Context: an optimization exercise on an open-source flow, tuned for small area. The choices shown serve that exercise and are no tape-out recipe.
The RTL was checked by simulation tests, not by an equivalence proof against the original design.
The series may have gaps, and a smaller design here may also do less where the tests do not look.
In runs 7 and 8 the design's own scripts or RTL, not TritonCTS, make the clock network.
The clock input has no modelled driver; a real chip could not lean on it and would need a root buffer or a full tree.
Power figures rest on the tool's default switching activity, not on a simulated workload.

$ cat flow/config.mk
export PLATFORM = sky130hd
export DESIGN_NAME = top
export DESIGN_NICKNAME = top
export VERILOG_FILES = /design/flow/design.v
export SDC_FILE = /design/flow/constraint.sdc
export NUM_CORES = 4
export LEC_CHECK = 0
export CAP_MARGIN = 20
export CORE_MARGIN = 2
export CORE_UTILIZATION = 40
export SLEW_MARGIN = 20
$ cat flow/constraint.sdc
create_clock -name core_clock -period 10.0 [get_ports {clk}]
set_input_delay 2.0000 -clock core_clock [delete_from_list [all_inputs] [get_ports {clk}]]
set_output_delay 2.0000 -clock core_clock [all_outputs]
set_load 0.01 [all_outputs]
$ cat flow/design.v
module stepper_zatvaranje(clk, rst, ir_zatvaranje, motor_zatvaranje1, motor_zatvaranje2);
	input clk;
	input rst;
	input ir_zatvaranje;
	output[3:0] motor_zatvaranje1; 
	output[3:0] motor_zatvaranje2;
	reg[3:0] motor_zatvaranje1;
	reg[3:0] motor_zatvaranje2;
	reg[1:0] step1, step2; 
	reg[31:0] StepCounter;
	parameter	[31:0] step_delay = 32'd200000;	 
	parameter	[31:0] vrijeme_cekanja = 32'd300_000_000;  
	parameter	input_angle = 850; 
	integer angle;
	always @(posedge clk) 
	begin
		if (rst)
		begin 
			step1 <= 3'b0;
			step2 <= 3'b0;
			StepCounter <= 32'b0;
			angle <= 0;
			motor_zatvaranje1 <= 4'b0000;
			motor_zatvaranje2 <= 4'b0000;
		end
		else if ((ir_zatvaranje == 1'b0) && (angle < (2*input_angle)))
		begin
			StepCounter <= StepCounter + 31'b1; 
			if (StepCounter >= step_delay)
			begin
				StepCounter <=32'b0;
				if (angle < input_angle) 
				begin
					step1 <= step1 - 1;
					step2 <= step2 + 1;
					angle <= angle + 1;
					case (step1) 
					0: motor_zatvaranje1 <= 4'b1100;
					1: motor_zatvaranje1 <= 4'b0110;
					2: motor_zatvaranje1 <= 4'b0011;
					3: motor_zatvaranje1 <= 4'b1001;						
					endcase
					case (step2) 
					0: motor_zatvaranje2 <= 4'b1100;
					1: motor_zatvaranje2 <= 4'b0110;
					2: motor_zatvaranje2 <= 4'b0011;
					3: motor_zatvaranje2 <= 4'b1001;						
					endcase 
				end
				else if (angle == input_angle)
				begin
					step1 <= 0;
					step2 <= 0;
					angle <= angle + 1;
				end
				else if ((angle > input_angle) && (angle < (2 * input_angle)))
				begin
					step1 <= step1 + 1;
					step2 <= step2 - 1;
					angle <= angle + 1;
					case (step1) 
					0: motor_zatvaranje1 <= 4'b1100;
					1: motor_zatvaranje1 <= 4'b0110;
					2: motor_zatvaranje1 <= 4'b0011;
					3: motor_zatvaranje1 <= 4'b1001;		
					endcase 
					case (step2) 
					0: motor_zatvaranje2 <= 4'b1100;
					1: motor_zatvaranje2 <= 4'b0110;
					2: motor_zatvaranje2 <= 4'b0011;
					3: motor_zatvaranje2 <= 4'b1001;						
					endcase 
				end
			end
		end
		else if ( angle >= (2 * input_angle))
		begin
			motor_zatvaranje1 <= 4'b0000;
			motor_zatvaranje2 <= 4'b0000;
			StepCounter <= StepCounter + 31'b1;
			if (StepCounter == vrijeme_cekanja)
			begin
				angle <= 0;
				StepCounter <=32'b0;
			end	
		end
	end 
 endmodule
module stepper_traka (clk, rst, ir_zatvaranje, ir_pumpa, motor_traka1, motor_traka2);
	input clk;
	input rst;
	input ir_zatvaranje;
	input ir_pumpa;
	output[3:0] motor_traka1; 
	output[3:0] motor_traka2;
	reg[3:0] motor_traka1; 
	reg[3:0] motor_traka2;
	reg[1:0] step1, step2;
	reg[31:0] StepCounter;
	parameter[31:0] step_delay = 32'd200000;	 
	parameter[31:0] vrijeme_zatvaranja = 32'd227_600_000;  
	parameter[31:0] vrijeme_punjenja = 32'd750_000_000;  
	parameter input_angle = 3000; 
	integer angle;
	integer blokiranje_zatvaranje;
	integer blokiranje_pumpa;
	always @(posedge clk) 
	begin
		if (rst)
		begin 
			step1 <= 3'b0;
			step2 <= 3'b0;
			StepCounter <= 32'b0;
			motor_traka1 <= 4'b0000;
			motor_traka2 <= 4'b0000;
			angle = 0;
			blokiranje_zatvaranje = 0;
			blokiranje_pumpa = 0;
		end
		else if ((ir_zatvaranje == 1'b1) && (ir_pumpa == 1'b1) && (blokiranje_zatvaranje == 0) && (blokiranje_pumpa == 0))
		begin
			StepCounter <= StepCounter + 31'b1; 
			if (StepCounter >= step_delay)
			begin
				StepCounter <= 31'b0;
				step1 <= step1 - 1;
				step2 <= step2 - 1;
				case (step1) 
				0: motor_traka1 <= 4'b1100;
				1: motor_traka1 <= 4'b0110;
				2: motor_traka1 <= 4'b0011;
				3: motor_traka1 <= 4'b1001;						
				endcase 
				case (step2) 
				0: motor_traka2 <= 4'b1100;
				1: motor_traka2 <= 4'b0110;
				2: motor_traka2 <= 4'b0011;
				3: motor_traka2 <= 4'b1001;						
				endcase 
			end
		end
		else if((ir_pumpa == 1'b0) && (StepCounter < vrijeme_punjenja) && (blokiranje_pumpa == 0))
		begin
			StepCounter <= StepCounter + 1'b1;
			motor_traka1 <= 4'b0000;
			motor_traka2 <= 4'b0000;
		end
		else if ((ir_pumpa == 1'b0) && (StepCounter == vrijeme_punjenja) && (blokiranje_pumpa == 0))
		begin
			blokiranje_pumpa = 1;
			StepCounter <= 31'b0;					
		end
		else if(blokiranje_pumpa == 1)
		begin
			StepCounter <= StepCounter + 31'b10;
			if (StepCounter >= step_delay)
			begin
				StepCounter <= 31'b0;
				if (angle < input_angle) 
				begin
					step1 <= step1 - 1;
					step2 <= step2 - 1;
					angle <= angle + 1;
					case (step1) 
					0: motor_traka1 <= 4'b1100;
					1: motor_traka1 <= 4'b0110;
					2: motor_traka1 <= 4'b0011;
					3: motor_traka1 <= 4'b1001;						
					endcase 
					case (step2) 
					0: motor_traka2 <= 4'b1100;
					1: motor_traka2 <= 4'b0110;
					2: motor_traka2 <= 4'b0011;
					3: motor_traka2 <= 4'b1001;						
					endcase 
				end
				else if(angle == input_angle)
				begin
					angle = 0;
					blokiranje_pumpa = 0;
				end
			end
		end
		else if ((ir_zatvaranje == 1'b0) && (StepCounter < vrijeme_zatvaranja) && (blokiranje_zatvaranje == 0))
		begin
			StepCounter <= StepCounter + 31'b1;
			motor_traka1 <= 4'b0000;
			motor_traka2 <= 4'b0000;
		end
		else if ((ir_zatvaranje == 1'b0) && (StepCounter == vrijeme_zatvaranja) && (blokiranje_zatvaranje == 0))
		begin
			blokiranje_zatvaranje = 1;
			StepCounter <= 31'b0;
		end
		else if (blokiranje_zatvaranje == 1)
		begin
			StepCounter <= StepCounter + 31'b10;
			if (StepCounter >= step_delay)
			begin
				StepCounter <= 31'b0;
				if (angle < input_angle) 
				begin
					step1 <= step1 - 1;
					step2 <= step2 - 1;
					angle <= angle + 1;
					case (step1) 
					0: motor_traka1 <= 4'b1100;
					1: motor_traka1 <= 4'b0110;
					2: motor_traka1 <= 4'b0011;
					3: motor_traka1 <= 4'b1001;						
					endcase 
					case (step2) 
					0: motor_traka2 <= 4'b1100;
					1: motor_traka2 <= 4'b0110;
					2: motor_traka2 <= 4'b0011;
					3: motor_traka2 <= 4'b1001;						
					endcase 
				end
				else if(angle == input_angle)
				begin
					angle = 0;
					blokiranje_zatvaranje = 0;
				end
			end
		end
	end
endmodule 
module pumpa (clk, rst, ir_pumpa, pumpa_switch, dioda_punjenje);
	input clk;
	input rst;
	input ir_pumpa;
	output pumpa_switch;
	output dioda_punjenje;
	reg pumpa_switch;
	reg dioda_punjenje;
	reg[35:0] StepCounter;
	parameter[35:0] vrijeme_punjenja = 32'd700_000_000;  
	parameter[35:0] vrijeme_cekanja = 32'd400_000_000;  
	always @(posedge clk) 
	begin
		if (rst)
		begin
			StepCounter <= 32'b0;
			pumpa_switch <= 1'b1;  
			dioda_punjenje <= 1'b1;  
		end
		else if ((ir_pumpa == 1'b0) && (StepCounter < vrijeme_punjenja))
		begin
			pumpa_switch <= 1'b0;  
			dioda_punjenje <= 1'b0;  
			StepCounter <= StepCounter + 1'b1;
		end
		else if((ir_pumpa == 1'b0) && (StepCounter >= vrijeme_punjenja) && (StepCounter < (vrijeme_punjenja + vrijeme_cekanja)))
		begin
			pumpa_switch <= 1'b1;  
			dioda_punjenje <= 1'b1;  
			StepCounter <= StepCounter + 31'b1; 
			if (StepCounter == (vrijeme_cekanja + vrijeme_punjenja - 1))
			begin
				pumpa_switch <= 1'b1;  
				dioda_punjenje <= 1'b1;  
				StepCounter <=32'b0;
			end	
		end
	end
endmodule 
module top(clk,
				rst,
				ir_zatvaranje, 
				ir_pumpa,
				motor_zatvaranje1, 
				motor_zatvaranje2, 
				motor_traka1, 
				motor_traka2,
				pumpa_switch,
				dioda_punjenje
				);
	input clk;
	input rst;
	input ir_zatvaranje;
	input ir_pumpa;
	output [3:0] motor_zatvaranje1; 
	output [3:0] motor_zatvaranje2;
	output [3:0] motor_traka1;
	output [3:0] motor_traka2;
	output pumpa_switch;
	output dioda_punjenje;
	stepper_zatvaranje #(
		.step_delay (32'd20),
		.vrijeme_cekanja (32'd30_000)
		) step_motor_zatvaranje (
		.clk (clk),
		.rst (rst),
		.ir_zatvaranje (ir_zatvaranje),
		.motor_zatvaranje1 (motor_zatvaranje1),
		.motor_zatvaranje2 (motor_zatvaranje2)
		);
	stepper_traka #(
		.step_delay (32'd20),
		.vrijeme_zatvaranja (32'd22_760),
		.vrijeme_punjenja (32'd75_000)
		) step_motor_traka (
		.clk (clk),
		.rst (rst),
		.ir_zatvaranje (ir_zatvaranje),
		.ir_pumpa(ir_pumpa),
		.motor_traka1 (motor_traka1),
		.motor_traka2 (motor_traka2)
		);
	pumpa #(
		.vrijeme_punjenja (36'd70_000),
		.vrijeme_cekanja (36'd40_000)
		) pumpa (
		.clk(clk),
		.rst(rst),
		.ir_pumpa(ir_pumpa),
		.pumpa_switch(pumpa_switch),
		.dioda_punjenje(dioda_punjenje)
		);
endmodule 
$ cat flow/run.sh
#!/bin/bash
# synth_recipe.tcl (not shown) runs the flow's synth.tcl, then flattens the netlist and writes it again
# the make line also repeats each setting of config.mk as NAME=value (left out here)
make -C /OpenROAD-flow-scripts/flow DESIGN_CONFIG=/design/flow/config.mk WORK_HOME=/design/flow/orfs CLKGATE_MAP_FILE= SYNTH_SCRIPT=/design/flow/synth_recipe.tcl finish
Run 1, sizing map:
(2 px per um)
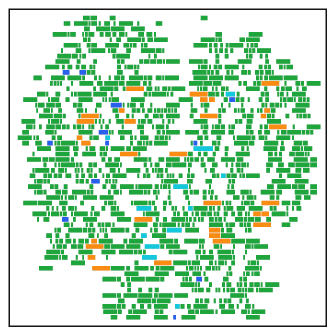
[_2 cells] blue | cells: 12 | share: 1.1%
[_6 and larger] orange | cells: 31 | share: 2.7% | most used: clkbuf_16
[_3 and _4 cells] cyan | cells: 12 | share: 1.1%
[_0 and _1 cells] green | cells: 1,085 | share: 95% | most used: dfxtp_1

Run 1, full-chip view from the flow's report step:
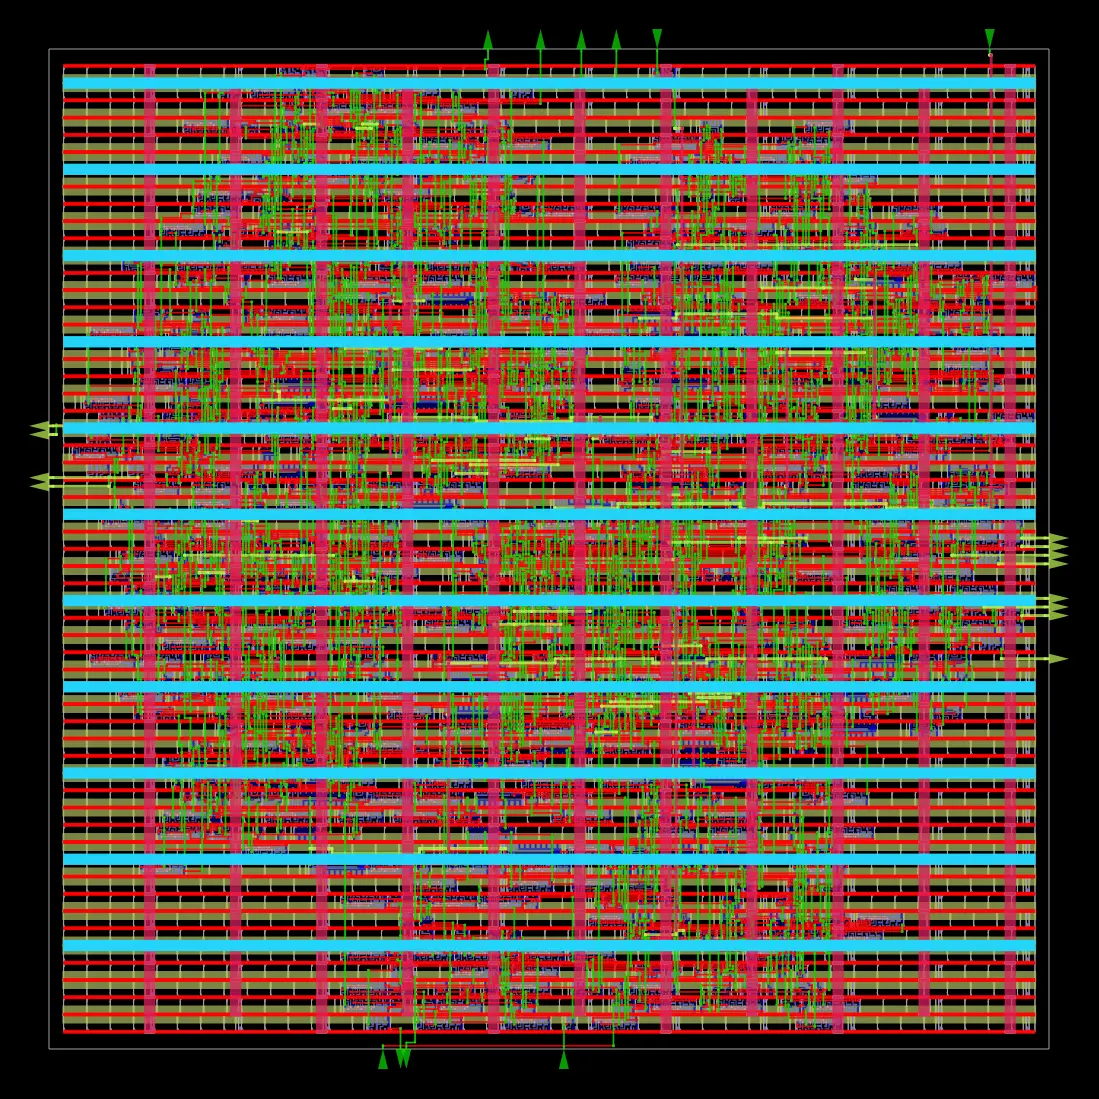
Util after Layout: 44.9%
routed wire length: 20.9 mm
die width: 158 um
Placement Rows: 56

Run 1, wiring heat map:
(2 px per um) The die is cut into 32 by 32 equal tiles; black is low, pale yellow is high, scaled to the fullest tile. Values are wire area over tile area, all layers added.
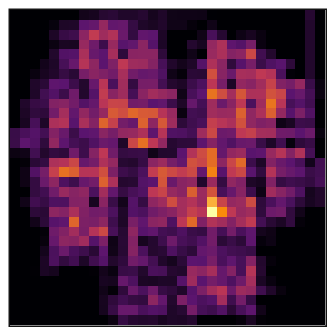
emptiest ninth of the die: lower left
fullest tile: 0.64
nearly empty tiles: 23%

Run 1, cell placement:
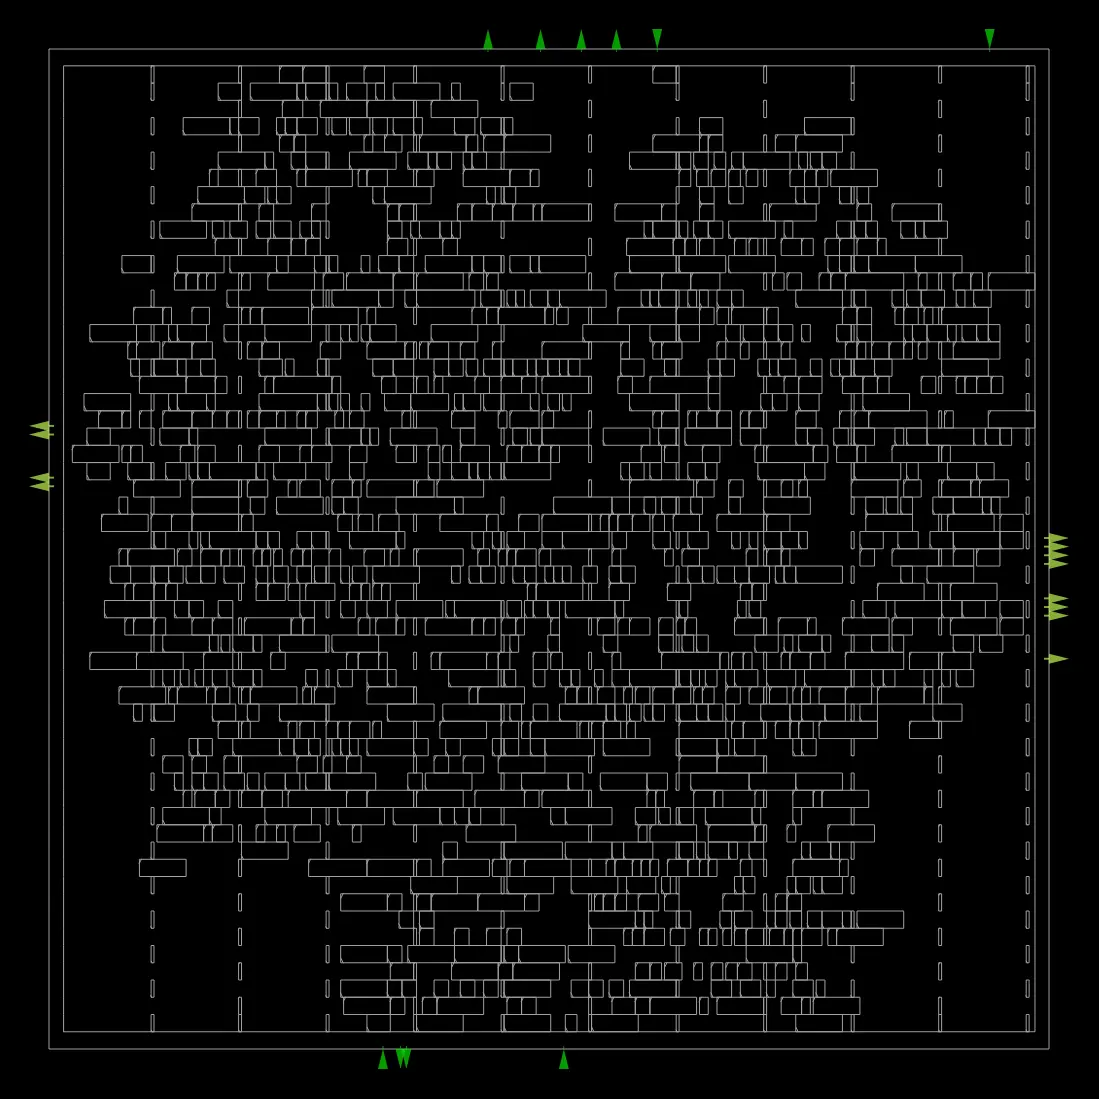
sequential share of cell area: 36.5%
Core Area: 23,300 um2

==> results.json, run 1 <==
{
  "outcome": "complete, no violations",
  "power_density_nw_per_um2": 144,
  "drv_cap": 0,
  "final_cells": 1459,
  "largest_class": "multi-input gates",
  "via_per_inst": 5.41,
  "worstHoldStart": "step_motor_zatvaranje.motor_zatvaranje2[1]$_SDFFE_PP0P_",
  "maxUsedRoutingLayer": "met4",
  "netlist_area_um2": 9450,
  "startpoint": "ir_zatvaranje",
  "seq_power_w": 0.000769,
  "fin_nets": 1159,
  "synth_edf_count": 0,
  "min_path_cells": 2,
  "synth-compound-area-share_pct": 12.4,
  "slew_headroom_pct": 31.6,
  "p_switching_w": 0.000388,
  "cts_resized": 0,
  "grt_pass1_wl_mm": 36.2,
  "grt_pass1_vias": 7348,
  "cts_tree": "yes",
  "path_depth": 8,
  "slew_violations": 0,
  "ys_seq_area_share_pct": 40.5,
  "yosys.area_share.simple_pct": 32.1,
  "portBuffers": 21,
  "cp.arrival_ps": 4850,
  "placedCellCount": 1427,
  "fill_cells": 2314,
  "placed_area_um2": 9880,
  "dpl.hpwl_mm": 14.1,
  "powerComb_w": 0.0000544,
  "seq_power_share_pct": 50.9
}
--- run 2 (changed files replaced; the others as in run 1) ---
==> flow/design.v <==
module stepper_zatvaranje(clk, rst, ir_zatvaranje, motor_zatvaranje1, motor_zatvaranje2);
	input clk;
	input rst;
	input ir_zatvaranje;
	output [3:0] motor_zatvaranje1;
	output [3:0] motor_zatvaranje2;
	localparam [11:0] H0 = 12'd348;
	localparam [11:0] HREST = H0 + 12'd1700;           
	localparam [11:0] HEND = HREST + 12'd1428;         
	localparam [4:0]  LEND = 5'd12;
	reg [11:0] hi;
	reg [4:0] lo;
	reg f;           
	wire rest = hi[11];
	wire en = rest | ~ir_zatvaranje;
	wire lo_end = lo[4] & lo[2];                                  
	wire rest_end = ((hi & HEND) == HEND) & lo[3] & lo[2];        
	always @(posedge clk)
	begin
		if (rst | rest_end)
		begin
			hi <= H0;
			lo <= 5'd0;
		end
		else if (en)
		begin
			if (lo_end)
			begin
				lo <= 5'd0;
				hi <= hi + 1'b1;
			end
			else
				lo <= lo + 1'b1;
		end
	end
	always @(posedge clk)
		f <= ~rst & (f | rest);
	wire a0 = (hi == H0);
	wire down = (hi > H0) & (hi <= H0 + 12'd850);
	wire a851 = (hi == H0 + 12'd851);
	wire up = (hi >= H0 + 12'd852) & ((hi < HREST) | ((hi == HREST) & (lo == 5'd0)));
	reg [1:0] idx;
	always @(*)
	begin
		if (up)
			idx = hi[1:0] - H0[1:0];
		else if (a851)
			idx = {1'b0, f} + 2'd1 - 2'd2;    
		else
			idx = {1'b0, f} + 2'd1 - (hi[1:0] - H0[1:0]);
	end
	wire on = down | a851 | up;
	wire [3:0] pat = {~(idx[1] ^ idx[0]), ~idx[1], idx[1] ^ idx[0], idx[1]};
	assign motor_zatvaranje1 = on ? pat : 4'b0000;
	assign motor_zatvaranje2 = {motor_zatvaranje1[2], motor_zatvaranje1[3], motor_zatvaranje1[0], motor_zatvaranje1[1]};
endmodule
module stepper_traka (clk, rst, ir_zatvaranje, ir_pumpa, motor_traka1, motor_traka2);
	input clk;
	input rst;
	input ir_zatvaranje;
	input ir_pumpa;
	output [3:0] motor_traka1;
	output [3:0] motor_traka2;
	parameter [16:0] step_delay = 17'd20;
	parameter [16:0] vrijeme_zatvaranja = 17'd22760;
	parameter [16:0] vrijeme_punjenja = 17'd75000;
	parameter [11:0] input_angle = 12'd3000;
	reg [16:0] StepCounter;    
	reg [11:0] angle;          
	reg blok_z, blok_p, on;
	reg [1:0] m;
	wire sc_ge = StepCounter >= step_delay;
	wire sc_fill_end = ((StepCounter & vrijeme_punjenja) == vrijeme_punjenja);
	wire angle_end = ((angle & input_angle) == input_angle);
	wire move = blok_p | (ir_pumpa & blok_z);
	wire [3:0] pat = {~(m[1] ^ m[0]), ~m[1], m[1] ^ m[0], m[1]};
	assign motor_traka1 = on ? pat : 4'b0000;
	assign motor_traka2 = motor_traka1;
	always @(posedge clk)
	begin
		if (rst)
		begin
			StepCounter <= 17'd0;
			angle <= 12'd0;
			blok_z <= 1'b0;
			blok_p <= 1'b0;
			on <= 1'b0;
			m <= 2'd1;
		end
		else if (move)
		begin
			if (sc_ge)
			begin
				StepCounter <= 17'd0;
				if (angle_end)
				begin
					angle <= 12'd0;
					if (blok_p)
						blok_p <= 1'b0;
					else
						blok_z <= 1'b0;
				end
				else
				begin
					angle <= angle + 1'b1;
					m <= m - 1'b1;
					on <= 1'b1;
				end
			end
			else
				StepCounter <= StepCounter + 2'd2;
		end
		else if (!ir_pumpa)
		begin
			if (sc_fill_end)
			begin
				blok_p <= 1'b1;
				StepCounter <= 17'd0;
			end
			else
			begin
				StepCounter <= StepCounter + 1'b1;
				on <= 1'b0;
			end
		end
		else if (ir_zatvaranje)
		begin
			if (sc_ge)
			begin
				StepCounter <= 17'd0;
				m <= m - 1'b1;
				on <= 1'b1;
			end
			else
				StepCounter <= StepCounter + 1'b1;
		end
		else if (StepCounter < vrijeme_zatvaranja)
		begin
			StepCounter <= StepCounter + 1'b1;
			on <= 1'b0;
		end
		else if (StepCounter == vrijeme_zatvaranja)
		begin
			blok_z <= 1'b1;
			StepCounter <= 17'd0;
		end
	end
endmodule
module pumpa (clk, rst, ir_pumpa, pumpa_switch, dioda_punjenje);
	input clk;
	input rst;
	input ir_pumpa;
	output pumpa_switch;
	output dioda_punjenje;
	reg [16:0] D;
	wire last = ((D & 17'd121919) == 17'd121919);
	wire off = D[16] & (D[15] | D[14]);
	assign pumpa_switch = off;
	assign dioda_punjenje = off;
	always @(posedge clk)
	begin
		if (rst)
			D <= 17'd121919;
		else if (!ir_pumpa)
		begin
			if (last)
				D <= 17'd11920;
			else
				D <= D + 1'b1;
		end
	end
endmodule
module top(clk,
				rst,
				ir_zatvaranje,
				ir_pumpa,
				motor_zatvaranje1,
				motor_zatvaranje2,
				motor_traka1,
				motor_traka2,
				pumpa_switch,
				dioda_punjenje
				);
	input clk;
	input rst;
	input ir_zatvaranje;
	input ir_pumpa;
	output [3:0] motor_zatvaranje1;
	output [3:0] motor_zatvaranje2;
	output [3:0] motor_traka1;
	output [3:0] motor_traka2;
	output pumpa_switch;
	output dioda_punjenje;
	stepper_zatvaranje step_motor_zatvaranje (
		.clk (clk),
		.rst (rst),
		.ir_zatvaranje (ir_zatvaranje),
		.motor_zatvaranje1 (motor_zatvaranje1),
		.motor_zatvaranje2 (motor_zatvaranje2)
		);
	stepper_traka step_motor_traka (
		.clk (clk),
		.rst (rst),
		.ir_zatvaranje (ir_zatvaranje),
		.ir_pumpa (ir_pumpa),
		.motor_traka1 (motor_traka1),
		.motor_traka2 (motor_traka2)
		);
	pumpa pumpa (
		.clk (clk),
		.rst (rst),
		.ir_pumpa (ir_pumpa),
		.pumpa_switch (pumpa_switch),
		.dioda_punjenje (dioda_punjenje)
		);
endmodule
==> run 2 against run 1 <==
Still clean. Sequential power down 61%. Clock skew is 3.3 ps lower. Sequential share of layout area shrank 5.8 points. Wire length decreased by 56%. Area after synthesis decreased by 56%. Final cell count fell by 55%. Worst hold slack better by 60 ps. Core utilization down 0.75 points. Register-to-register slack improved by 1200 ps. Global-route usage is 0.55 points lower. Critical endpoint is now motor_zatvaranje2[3]. Largest cell class unchanged. Largest power group unchanged.
==> results.json, run 2 <==
{
  "timing.rr.start": "step_motor_traka.StepCounter[4]$_SDFFE_PP0P_",
  "cts_resized": 0,
  "cp.required_ps": 8000,
  "seq_power_w": 0.000301,
  "clock_latency_ps": 360,
  "clock_buffers": 10,
  "p_switching_w": 0.000163,
  "maxUsedRoutingLayer": "met4",
  "routed_wl_mm": 9.16,
  "hold_viol_final": 0,
  "grtUsageMet2_pct": 29.0,
  "max_slew.worst_pin.slew_ps": 747,
  "min_path_cells": 2,
  "cts_tree": "yes",
  "yosys.area_share.simple_pct": 29.1,
  "wl_met3_um": 340,
  "synth_edf_count": 0,
  "final-seq-area_um2": 1380,
  "portBuffers": 21,
  "placed_area_um2": 4320,
  "drv_cap": 0,
  "avgSynthCellArea_um2": 8.08,
  "power_density_nw_per_um2": 128,
  "grt_pass1_wl_mm": 15.6,
  "path_depth": 7,
  "clock_skew_ps": 10.6,
  "clk_share_pct": 4.09,
  "powerComb_w": 0.0000644,
  "ys_seq_area_share_pct": 33.3,
  "fill_cells": 1051,
  "end_kind": "output port",
  "fin_nets": 530,
  "placedCellCount": 641,
  "cp.arrival_ps": 2810,
  "slew_violations": 0,
  "dr_wl_met2_mm": 4.36,
  "largest_class": "multi-input gates",
  "slew_headroom_pct": 49.9,
  "seq_power_share_pct": 52.2,
  "synth-compound-area-share_pct": 18.7,
  "startpoint": "step_motor_zatvaranje.hi[4]$_SDFFE_PP1P_",
  "dpl.hpwl_mm": 6.56,
  "worstHoldStart": "step_motor_traka.angle[9]$_SDFFE_PP0P_",
  "via_per_inst": 5.52,
  "grt_pass1_vias": 3335,
  "cpPeakStageDelay_ps": 570,
  "outcome": "complete, no violations",
  "netlist_area_um2": 4140,
  "gr-usage-met1_pct": 20.7,
  "period_share_pct": 48.1
}
Run 2, wiring heat map:
(4 px per um) The die is cut into 21 by 21 equal tiles; black is low, pale yellow is high, scaled to the fullest tile. Values are wire area over tile area, all layers added.
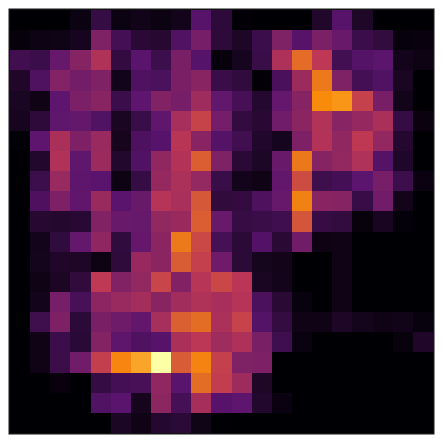
fullest tile: 0.64
tiles over half the peak: 7.5%
nearly empty tiles: 24%
emptiest ninth of the die: lower right

Run 2, cells coloured by class:
(4 px per um)
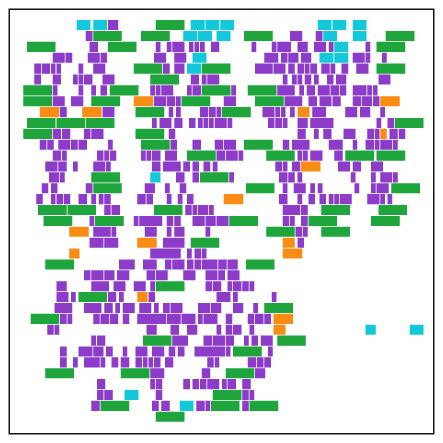
[other buffers and delay cells] cyan | cells: 23
[flops] green | cells: 69
[combinational and other logic] purple | cells: 413
[clock drivers and dummy loads] orange | cells: 16
Util after Layout: 44.2%
Placement Rows: 37
Core Area: 10,200 um2
sequential share of cell area: 30.7%
Design Area, Final: 4500 um2

Run 2, full-chip view from the flow's report step:
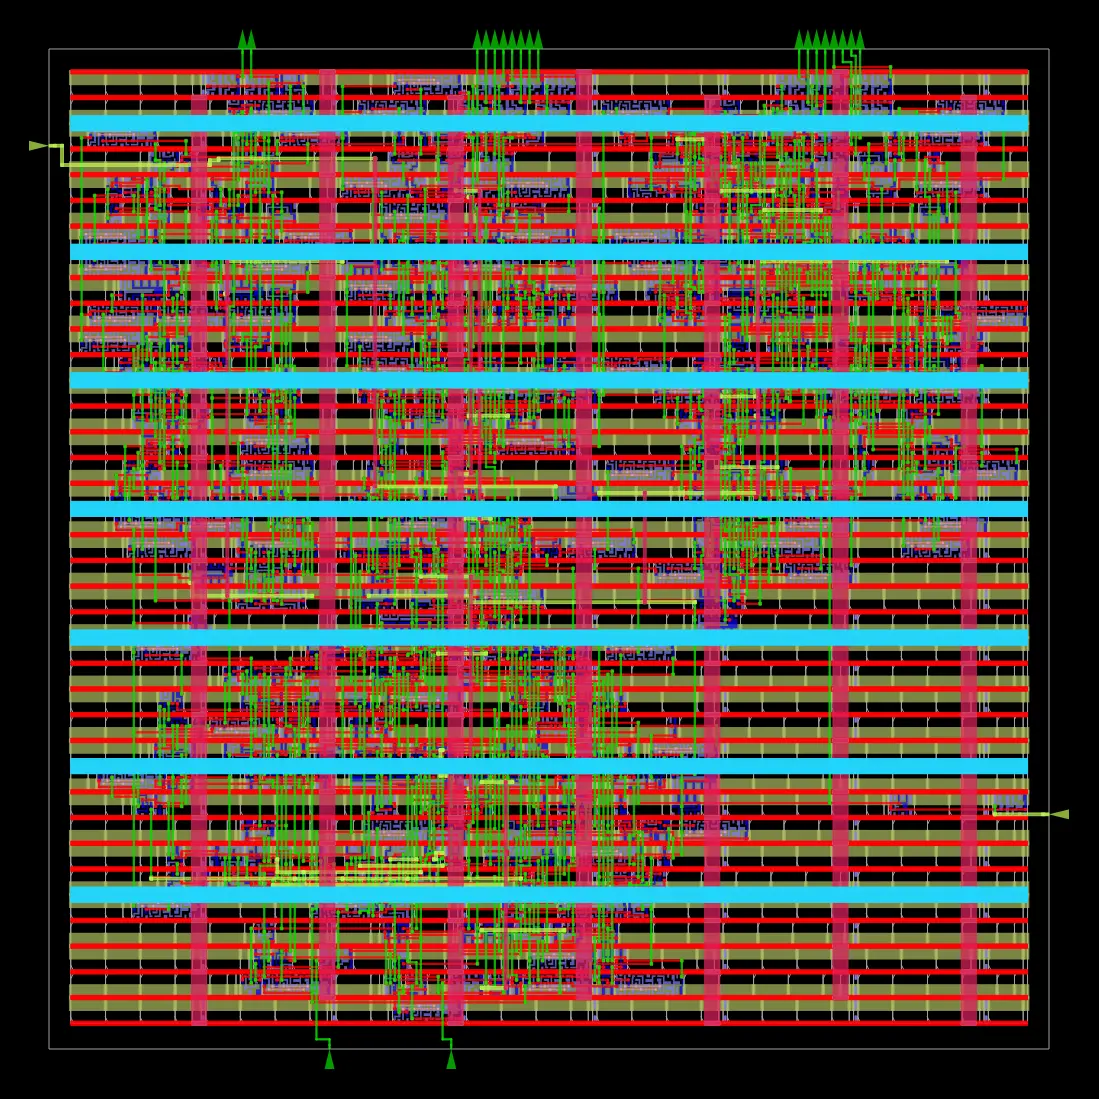
IO Pins: 22
Die Height: 106 um
die area: 11,200 um2
Finished Layout Cells: 657
die width: 106 um

Run 2, sizing map:
(4 px per um)
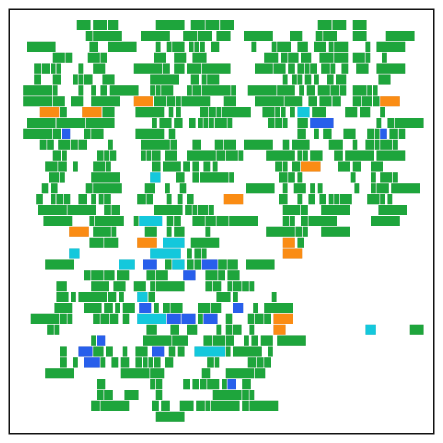
[_2 cells] blue | cells: 16 | share: 3.1% | most used: or2_2
[_0 and _1 cells] green | cells: 481 | share: 92% | most used: dfxtp_1
[_3 and _4 cells] cyan | cells: 12 | share: 2.3%
[_6 and larger] orange | cells: 12 | share: 2.3% | most used: clkbuf_8
setup slack after layout: 5190 ps
area grow syn2layout: 8.64%
nonclk buf count: 23

==> run 3: a larger rewrite; changed files in full <==
removed: flow/run.sh
==> flow/design.v <==
module stepper_zatvaranje(clk, rst, ir_zatvaranje, motor_zatvaranje1, motor_zatvaranje2);
	input clk;
	input rst;
	input ir_zatvaranje;
	output [3:0] motor_zatvaranje1;
	output [3:0] motor_zatvaranje2;
	localparam [11:0] H0 = 12'd348;
	localparam [11:0] HEND = H0 + 12'd1700 + 12'd1428;    
	reg [11:0] hi;
	reg [4:0] lo;
	reg f;           
	reg on;          
	function ge12;
		input [11:0] q;
		input [11:0] k;
		integer j;
		begin
			ge12 = 1'b1;
			for (j = 0; j < 12; j = j + 1)
				ge12 = k[j] ? (q[j] & ge12) : (q[j] | ge12);
		end
	endfunction
	wire rest = hi[11];
	wire en = rest | ~ir_zatvaranje;
	wire lo_end = lo[4] & lo[2];                                  
	wire rest_end = ((hi & HEND) == HEND) & lo[3] & lo[2];
	wire clr = rst | rest_end;
	wire hi_inc = en & lo_end;
	wire [5:0] cl;
	wire [12:0] ch;
	assign cl[0] = en;
	assign ch[0] = hi_inc;
	genvar i;
	generate
		for (i = 0; i < 5; i = i + 1)
		begin : lo_c
			assign cl[i + 1] = cl[i] & lo[i];
		end
		for (i = 0; i < 12; i = i + 1)
		begin : hi_c
			assign ch[i + 1] = ch[i] & hi[i];
		end
	endgenerate
	always @(posedge clk)
	begin
		lo <= (clr | hi_inc) ? 5'd0 : lo ^ cl[4:0];
		hi <= clr ? H0 : hi ^ ch[11:0];
		f <= ~rst & (f | rest);
		on <= ~rst & ~rest & (on | (~ir_zatvaranje & lo_end));
	end
	wire up = ge12(hi, H0 + 12'd852);
	wire a851 = ge12(hi, H0 + 12'd851) & ~up;
	wire [1:0] idx = up ? hi[1:0] : a851 ? {1'b0, f} + 2'd3 : {1'b0, f} + 2'd1 - hi[1:0];
	wire [3:0] pat = {~(idx[1] ^ idx[0]), ~idx[1], idx[1] ^ idx[0], idx[1]};
	assign motor_zatvaranje1 = on ? pat : 4'b0000;
	assign motor_zatvaranje2 = {motor_zatvaranje1[2], motor_zatvaranje1[3], motor_zatvaranje1[0], motor_zatvaranje1[1]};
endmodule
module stepper_traka (clk, rst, ir_zatvaranje, ir_pumpa, motor_traka1, motor_traka2);
	input clk;
	input rst;
	input ir_zatvaranje;
	input ir_pumpa;
	output [3:0] motor_traka1;
	output [3:0] motor_traka2;
	localparam [16:0] STEP_DELAY = 17'd20;
	localparam [16:0] T_CAP = 17'd22760;
	localparam [16:0] T_FILL = 17'd75000;
	localparam [11:0] ANGLE = 12'd3000;
	reg [16:0] sc;        
	reg [11:0] angle;     
	reg blok_z, blok_p, on;
	reg [1:0] g;
	function ge17;
		input [16:0] q;
		input [16:0] k;
		integer j;
		begin
			ge17 = 1'b1;
			for (j = 0; j < 17; j = j + 1)
				ge17 = k[j] ? (q[j] & ge17) : (q[j] | ge17);
		end
	endfunction
	wire ge20 = ge17(sc, STEP_DELAY);
	wire fill_end = ((sc & T_FILL) == T_FILL);
	wire angle_end = ((angle & ANGLE) == ANGLE);
	wire le_cap = ~ge17(sc, T_CAP + 17'd1);
	wire eq_cap = le_cap & ((sc & T_CAP) == T_CAP);
	wire lt_cap = le_cap & ~eq_cap;
	wire b_move = blok_p | (ir_pumpa & blok_z);        
	wire b_fill = ~b_move & ~ir_pumpa;                 
	wire b_run = ~b_move & ir_pumpa & ir_zatvaranje;   
	wire b_cap = ~b_move & ir_pumpa & ~ir_zatvaranje;  
	wire move_step = b_move & ge20;
	wire step = (move_step & ~angle_end) | (b_run & ge20);
	wire stop = (b_fill & ~fill_end) | (b_cap & lt_cap);
	wire sc_clr = rst | ((b_move | b_run) & ge20) | (b_fill & fill_end) | (b_cap & eq_cap);
	wire inc2 = b_move;
	wire inc1 = ~b_move & ~(b_cap & ~lt_cap);
	wire [17:0] c;
	assign c[0] = 1'b0;
	assign c[1] = (sc[0] & inc1) | inc2;
	genvar i;
	generate
		for (i = 1; i < 17; i = i + 1)
		begin : sc_inc
			assign c[i + 1] = c[i] & sc[i];
		end
	endgenerate
	wire [16:0] sc_sum = sc ^ {c[16:1], inc1};
	wire [12:0] ca;
	assign ca[0] = move_step;
	generate
		for (i = 0; i < 12; i = i + 1)
		begin : angle_inc
			assign ca[i + 1] = ca[i] & angle[i];
		end
	endgenerate
	wire [3:0] pat = {~g[0], ~g[1], g[0], g[1]};
	assign motor_traka1 = on ? pat : 4'b0000;
	assign motor_traka2 = motor_traka1;
	always @(posedge clk)
	begin
		sc <= sc_clr ? 17'd0 : sc_sum;
		angle <= (rst | (move_step & angle_end)) ? 12'd0 : angle ^ ca[11:0];
		if (rst)
		begin
			blok_z <= 1'b0;
			blok_p <= 1'b0;
			on <= 1'b0;
			g <= 2'b01;
		end
		else
		begin
			if (b_fill & fill_end)
				blok_p <= 1'b1;
			else if (move_step & angle_end & blok_p)
				blok_p <= 1'b0;
			if (b_cap & eq_cap)
				blok_z <= 1'b1;
			else if (move_step & angle_end & ~blok_p)
				blok_z <= 1'b0;
			if (step)
			begin
				g <= {~g[0], g[1]};
				on <= 1'b1;
			end
			else if (stop)
				on <= 1'b0;
		end
	end
endmodule
module pumpa (clk, rst, ir_pumpa, pumpa_switch, dioda_punjenje);
	input clk;
	input rst;
	input ir_pumpa;
	output pumpa_switch;
	output dioda_punjenje;
	localparam [16:0] D_IDLE = 17'd121919;
	localparam [16:0] D_FILL = 17'd11920;
	reg [16:0] D;
	wire last = ((D & D_IDLE) == D_IDLE);
	wire en = ~ir_pumpa;
	wire [17:0] c;
	assign c[0] = en;
	genvar i;
	generate
		for (i = 0; i < 17; i = i + 1)
		begin : inc
			assign c[i + 1] = c[i] & D[i];
		end
	endgenerate
	wire off = D[16] & (D[15] | D[14]);
	assign pumpa_switch = off;
	assign dioda_punjenje = off;
	always @(posedge clk)
	begin
		if (rst)
			D <= D_IDLE;
		else if (en & last)
			D <= D_FILL;
		else
			D <= D ^ c[16:0];
	end
endmodule
module top(clk,
				rst,
				ir_zatvaranje,
				ir_pumpa,
				motor_zatvaranje1,
				motor_zatvaranje2,
				motor_traka1,
				motor_traka2,
				pumpa_switch,
				dioda_punjenje
				);
	input clk;
	input rst;
	input ir_zatvaranje;
	input ir_pumpa;
	output [3:0] motor_zatvaranje1;
	output [3:0] motor_zatvaranje2;
	output [3:0] motor_traka1;
	output [3:0] motor_traka2;
	output pumpa_switch;
	output dioda_punjenje;
	stepper_zatvaranje step_motor_zatvaranje (
		.clk (clk),
		.rst (rst),
		.ir_zatvaranje (ir_zatvaranje),
		.motor_zatvaranje1 (motor_zatvaranje1),
		.motor_zatvaranje2 (motor_zatvaranje2)
		);
	stepper_traka step_motor_traka (
		.clk (clk),
		.rst (rst),
		.ir_zatvaranje (ir_zatvaranje),
		.ir_pumpa (ir_pumpa),
		.motor_traka1 (motor_traka1),
		.motor_traka2 (motor_traka2)
		);
	pumpa pumpa (
		.clk (clk),
		.rst (rst),
		.ir_pumpa (ir_pumpa),
		.pumpa_switch (pumpa_switch),
		.dioda_punjenje (dioda_punjenje)
		);
endmodule
==> flow/flow/run.sh <==
#!/bin/bash
# Standard layout, unchanged.
set -e
bash standard.sh finish > standard.log 2>&1
==> flow/standard.sh <==
#!/bin/bash
# synth_recipe.tcl (not shown) runs the flow's synth.tcl, then flattens the netlist and writes it again
# the make line also repeats each setting of config.mk as NAME=value (left out here)
make -C /OpenROAD-flow-scripts/flow DESIGN_CONFIG=/design/flow/config.mk WORK_HOME=/design/flow/orfs CLKGATE_MAP_FILE= SYNTH_SCRIPT=/design/flow/synth_recipe.tcl "${@:-finish}"
Run 3, cells coloured by class:
(4 px per um)
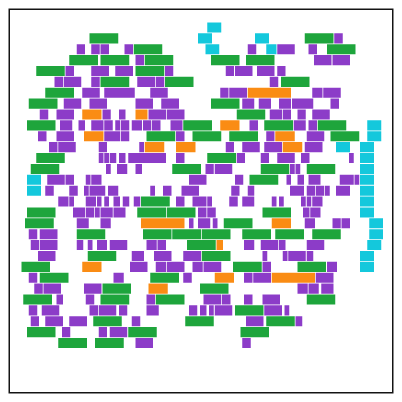
[other buffers and delay cells] cyan | cells: 22
[clock drivers and dummy loads] orange | cells: 16
[combinational and other logic] purple | cells: 229
[flops] green | cells: 70
Design Area, Final: 3850 um2
Util after Layout: 47.1%
sequential share of cell area: 36.4%
Placement Rows: 33
Core Area: 8180 um2

Run 3, wiring heat map:
(4 px per um) The die is cut into 19 by 19 equal tiles; black is low, pale yellow is high, scaled to the fullest tile. Values are wire area over tile area, all layers added.
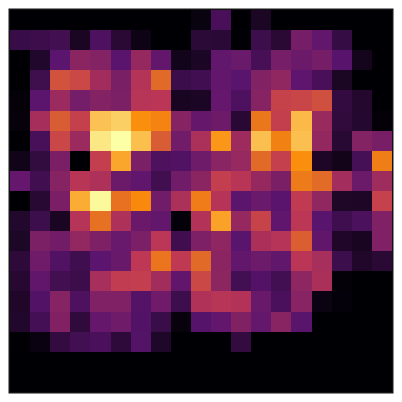
fullest tile: 0.36
tiles over half the peak: 14%
mean over tiles: 0.091
nearly empty tiles: 26%
emptiest ninth of the die: lower right
densest ninth of the die: centre

Run 3, cell placement:
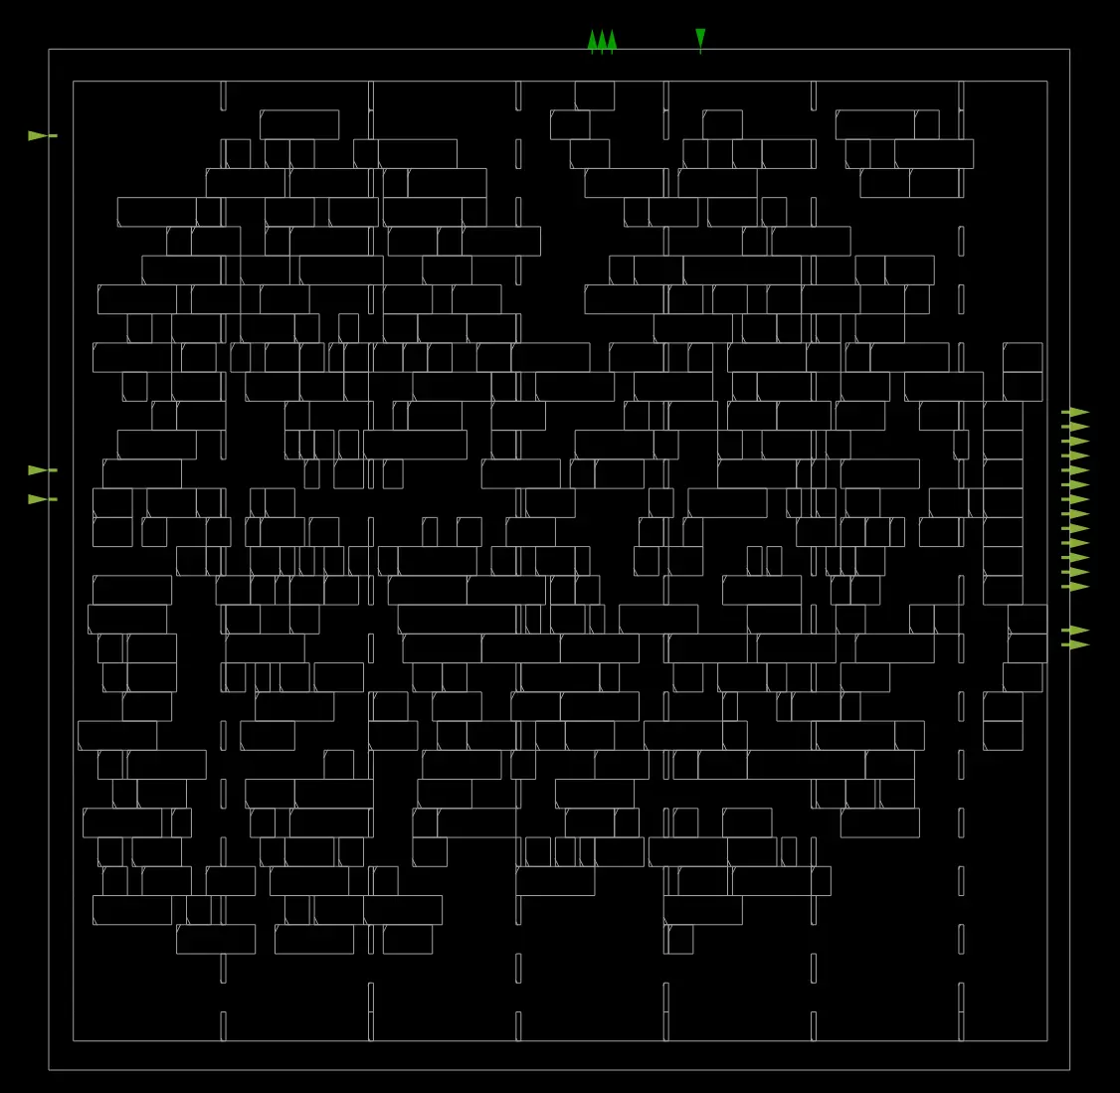
num sequential: 70
Finished Layout Cells: 442
fill count: 795

Run 3, metal layers overlaid:
(4 px per um) Two of the layers only.
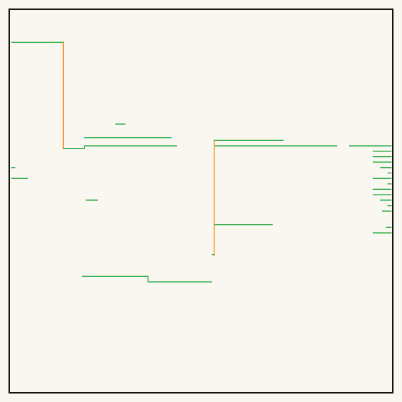
[metal 3] green | wire length: 220 um
[metal 4] orange | wire length: 55.1 um

==> run 3 against run 2 <==
Clock-buffer cell count increased by 1. Core utilization increased by 2.9 points. Flip-flop and latch count increased by 1. Maximum frequency decreased by 30%. Critical path type is now in -> reg. Wire length decreased by 41%. Non-clock buffer count decreased by 1. Synthesized cell count decreased by 39%. Highest routed layer unchanged.
==> results.json, run 3 <==
{
  "cpPeakStageDelay_ps": 550,
  "slew_headroom_pct": 32.8,
  "placedCellCount": 426,
  "powerComb_w": 0.0000779,
  "ios": 22,
  "final-seq-area_um2": 1400,
  "end_kind": "flip-flop",
  "min_path_cells": 1,
  "clk_share_pct": 6.63,
  "outcome": "complete, no violations",
  "die_w_um": 95.5,
  "setup_ws_ps": 3130,
  "largest_class": "multi-input gates",
  "grt_pass1_wl_mm": 9.40,
  "power_density_nw_per_um2": 176,
  "dieHeight_um": 95.5,
  "buffers": 22,
  "synth-compound-area-share_pct": 9.45,
  "crit_top_cell": "ha_1",
  "cp.required_ps": 10230,
  "maxUsedRoutingLayer": "met4",
  "max_slew.worst_pin.slew_ps": 994,
  "ys_seq_area_share_pct": 41.9,
  "wl_per_cell_um": 12.1,
  "hold_viol_final": 0,
  "worstHoldStart": "step_motor_traka.g[1]$_SDFFE_PP0P_",
  "portBuffers": 21,
  "timing.rr.start": "step_motor_traka.sc[5]$_SDFF_PP0_",
  "dr_wl_met2_mm": 2.43,
  "seq_power_w": 0.000316,
  "netlist_area_um2": 3350,
  "cp.arrival_ps": 7100,
  "clock_skew_ps": 12.6,
  "cts_tree": "yes",
  "routed_wl_mm": 5.37,
  "placed_area_um2": 3590,
  "startpoint": "ir_pumpa",
  "met3_usage_pct": 4.74,
  "wl_met3_um": 220,
  "slew_violations": 0,
  "grt_pass1_vias": 2066,
  "cts_resized": 0,
  "die_area_um2": 9120,
  "clock_latency_ps": 340,
  "yosys.area_share.simple_pct": 19.6,
  "path_depth": 23,
  "seq_power_share_pct": 46.6,
  "via_per_inst": 4.99,
  "avgSynthCellArea_um2": 10.6,
  "p_switching_w": 0.000155,
  "gr-usage-met1_pct": 17.8
}
==> run 4: changes to the inputs <==
==> flow/run.sh (new file) <==
#!/bin/bash
# synth_recipe.tcl (not shown) runs the flow's synth.tcl, then flattens the netlist and writes it again
# the make line also repeats each setting of config.mk as NAME=value (left out here)
make -C /OpenROAD-flow-scripts/flow DESIGN_CONFIG=/design/flow/config.mk WORK_HOME=/design/flow/orfs CLKGATE_MAP_FILE= SYNTH_SCRIPT=/design/flow/synth_recipe.tcl finish
removed: flow/flow/run.sh
removed: flow/standard.sh
==> run 4 against run 3 <==
Core utilization stayed put. Still clean. Flip-flop and latch count unchanged. Worst hold slack is the same. Power is the same. Largest power group unchanged. Register-to-register slack barely moved. Wire length is the same. Die area did not move. Maximum frequency stayed put. Sequential power about the same. First-iteration DRC count did not move. Non-clock buffer count unchanged. Critical path type unchanged.
==> results.json, run 4 <==
{
  "outcome": "complete, no violations",
  "timing.rr.start": "step_motor_traka.sc[5]$_SDFF_PP0_",
  "final_area_um2": 3850,
  "grtUsageMet2_pct": 20.4,
  "cp.arrival_ps": 7100,
  "placed_area_um2": 3590,
  "met3_usage_pct": 4.74,
  "synth_edf_count": 0,
  "clock_latency_ps": 340,
  "maxUsedRoutingLayer": "met4",
  "largest_class": "multi-input gates",
  "area_growth_pct": 15.0,
  "ys_ff_latch": 70,
  "setup_ws_ps": 3130,
  "clock_buffers": 11,
  "path_depth": 23,
  "grt_pass1_vias": 2066,
  "clock_skew_ps": 12.6,
  "ios": 22,
  "power_density_nw_per_um2": 176,
  "period_share_pct": 68.7,
  "clk_share_pct": 6.63,
  "portBuffers": 21,
  "dr_wl_met2_mm": 2.43,
  "fin_util_pct": 47.1,
  "slew_violations": 0,
  "p_switching_w": 0.000155,
  "fill_cells": 795,
  "seq_cell_count": 70,
  "powerComb_w": 0.0000779,
  "avgSynthCellArea_um2": 10.6,
  "final_cells": 442,
  "wl_met3_um": 220,
  "min_path_cells": 1,
  "slew_headroom_pct": 32.8,
  "multi_input_cells": 216,
  "hold_viol_final": 0,
  "dpl.hpwl_mm": 4.09,
  "gr-usage-met1_pct": 17.8,
  "num_rows": 33,
  "seq_area_share_pct": 36.4,
  "cts_tree": "yes",
  "max_slew.worst_pin.slew_ps": 994,
  "wl_per_cell_um": 12.1,
  "netlist_area_um2": 3350,
  "placedCellCount": 426,
  "final-seq-area_um2": 1400,
  "seq_power_w": 0.000316,
  "seq_power_share_pct": 46.6,
  "buffers": 22
}
Run 4, sizing map:
(4 px per um)
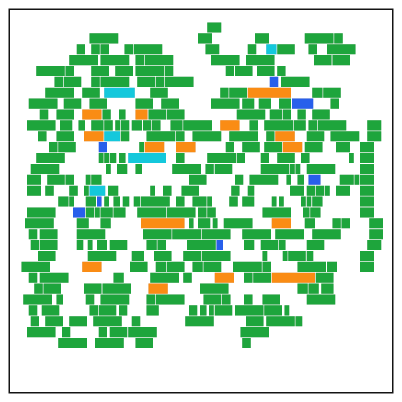
[_2 cells] blue | cells: 7 | share: 2.1% | most used: or2_2
[_6 and larger] orange | cells: 15 | share: 4.5% | most used: clkbuf_8
[_0 and _1 cells] green | cells: 310 | share: 92% | most used: dfxtp_1
[_3 and _4 cells] cyan | cells: 5 | share: 1.5%

Run 4, full-chip view from the flow's report step:
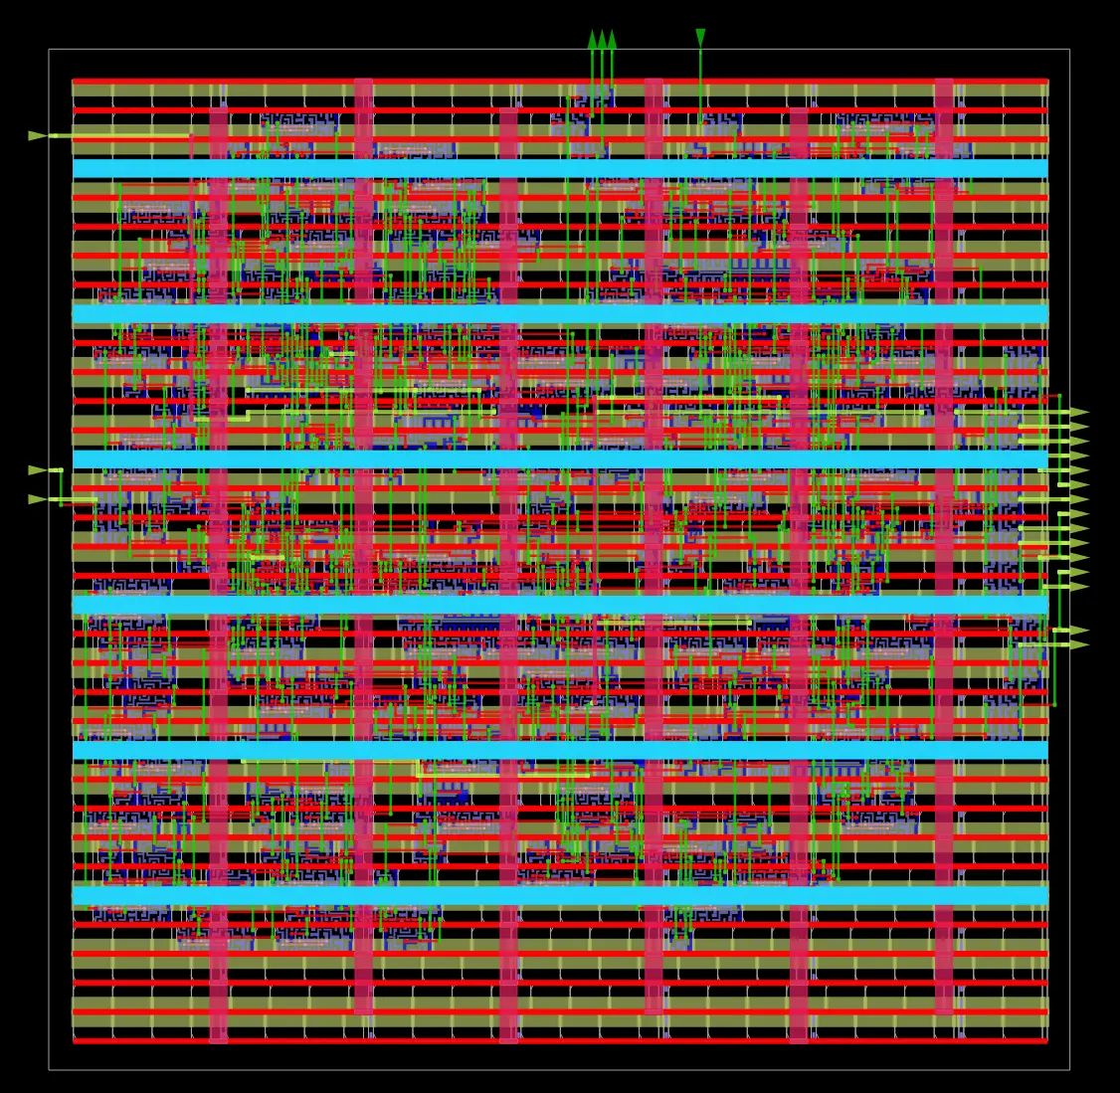
Die Height: 95.5 um
die width: 95.5 um
routed wire length: 5.37 mm
die area: 9120 um2

==> run 5: changes to the inputs <==
==> flow/flow/run.sh (new file) <==
#!/bin/bash
# Standard layout with single-drive-strength port buffers and a small clock tree.
set -e
bash standard.sh BUFFER_PORTS_ARGS="-buffer_cell sky130_fd_sc_hd__buf_1" \
  CTS_ARGS="-sink_clustering_enable -repair_clock_nets -dont_use_dummy_load -buf_list sky130_fd_sc_hd__clkbuf_8 -root_buf sky130_fd_sc_hd__clkbuf_8 -sink_clustering_size 70" \
  finish > standard.log 2>&1
==> flow/standard.sh (new file) <==
#!/bin/bash
# synth_recipe.tcl (not shown) runs the flow's synth.tcl, then flattens the netlist and writes it again
# the make line also repeats each setting of config.mk as NAME=value (left out here)
make -C /OpenROAD-flow-scripts/flow DESIGN_CONFIG=/design/flow/config.mk WORK_HOME=/design/flow/orfs CLKGATE_MAP_FILE= SYNTH_SCRIPT=/design/flow/synth_recipe.tcl "${@:-finish}"
removed: flow/run.sh
==> run 5 against run 4 <==
Synthesized cell count unchanged. Critical path type unchanged. Area after synthesis unchanged. Still clean. Critical path depth unchanged.
==> results.json, run 5 <==
{
  "outcome": "complete, no violations",
  "multi_input_cells": 216,
  "drv_cap": 0,
  "startpoint": "ir_pumpa",
  "portBuffers": 21,
  "cts_resized": 0,
  "clk_share_pct": 3.45,
  "num_rows": 33,
  "grt_pass1_wl_mm": 9.25,
  "dpl.hpwl_mm": 3.99,
  "ys_seq_area_share_pct": 41.9,
  "via_per_inst": 4.97,
  "slew_headroom_pct": 39.4,
  "avgSynthCellArea_um2": 10.6,
  "ys_ff_latch": 70,
  "path_depth": 23,
  "dieHeight_um": 95.5,
  "placedCellCount": 426,
  "end_kind": "flip-flop",
  "crit_top_cell": "ha_1",
  "die_w_um": 95.5,
  "clock_skew_ps": 23.7,
  "worstHoldStart": "step_motor_zatvaranje.f$_DFF_P_",
  "seq_power_share_pct": 56.4,
  "seq_power_w": 0.000316,
  "netlist_area_um2": 3350,
  "min_path_cells": 2,
  "fin_nets": 395,
  "gr-usage-met1_pct": 17.5,
  "core_area_um2": 8180,
  "p_switching_w": 0.000142,
  "cts_tree": "yes",
  "powerComb_w": 0.0000730,
  "yosys.area_share.simple_pct": 19.6,
  "slew_violations": 0,
  "wl_met3_um": 229,
  "clock_latency_ps": 340,
  "grtUsageMet2_pct": 19.9,
  "final-seq-area_um2": 1400,
  "seq_cell_count": 70,
  "placed_area_um2": 3460,
  "cpPeakStageDelay_ps": 500,
  "buffers": 22,
  "ios": 22,
  "met3_usage_pct": 5.14,
  "power_density_nw_per_um2": 156,
  "area_growth_pct": 7.14,
  "largest_class": "multi-input gates",
  "period_share_pct": 64.7,
  "synth-compound-area-share_pct": 9.45
}
Run 5, cell placement:
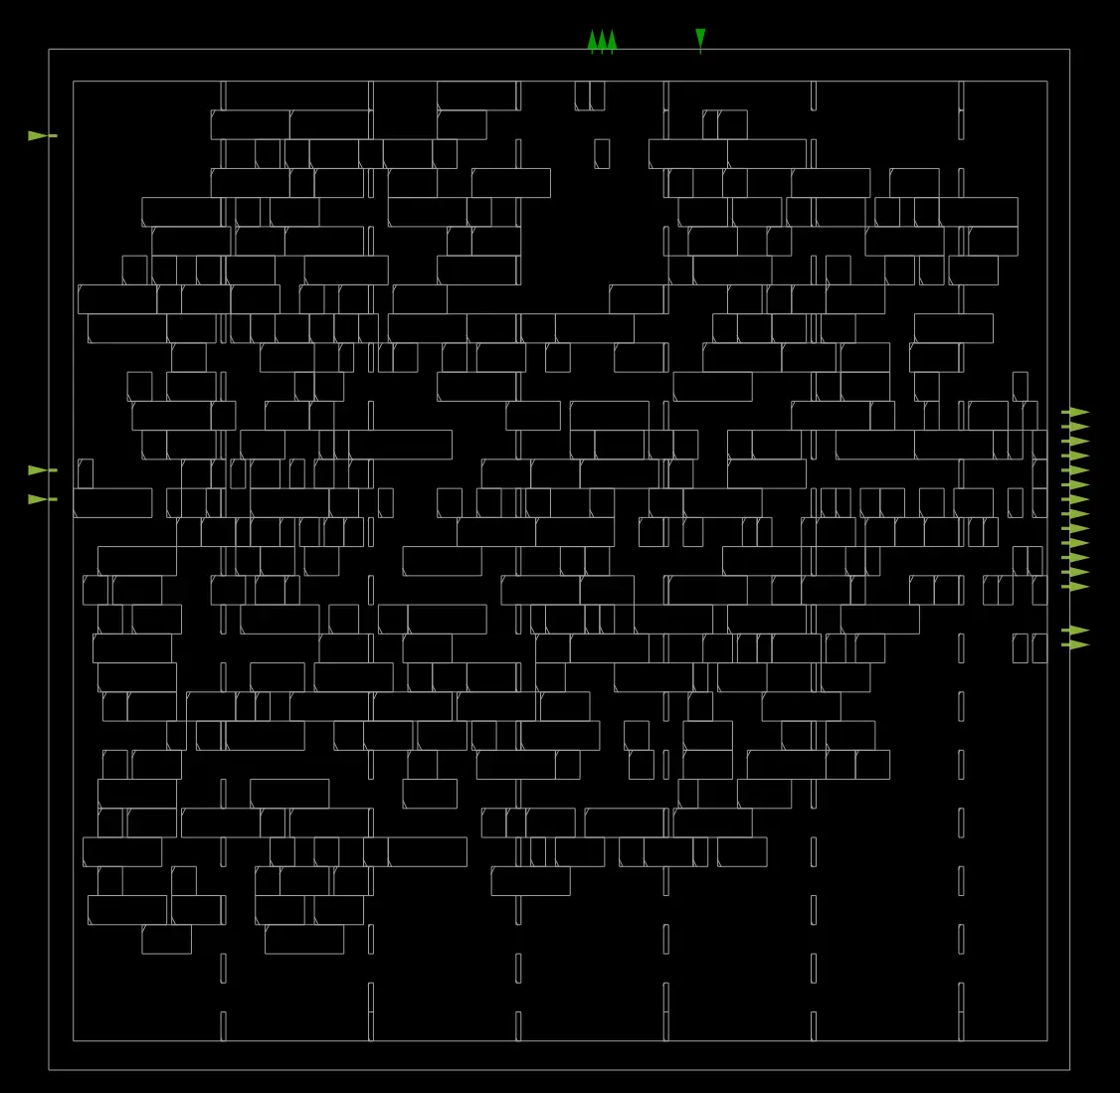
fill count: 815
Finished Layout Cells: 435
sequential share of cell area: 39.1%
Tap Count: 105
Util after Layout: 43.9%

Run 5, full-chip view from the flow's report step:
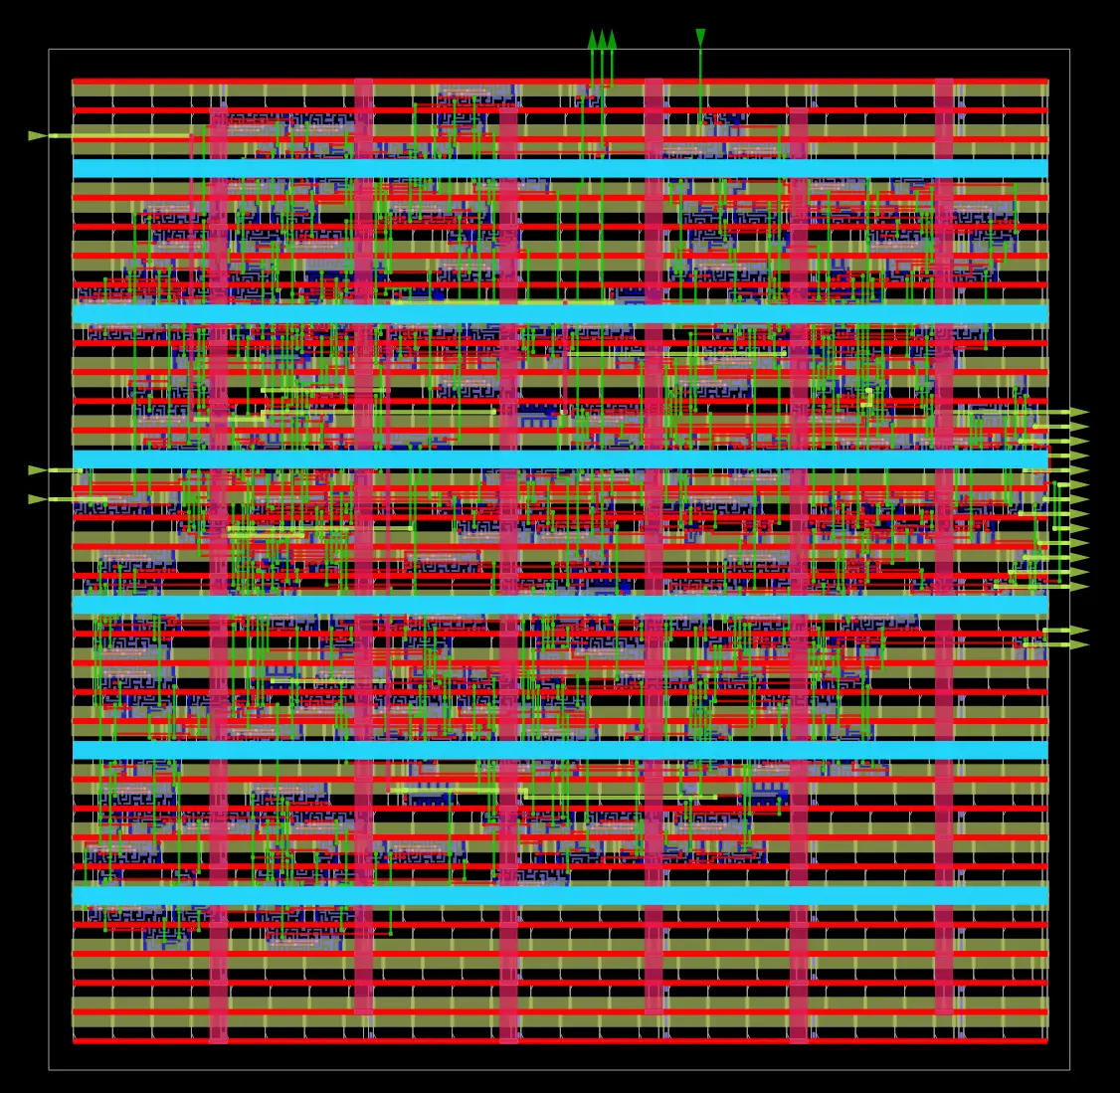
Design Area, Final: 3590 um2
routed wire length: 5.32 mm

Run 5, cells coloured by class:
(4 px per um)
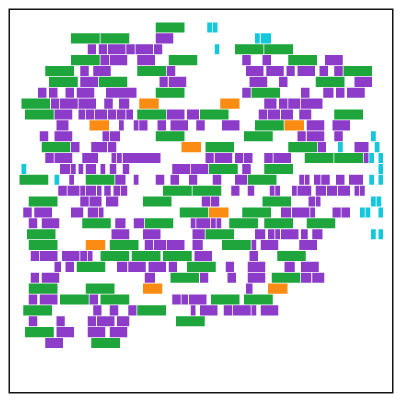
[other buffers and delay cells] cyan | cells: 22
[combinational and other logic] purple | cells: 229
[flops] green | cells: 70
[clock drivers] orange | cells: 9

Run 5, wiring heat map:
(4 px per um) The die is cut into 19 by 19 equal tiles; black is low, pale yellow is high, scaled to the fullest tile. Values are wire area over tile area, all layers added.
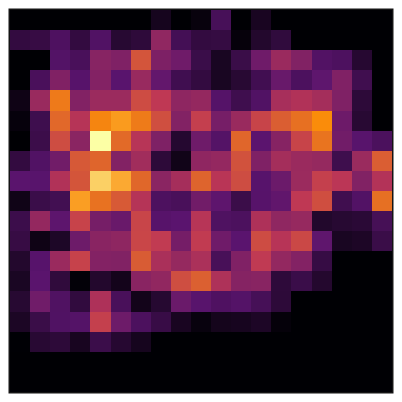
mean over tiles: 0.091
emptiest ninth of the die: lower right
tiles over half the peak: 14%
routed length per instance: 12.2 um
GR Util All Layers: 13.4%
routed via count: 2,164

==> run 6: changes to the inputs <==
==> flow/flow/run.sh (replaced) <==
#!/bin/bash
# Standard layout with single-drive-strength port buffers and a small clock tree.
set -e
bash standard.sh BUFFER_PORTS_ARGS="-buffer_cell sky130_fd_sc_hd__buf_1" \
  CTS_ARGS="-sink_clustering_enable -repair_clock_nets -dont_use_dummy_load -buf_list sky130_fd_sc_hd__clkbuf_4 -root_buf sky130_fd_sc_hd__clkbuf_4 -sink_clustering_size 35" \
  finish > standard.log 2>&1
==> run 6 against run 5 <==
Critical path depth is the same. Final cell count unchanged. Core utilization down 0.69 points. Worst hold slack better by 7.1 ps. Largest power group unchanged.
==> results.json, run 6 <==
{
  "cp.required_ps": 10300,
  "min_path_cells": 2,
  "cp.arrival_ps": 6700,
  "dieHeight_um": 95.5,
  "drv_cap": 0,
  "max_slew.worst_pin.slew_ps": 908,
  "end_kind": "flip-flop",
  "met3_usage_pct": 4.74,
  "ios": 22,
  "clock_skew_ps": 36.8,
  "wl_per_cell_um": 12.1,
  "worstHoldStart": "step_motor_zatvaranje.f$_DFF_P_",
  "outcome": "complete, no violations",
  "maxUsedRoutingLayer": "met4",
  "cpPeakStageDelay_ps": 500,
  "grtUsageMet2_pct": 19.8,
  "wl_met3_um": 227,
  "num_rows": 33,
  "timing.rr.start": "step_motor_traka.sc[7]$_SDFF_PP0_",
  "slew_headroom_pct": 38.6,
  "yosys.area_share.simple_pct": 19.6,
  "core_area_um2": 8180,
  "final-seq-area_um2": 1400,
  "seq_cell_count": 70,
  "startpoint": "ir_pumpa",
  "portBuffers": 21,
  "hold_viol_final": 0,
  "grt_pass1_wl_mm": 9.20,
  "multi_input_cells": 216,
  "die_w_um": 95.5
}
Run 6, cell placement:
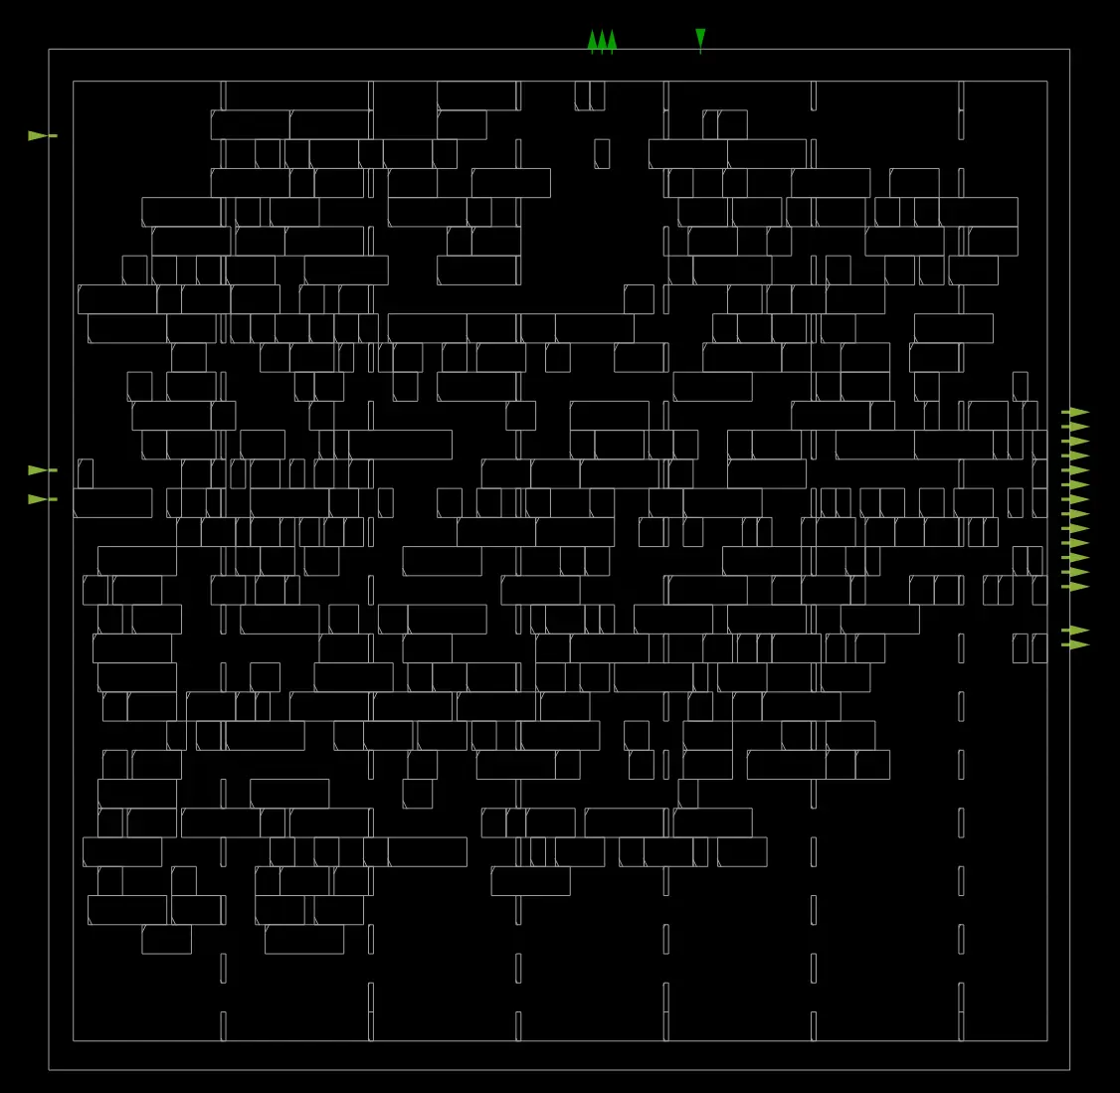
fill count: 827
sequential share of cell area: 39.7%

Run 6, sizing map:
(4 px per um)
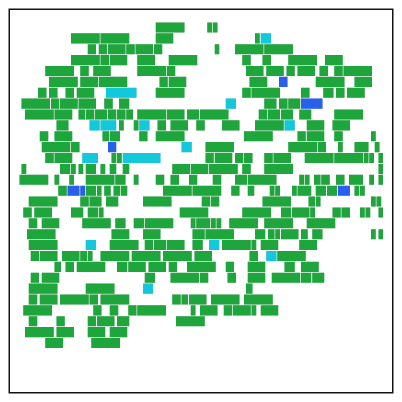
[_0 and _1 cells] green | cells: 310 | share: 94% | most used: dfxtp_1
[_2 cells] blue | cells: 6 | share: 1.8% | most used: or2_2
[_3 and _4 cells] cyan | cells: 14 | share: 4.2% | most used: clkbuf_4
setup slack after layout: 3600 ps
nonclk buf count: 22
area grow syn2layout: 5.46%
Design Area, Final: 3530 um2

Run 6, full-chip view from the flow's report step:
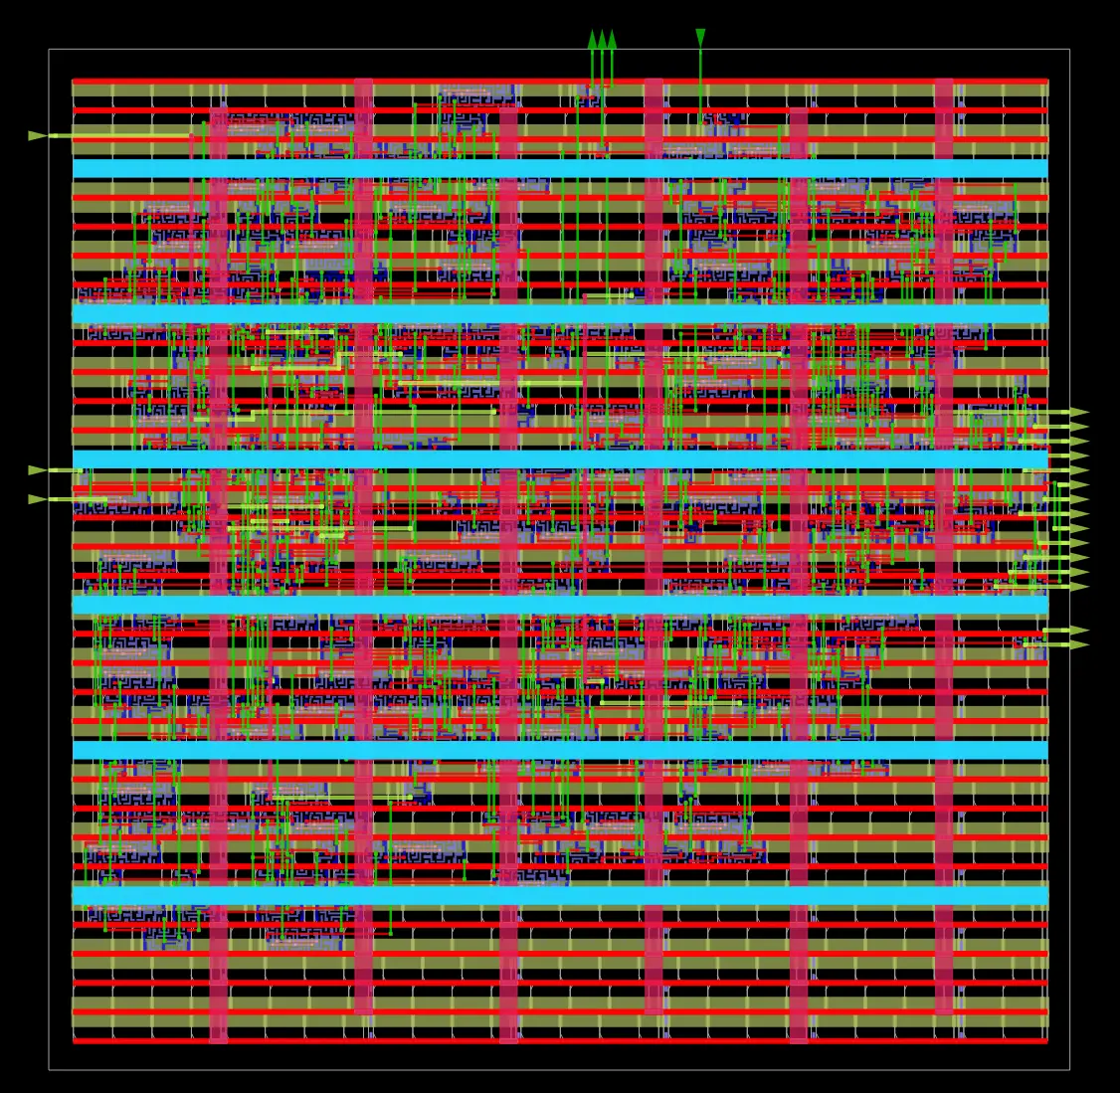
Util after Layout: 43.2%
routed wire length: 5.26 mm

Run 6, metal layers overlaid:
(4 px per um) Two of the layers only.
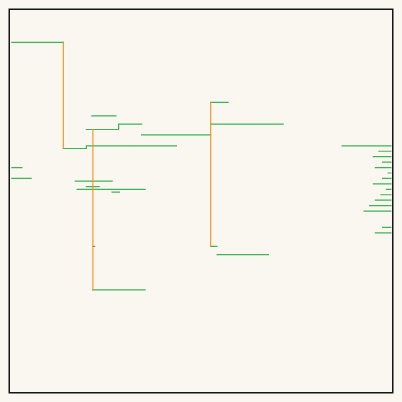
[metal 3] green | wire length: 227 um
[metal 4] orange | wire length: 103 um

==> run 7: changes to the inputs <==
==> flow/flow/run.sh (replaced) <==
#!/bin/bash
# Standard layout, except: single-strength port buffers and a hand-built
# one-level clock tree (flow/cts_manual.tcl) in place of TritonCTS.
set -e
here=$(pwd)
args=(BUFFER_PORTS_ARGS="-buffer_cell sky130_fd_sc_hd__buf_1")
bash standard.sh "${args[@]}" place > place.log 2>&1
MY_CLKBUF=sky130_fd_sc_hd__clkbuf_8 MY_CLKBUF_N=4 \
  bash standard.sh "${args[@]}" run RUN_SCRIPT=$here/flow/cts_manual.tcl RUN_LOG_NAME_STEM=4_1_cts > cts.log 2>&1
bash standard.sh "${args[@]}" finish > finish.log 2>&1
==> flow/flow/cts_manual.tcl (new file) <==
# Clock tree step in place of ORFS's cts.tcl: the design is small, so the
# clock port drives a few clock buffers directly and each buffer drives a
# group of registers (split by x position).  The rest follows cts.tcl.
utl::set_metrics_stage "cts__{}"
source $::env(SCRIPTS_DIR)/load.tcl
erase_non_stage_variables cts
load_design 3_place.odb 3_place.sdc

set buf_cell $::env(MY_CLKBUF)
set nbuf $::env(MY_CLKBUF_N)

set db [ord::get_db]
set block [ord::get_db_block]
set clk_net [$block findNet clk]
set master [$db findMaster $buf_cell]

set sinks {}
foreach it [$clk_net getITerms] {
  set inst [$it getInst]
  set bb [$inst getBBox]
  set x [expr {([$bb xMin] + [$bb xMax]) / 2}]
  set y [expr {([$bb yMin] + [$bb yMax]) / 2}]
  lappend sinks [list $x $y $it]
}
# split the sinks into nbuf groups: halves by x, then each half by y
proc split_sinks {sinks parts axis} {
  if {$parts <= 1} { return [list $sinks] }
  set sinks [lsort -integer -index $axis $sinks]
  set n [llength $sinks]
  set h [expr {$n / 2}]
  set p [expr {$parts / 2}]
  set next [expr {1 - $axis}]
  return [concat [split_sinks [lrange $sinks 0 [expr {$h - 1}]] $p $next] \
                 [split_sinks [lrange $sinks $h end] [expr {$parts - $p}] $next]]
}
set groups [split_sinks $sinks $nbuf 0]
puts "manual cts: [llength $sinks] sinks, $nbuf x $buf_cell"

set b 0
foreach group $groups {
  set net [odb::dbNet_create $block clknet_${b}_clk]
  $net setSigType CLOCK
  set inst [odb::dbInst_create $block $master clkbuf_${b}_clk]
  set sx 0
  set sy 0
  foreach s $group {
    set it [lindex $s 2]
    $it disconnect
    $it connect $net
    set sx [expr {$sx + [lindex $s 0]}]
    set sy [expr {$sy + [lindex $s 1]}]
  }
  set cnt [llength $group]
  [$inst findITerm A] connect $clk_net
  [$inst findITerm X] connect $net
  $inst setLocation [expr {$sx / $cnt}] [expr {$sy / $cnt}]
  $inst setPlacementStatus PLACED
  puts "manual cts: buffer $b drives $cnt sinks"
  incr b
}

set_propagated_clock [all_clocks]
estimate_parasitics -placement

set_placement_padding -global \
  -left $::env(CELL_PAD_IN_SITES_DETAIL_PLACEMENT) \
  -right $::env(CELL_PAD_IN_SITES_DETAIL_PLACEMENT)
detailed_placement
estimate_parasitics -placement
repair_timing_helper
detailed_placement
check_placement -verbose

report_metrics 4 "cts final"
orfs_write_db $::env(RESULTS_DIR)/4_1_cts.odb
orfs_write_sdc $::env(RESULTS_DIR)/4_cts.sdc
--- a/flow/config.mk
+++ b/flow/config.mk
@@ -7,5 +7,5 @@
 export LEC_CHECK = 0
 export CAP_MARGIN = 20
 export CORE_MARGIN = 2
-export CORE_UTILIZATION = 40
+export CORE_UTILIZATION = 65
 export SLEW_MARGIN = 20
Run 7, cell placement:
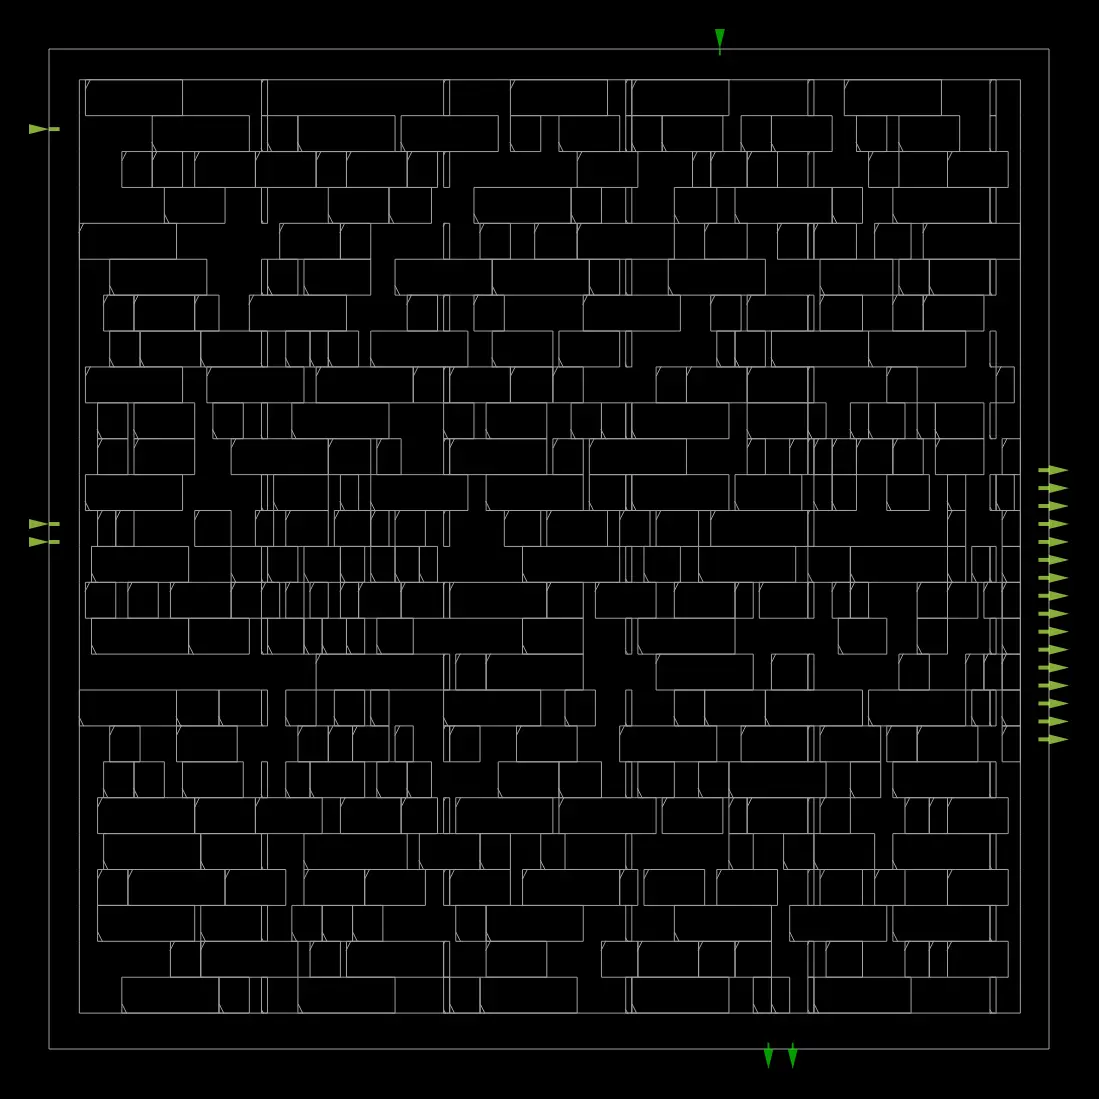
fill count: 427
Util after Layout: 68.9%
Core Area: 5040 um2

Run 7, metal layers overlaid:
(6 px per um) Two of the layers only.
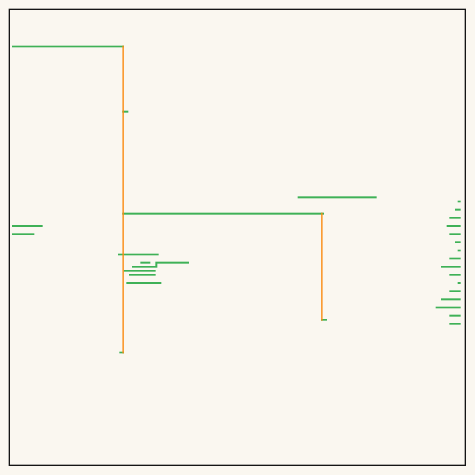
[metal 3] green | wire length: 132 um
[metal 4] orange | wire length: 68.7 um

Run 7, wiring heat map:
(4 px per um) The die is cut into 15 by 15 equal tiles; black is low, pale yellow is high, scaled to the fullest tile. Values are wire area over tile area, all layers added.
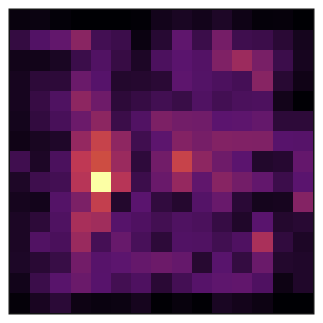
tiles over half the peak: 2.7%
mean over tiles: 0.14
nearly empty tiles: 6.2%
fullest tile: 0.70

Run 7, cells coloured by class:
(6 px per um)
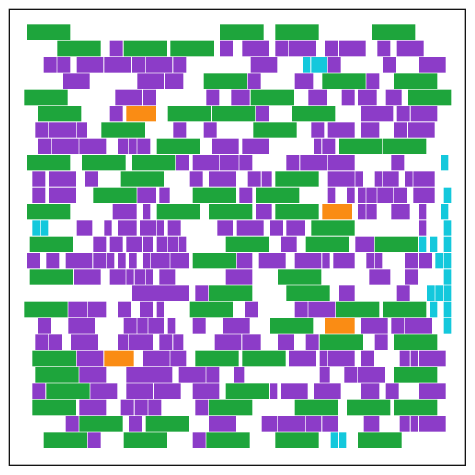
[combinational and other logic] purple | cells: 229
[flops] green | cells: 70
[clock drivers] orange | cells: 4
[other buffers and delay cells] cyan | cells: 22
Placement Rows: 26
sequential share of cell area: 40.3%
Design Area, Final: 3470 um2

==> run 7 against run 6 <==
Maximum frequency shrank 4.2%. Flip-flop and latch count is the same. Global-route usage grew 5.5 points. Power shrank 4.5%. Setup slack lost 280 ps. Sequential share of layout area grew 0.64 points. Synthesized cell count is the same. Die area shrank 37%.
==> results.json, run 7 <==
{
  "outcome": "complete, no violations",
  "portBuffers": 21,
  "p_switching_w": 0.000119,
  "clock_latency_ps": 160,
  "grt_usage_pct": 18.8,
  "drv_cap": 0,
  "met3_usage_pct": 1.06,
  "worstHoldStart": "step_motor_traka.g[1]$_SDFFE_PP0P_",
  "setup_ws_ps": 3320,
  "gr-usage-met1_pct": 25.3,
  "placed_area_um2": 3420,
  "grt_pass1_wl_mm": 8.79,
  "slew_violations": 0,
  "crit_top_cell": "ha_1",
  "powerComb_w": 0.0000724,
  "fin_nets": 390,
  "synth-compound-area-share_pct": 9.45,
  "routed_wl_mm": 5.04,
  "dpl.hpwl_mm": 3.79,
  "largest_class": "multi-input gates",
  "timing.rr.start": "step_motor_traka.sc[7]$_SDFF_PP0_",
  "yosys.area_share.simple_pct": 19.6,
  "max_slew.worst_pin.slew_ps": 917,
  "area_growth_pct": 3.77,
  "netlist_area_um2": 3350,
  "min_path_cells": 1,
  "wl_per_cell_um": 12.8,
  "synth_edf_count": 0,
  "maxUsedRoutingLayer": "met4",
  "end_kind": "flip-flop",
  "via_per_inst": 5.39,
  "placedCellCount": 391,
  "die_w_um": 75.8,
  "cpPeakStageDelay_ps": 510,
  "die_area_um2": 5740,
  "ys_ff_latch": 70,
  "dr_wl_met2_mm": 2.31,
  "seq_power_share_pct": 64.0,
  "clock_skew_ps": 10.4,
  "final-seq-area_um2": 1400,
  "route.vias.total": 2128,
  "seq_power_w": 0.000316
}
==> run 8: changes to the inputs <==
--- a/flow/flow/run.sh
+++ b/flow/flow/run.sh
@@ -5,6 +5,6 @@
 here=$(pwd)
 args=(BUFFER_PORTS_ARGS="-buffer_cell sky130_fd_sc_hd__buf_1")
 bash standard.sh "${args[@]}" place > place.log 2>&1
-MY_CLKBUF=sky130_fd_sc_hd__clkbuf_8 MY_CLKBUF_N=4 \
+MY_CLKBUF=sky130_fd_sc_hd__buf_8 MY_CLKBUF_N=4 \
   bash standard.sh "${args[@]}" run RUN_SCRIPT=$here/flow/cts_manual.tcl RUN_LOG_NAME_STEM=4_1_cts > cts.log 2>&1
 bash standard.sh "${args[@]}" finish > finish.log 2>&1
Run 8, cells coloured by class:
(6 px per um)
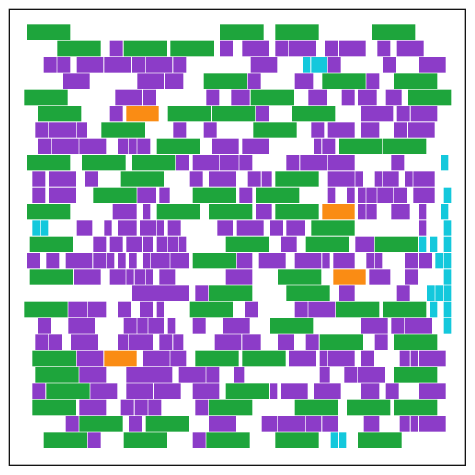
[flops] green | cells: 70
[clock drivers] orange | cells: 4
[other buffers and delay cells] cyan | cells: 22
[combinational and other logic] purple | cells: 229

Run 8, wiring heat map:
(4 px per um) The die is cut into 15 by 15 equal tiles; black is low, pale yellow is high, scaled to the fullest tile. Values are wire area over tile area, all layers added.
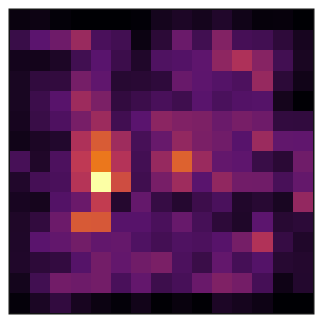
mean over tiles: 0.13
fullest tile: 0.63
nearly empty tiles: 6.7%
tiles over half the peak: 4.0%
routed wire length: 4.99 mm
routed via count: 2,125
routed length per instance: 12.6 um
GR Util All Layers: 18.8%

==> run 8 against run 7 <==
Worst hold slack got worse by 15 ps. Final cell count did not move. Maximum frequency fell by 0.51%. Synthesized cell count did not move. Global-route usage rose by 0.055 points. Flip-flop and latch count did not move. Wire length fell by 0.93%. Combinational power barely moved.
==> results.json, run 8 <==
{
  "power_density_nw_per_um2": 144,
  "crit_top_cell": "ha_1",
  "num_rows": 26,
  "die_area_um2": 5740,
  "fin_nets": 390,
  "ios": 22,
  "period_share_pct": 67.1,
  "yosys.area_share.simple_pct": 19.6,
  "area_growth_pct": 3.92,
  "portBuffers": 21,
  "outcome": "complete, no violations",
  "crit_family": "adder cells",
  "slew_headroom_pct": 38.1,
  "dpl.hpwl_mm": 3.79,
  "synth_edf_count": 0,
  "dr_wl_met2_mm": 2.31,
  "clock_latency_ps": 130,
  "seq_cell_count": 70,
  "drv_cap": 0,
  "fin_util_pct": 69.0,
  "cts_resized": 0,
  "setup_ws_ps": 3290,
  "die_w_um": 75.8,
  "fill_cells": 429,
  "core_area_um2": 5040,
  "wl_met3_um": 136,
  "max_slew.worst_pin.slew_ps": 917,
  "path_depth": 23,
  "p_switching_w": 0.000118,
  "cp.required_ps": 10020,
  "ys_ff_latch": 70,
  "maxUsedRoutingLayer": "met4",
  "startpoint": "ir_pumpa",
  "grt_pass1_vias": 2078,
  "worstHoldStart": "step_motor_traka.g[1]$_SDFFE_PP0P_",
  "clock_skew_ps": 10.3,
  "powerComb_w": 0.0000724,
  "seq_area_share_pct": 40.3,
  "placedCellCount": 391,
  "min_path_cells": 1,
  "end_kind": "flip-flop",
  "seq_power_share_pct": 63.0,
  "multi_input_cells": 216,
  "n_tap_cell": 70,
  "via_per_inst": 5.38,
  "ys_seq_area_share_pct": 41.9,
  "critical_path_buf_inv_count": 2,
  "final_cells": 395,
  "synth-xor-area-share_pct": 1.31,
  "hold_viol_final": 0
}
Run 8, sizing map:
(4 px per um)
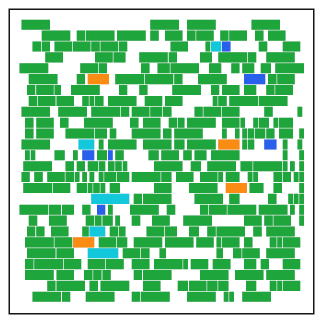
[_2 cells] blue | cells: 6 | share: 1.8% | most used: or2_2
[_3 and _4 cells] cyan | cells: 5 | share: 1.5%
[_6 and larger] orange | cells: 4 | share: 1.2% | most used: buf_8
[_0 and _1 cells] green | cells: 310 | share: 95% | most used: dfxtp_1

Run 8, metal layers overlaid:
(6 px per um) Two of the layers only.
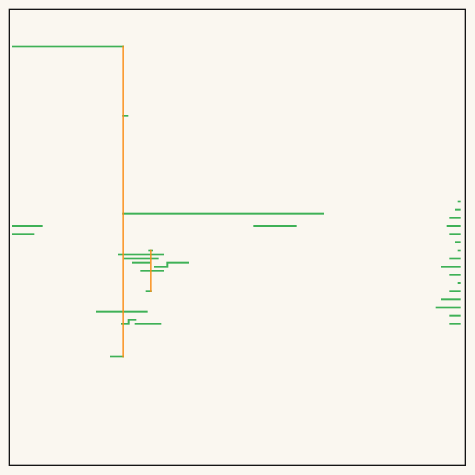
[metal 3] green | wire length: 137 um
[metal 4] orange | wire length: 58.5 um

==> static timing again, ports no longer ideal <==
No port has a modelled driver above. Below, the same layouts with a new extraction and two added sets of constraints.
Step 1 sets driving cells, clkbuf_16 on the clock port and buf_2 on the other inputs (assumed; they add their load-dependent delay and slew).
Step 2 times the ports against the registers' clock, not the clock port: input delays grow and output delays shrink by t, the midpoint of the rising clock arrivals with the driver on.
a / b / c = no drivers / after step 1 / after step 2; a / b = the first two.
run | shift t [ns] | setup WS [ns] | hold slack, ns | worst setup path after step 2 | worst slew at a driven data input, ns
run 1 | 0.488 | 5.535 / 5.560 / 5.071 | 0.459 / 0.459 / 0.459 | input to register | 0.04
run 2 | 0.385 | 5.195 / 5.162 / 5.526 | 0.519 / 0.519 / 0.519 | input to register | 0.03
run 3 | 0.358 | 3.130 / 3.133 / 2.775 | 0.511 / 0.511 / 0.511 | input to register | 0.03
run 4 | 0.358 | 3.130 / 3.133 / 2.775 | 0.511 / 0.511 / 0.511 | input to register | 0.03
run 5 | 0.360 | 3.527 / 3.528 / 3.168 | 0.500 / 0.500 / 0.500 | input to register | 0.03
run 6 | 0.419 | 3.599 / 3.599 / 3.179 | 0.507 / 0.507 / 0.507 | input to register | 0.03
run 7 | 0.215 | 3.322 / 3.356 / 3.141 | 0.546 / 0.546 / 0.546 | input to register | 0.03
run 8 | 0.191 | 3.287 / 3.334 / 3.143 | 0.531 / 0.531 / 0.531 | input to register | 0.03
After both steps setup and hold are still met in every run listed. For run 1, which loses most, drivers alone change the setup slack by +0.025 ns; drivers and shift together by -0.464 ns.
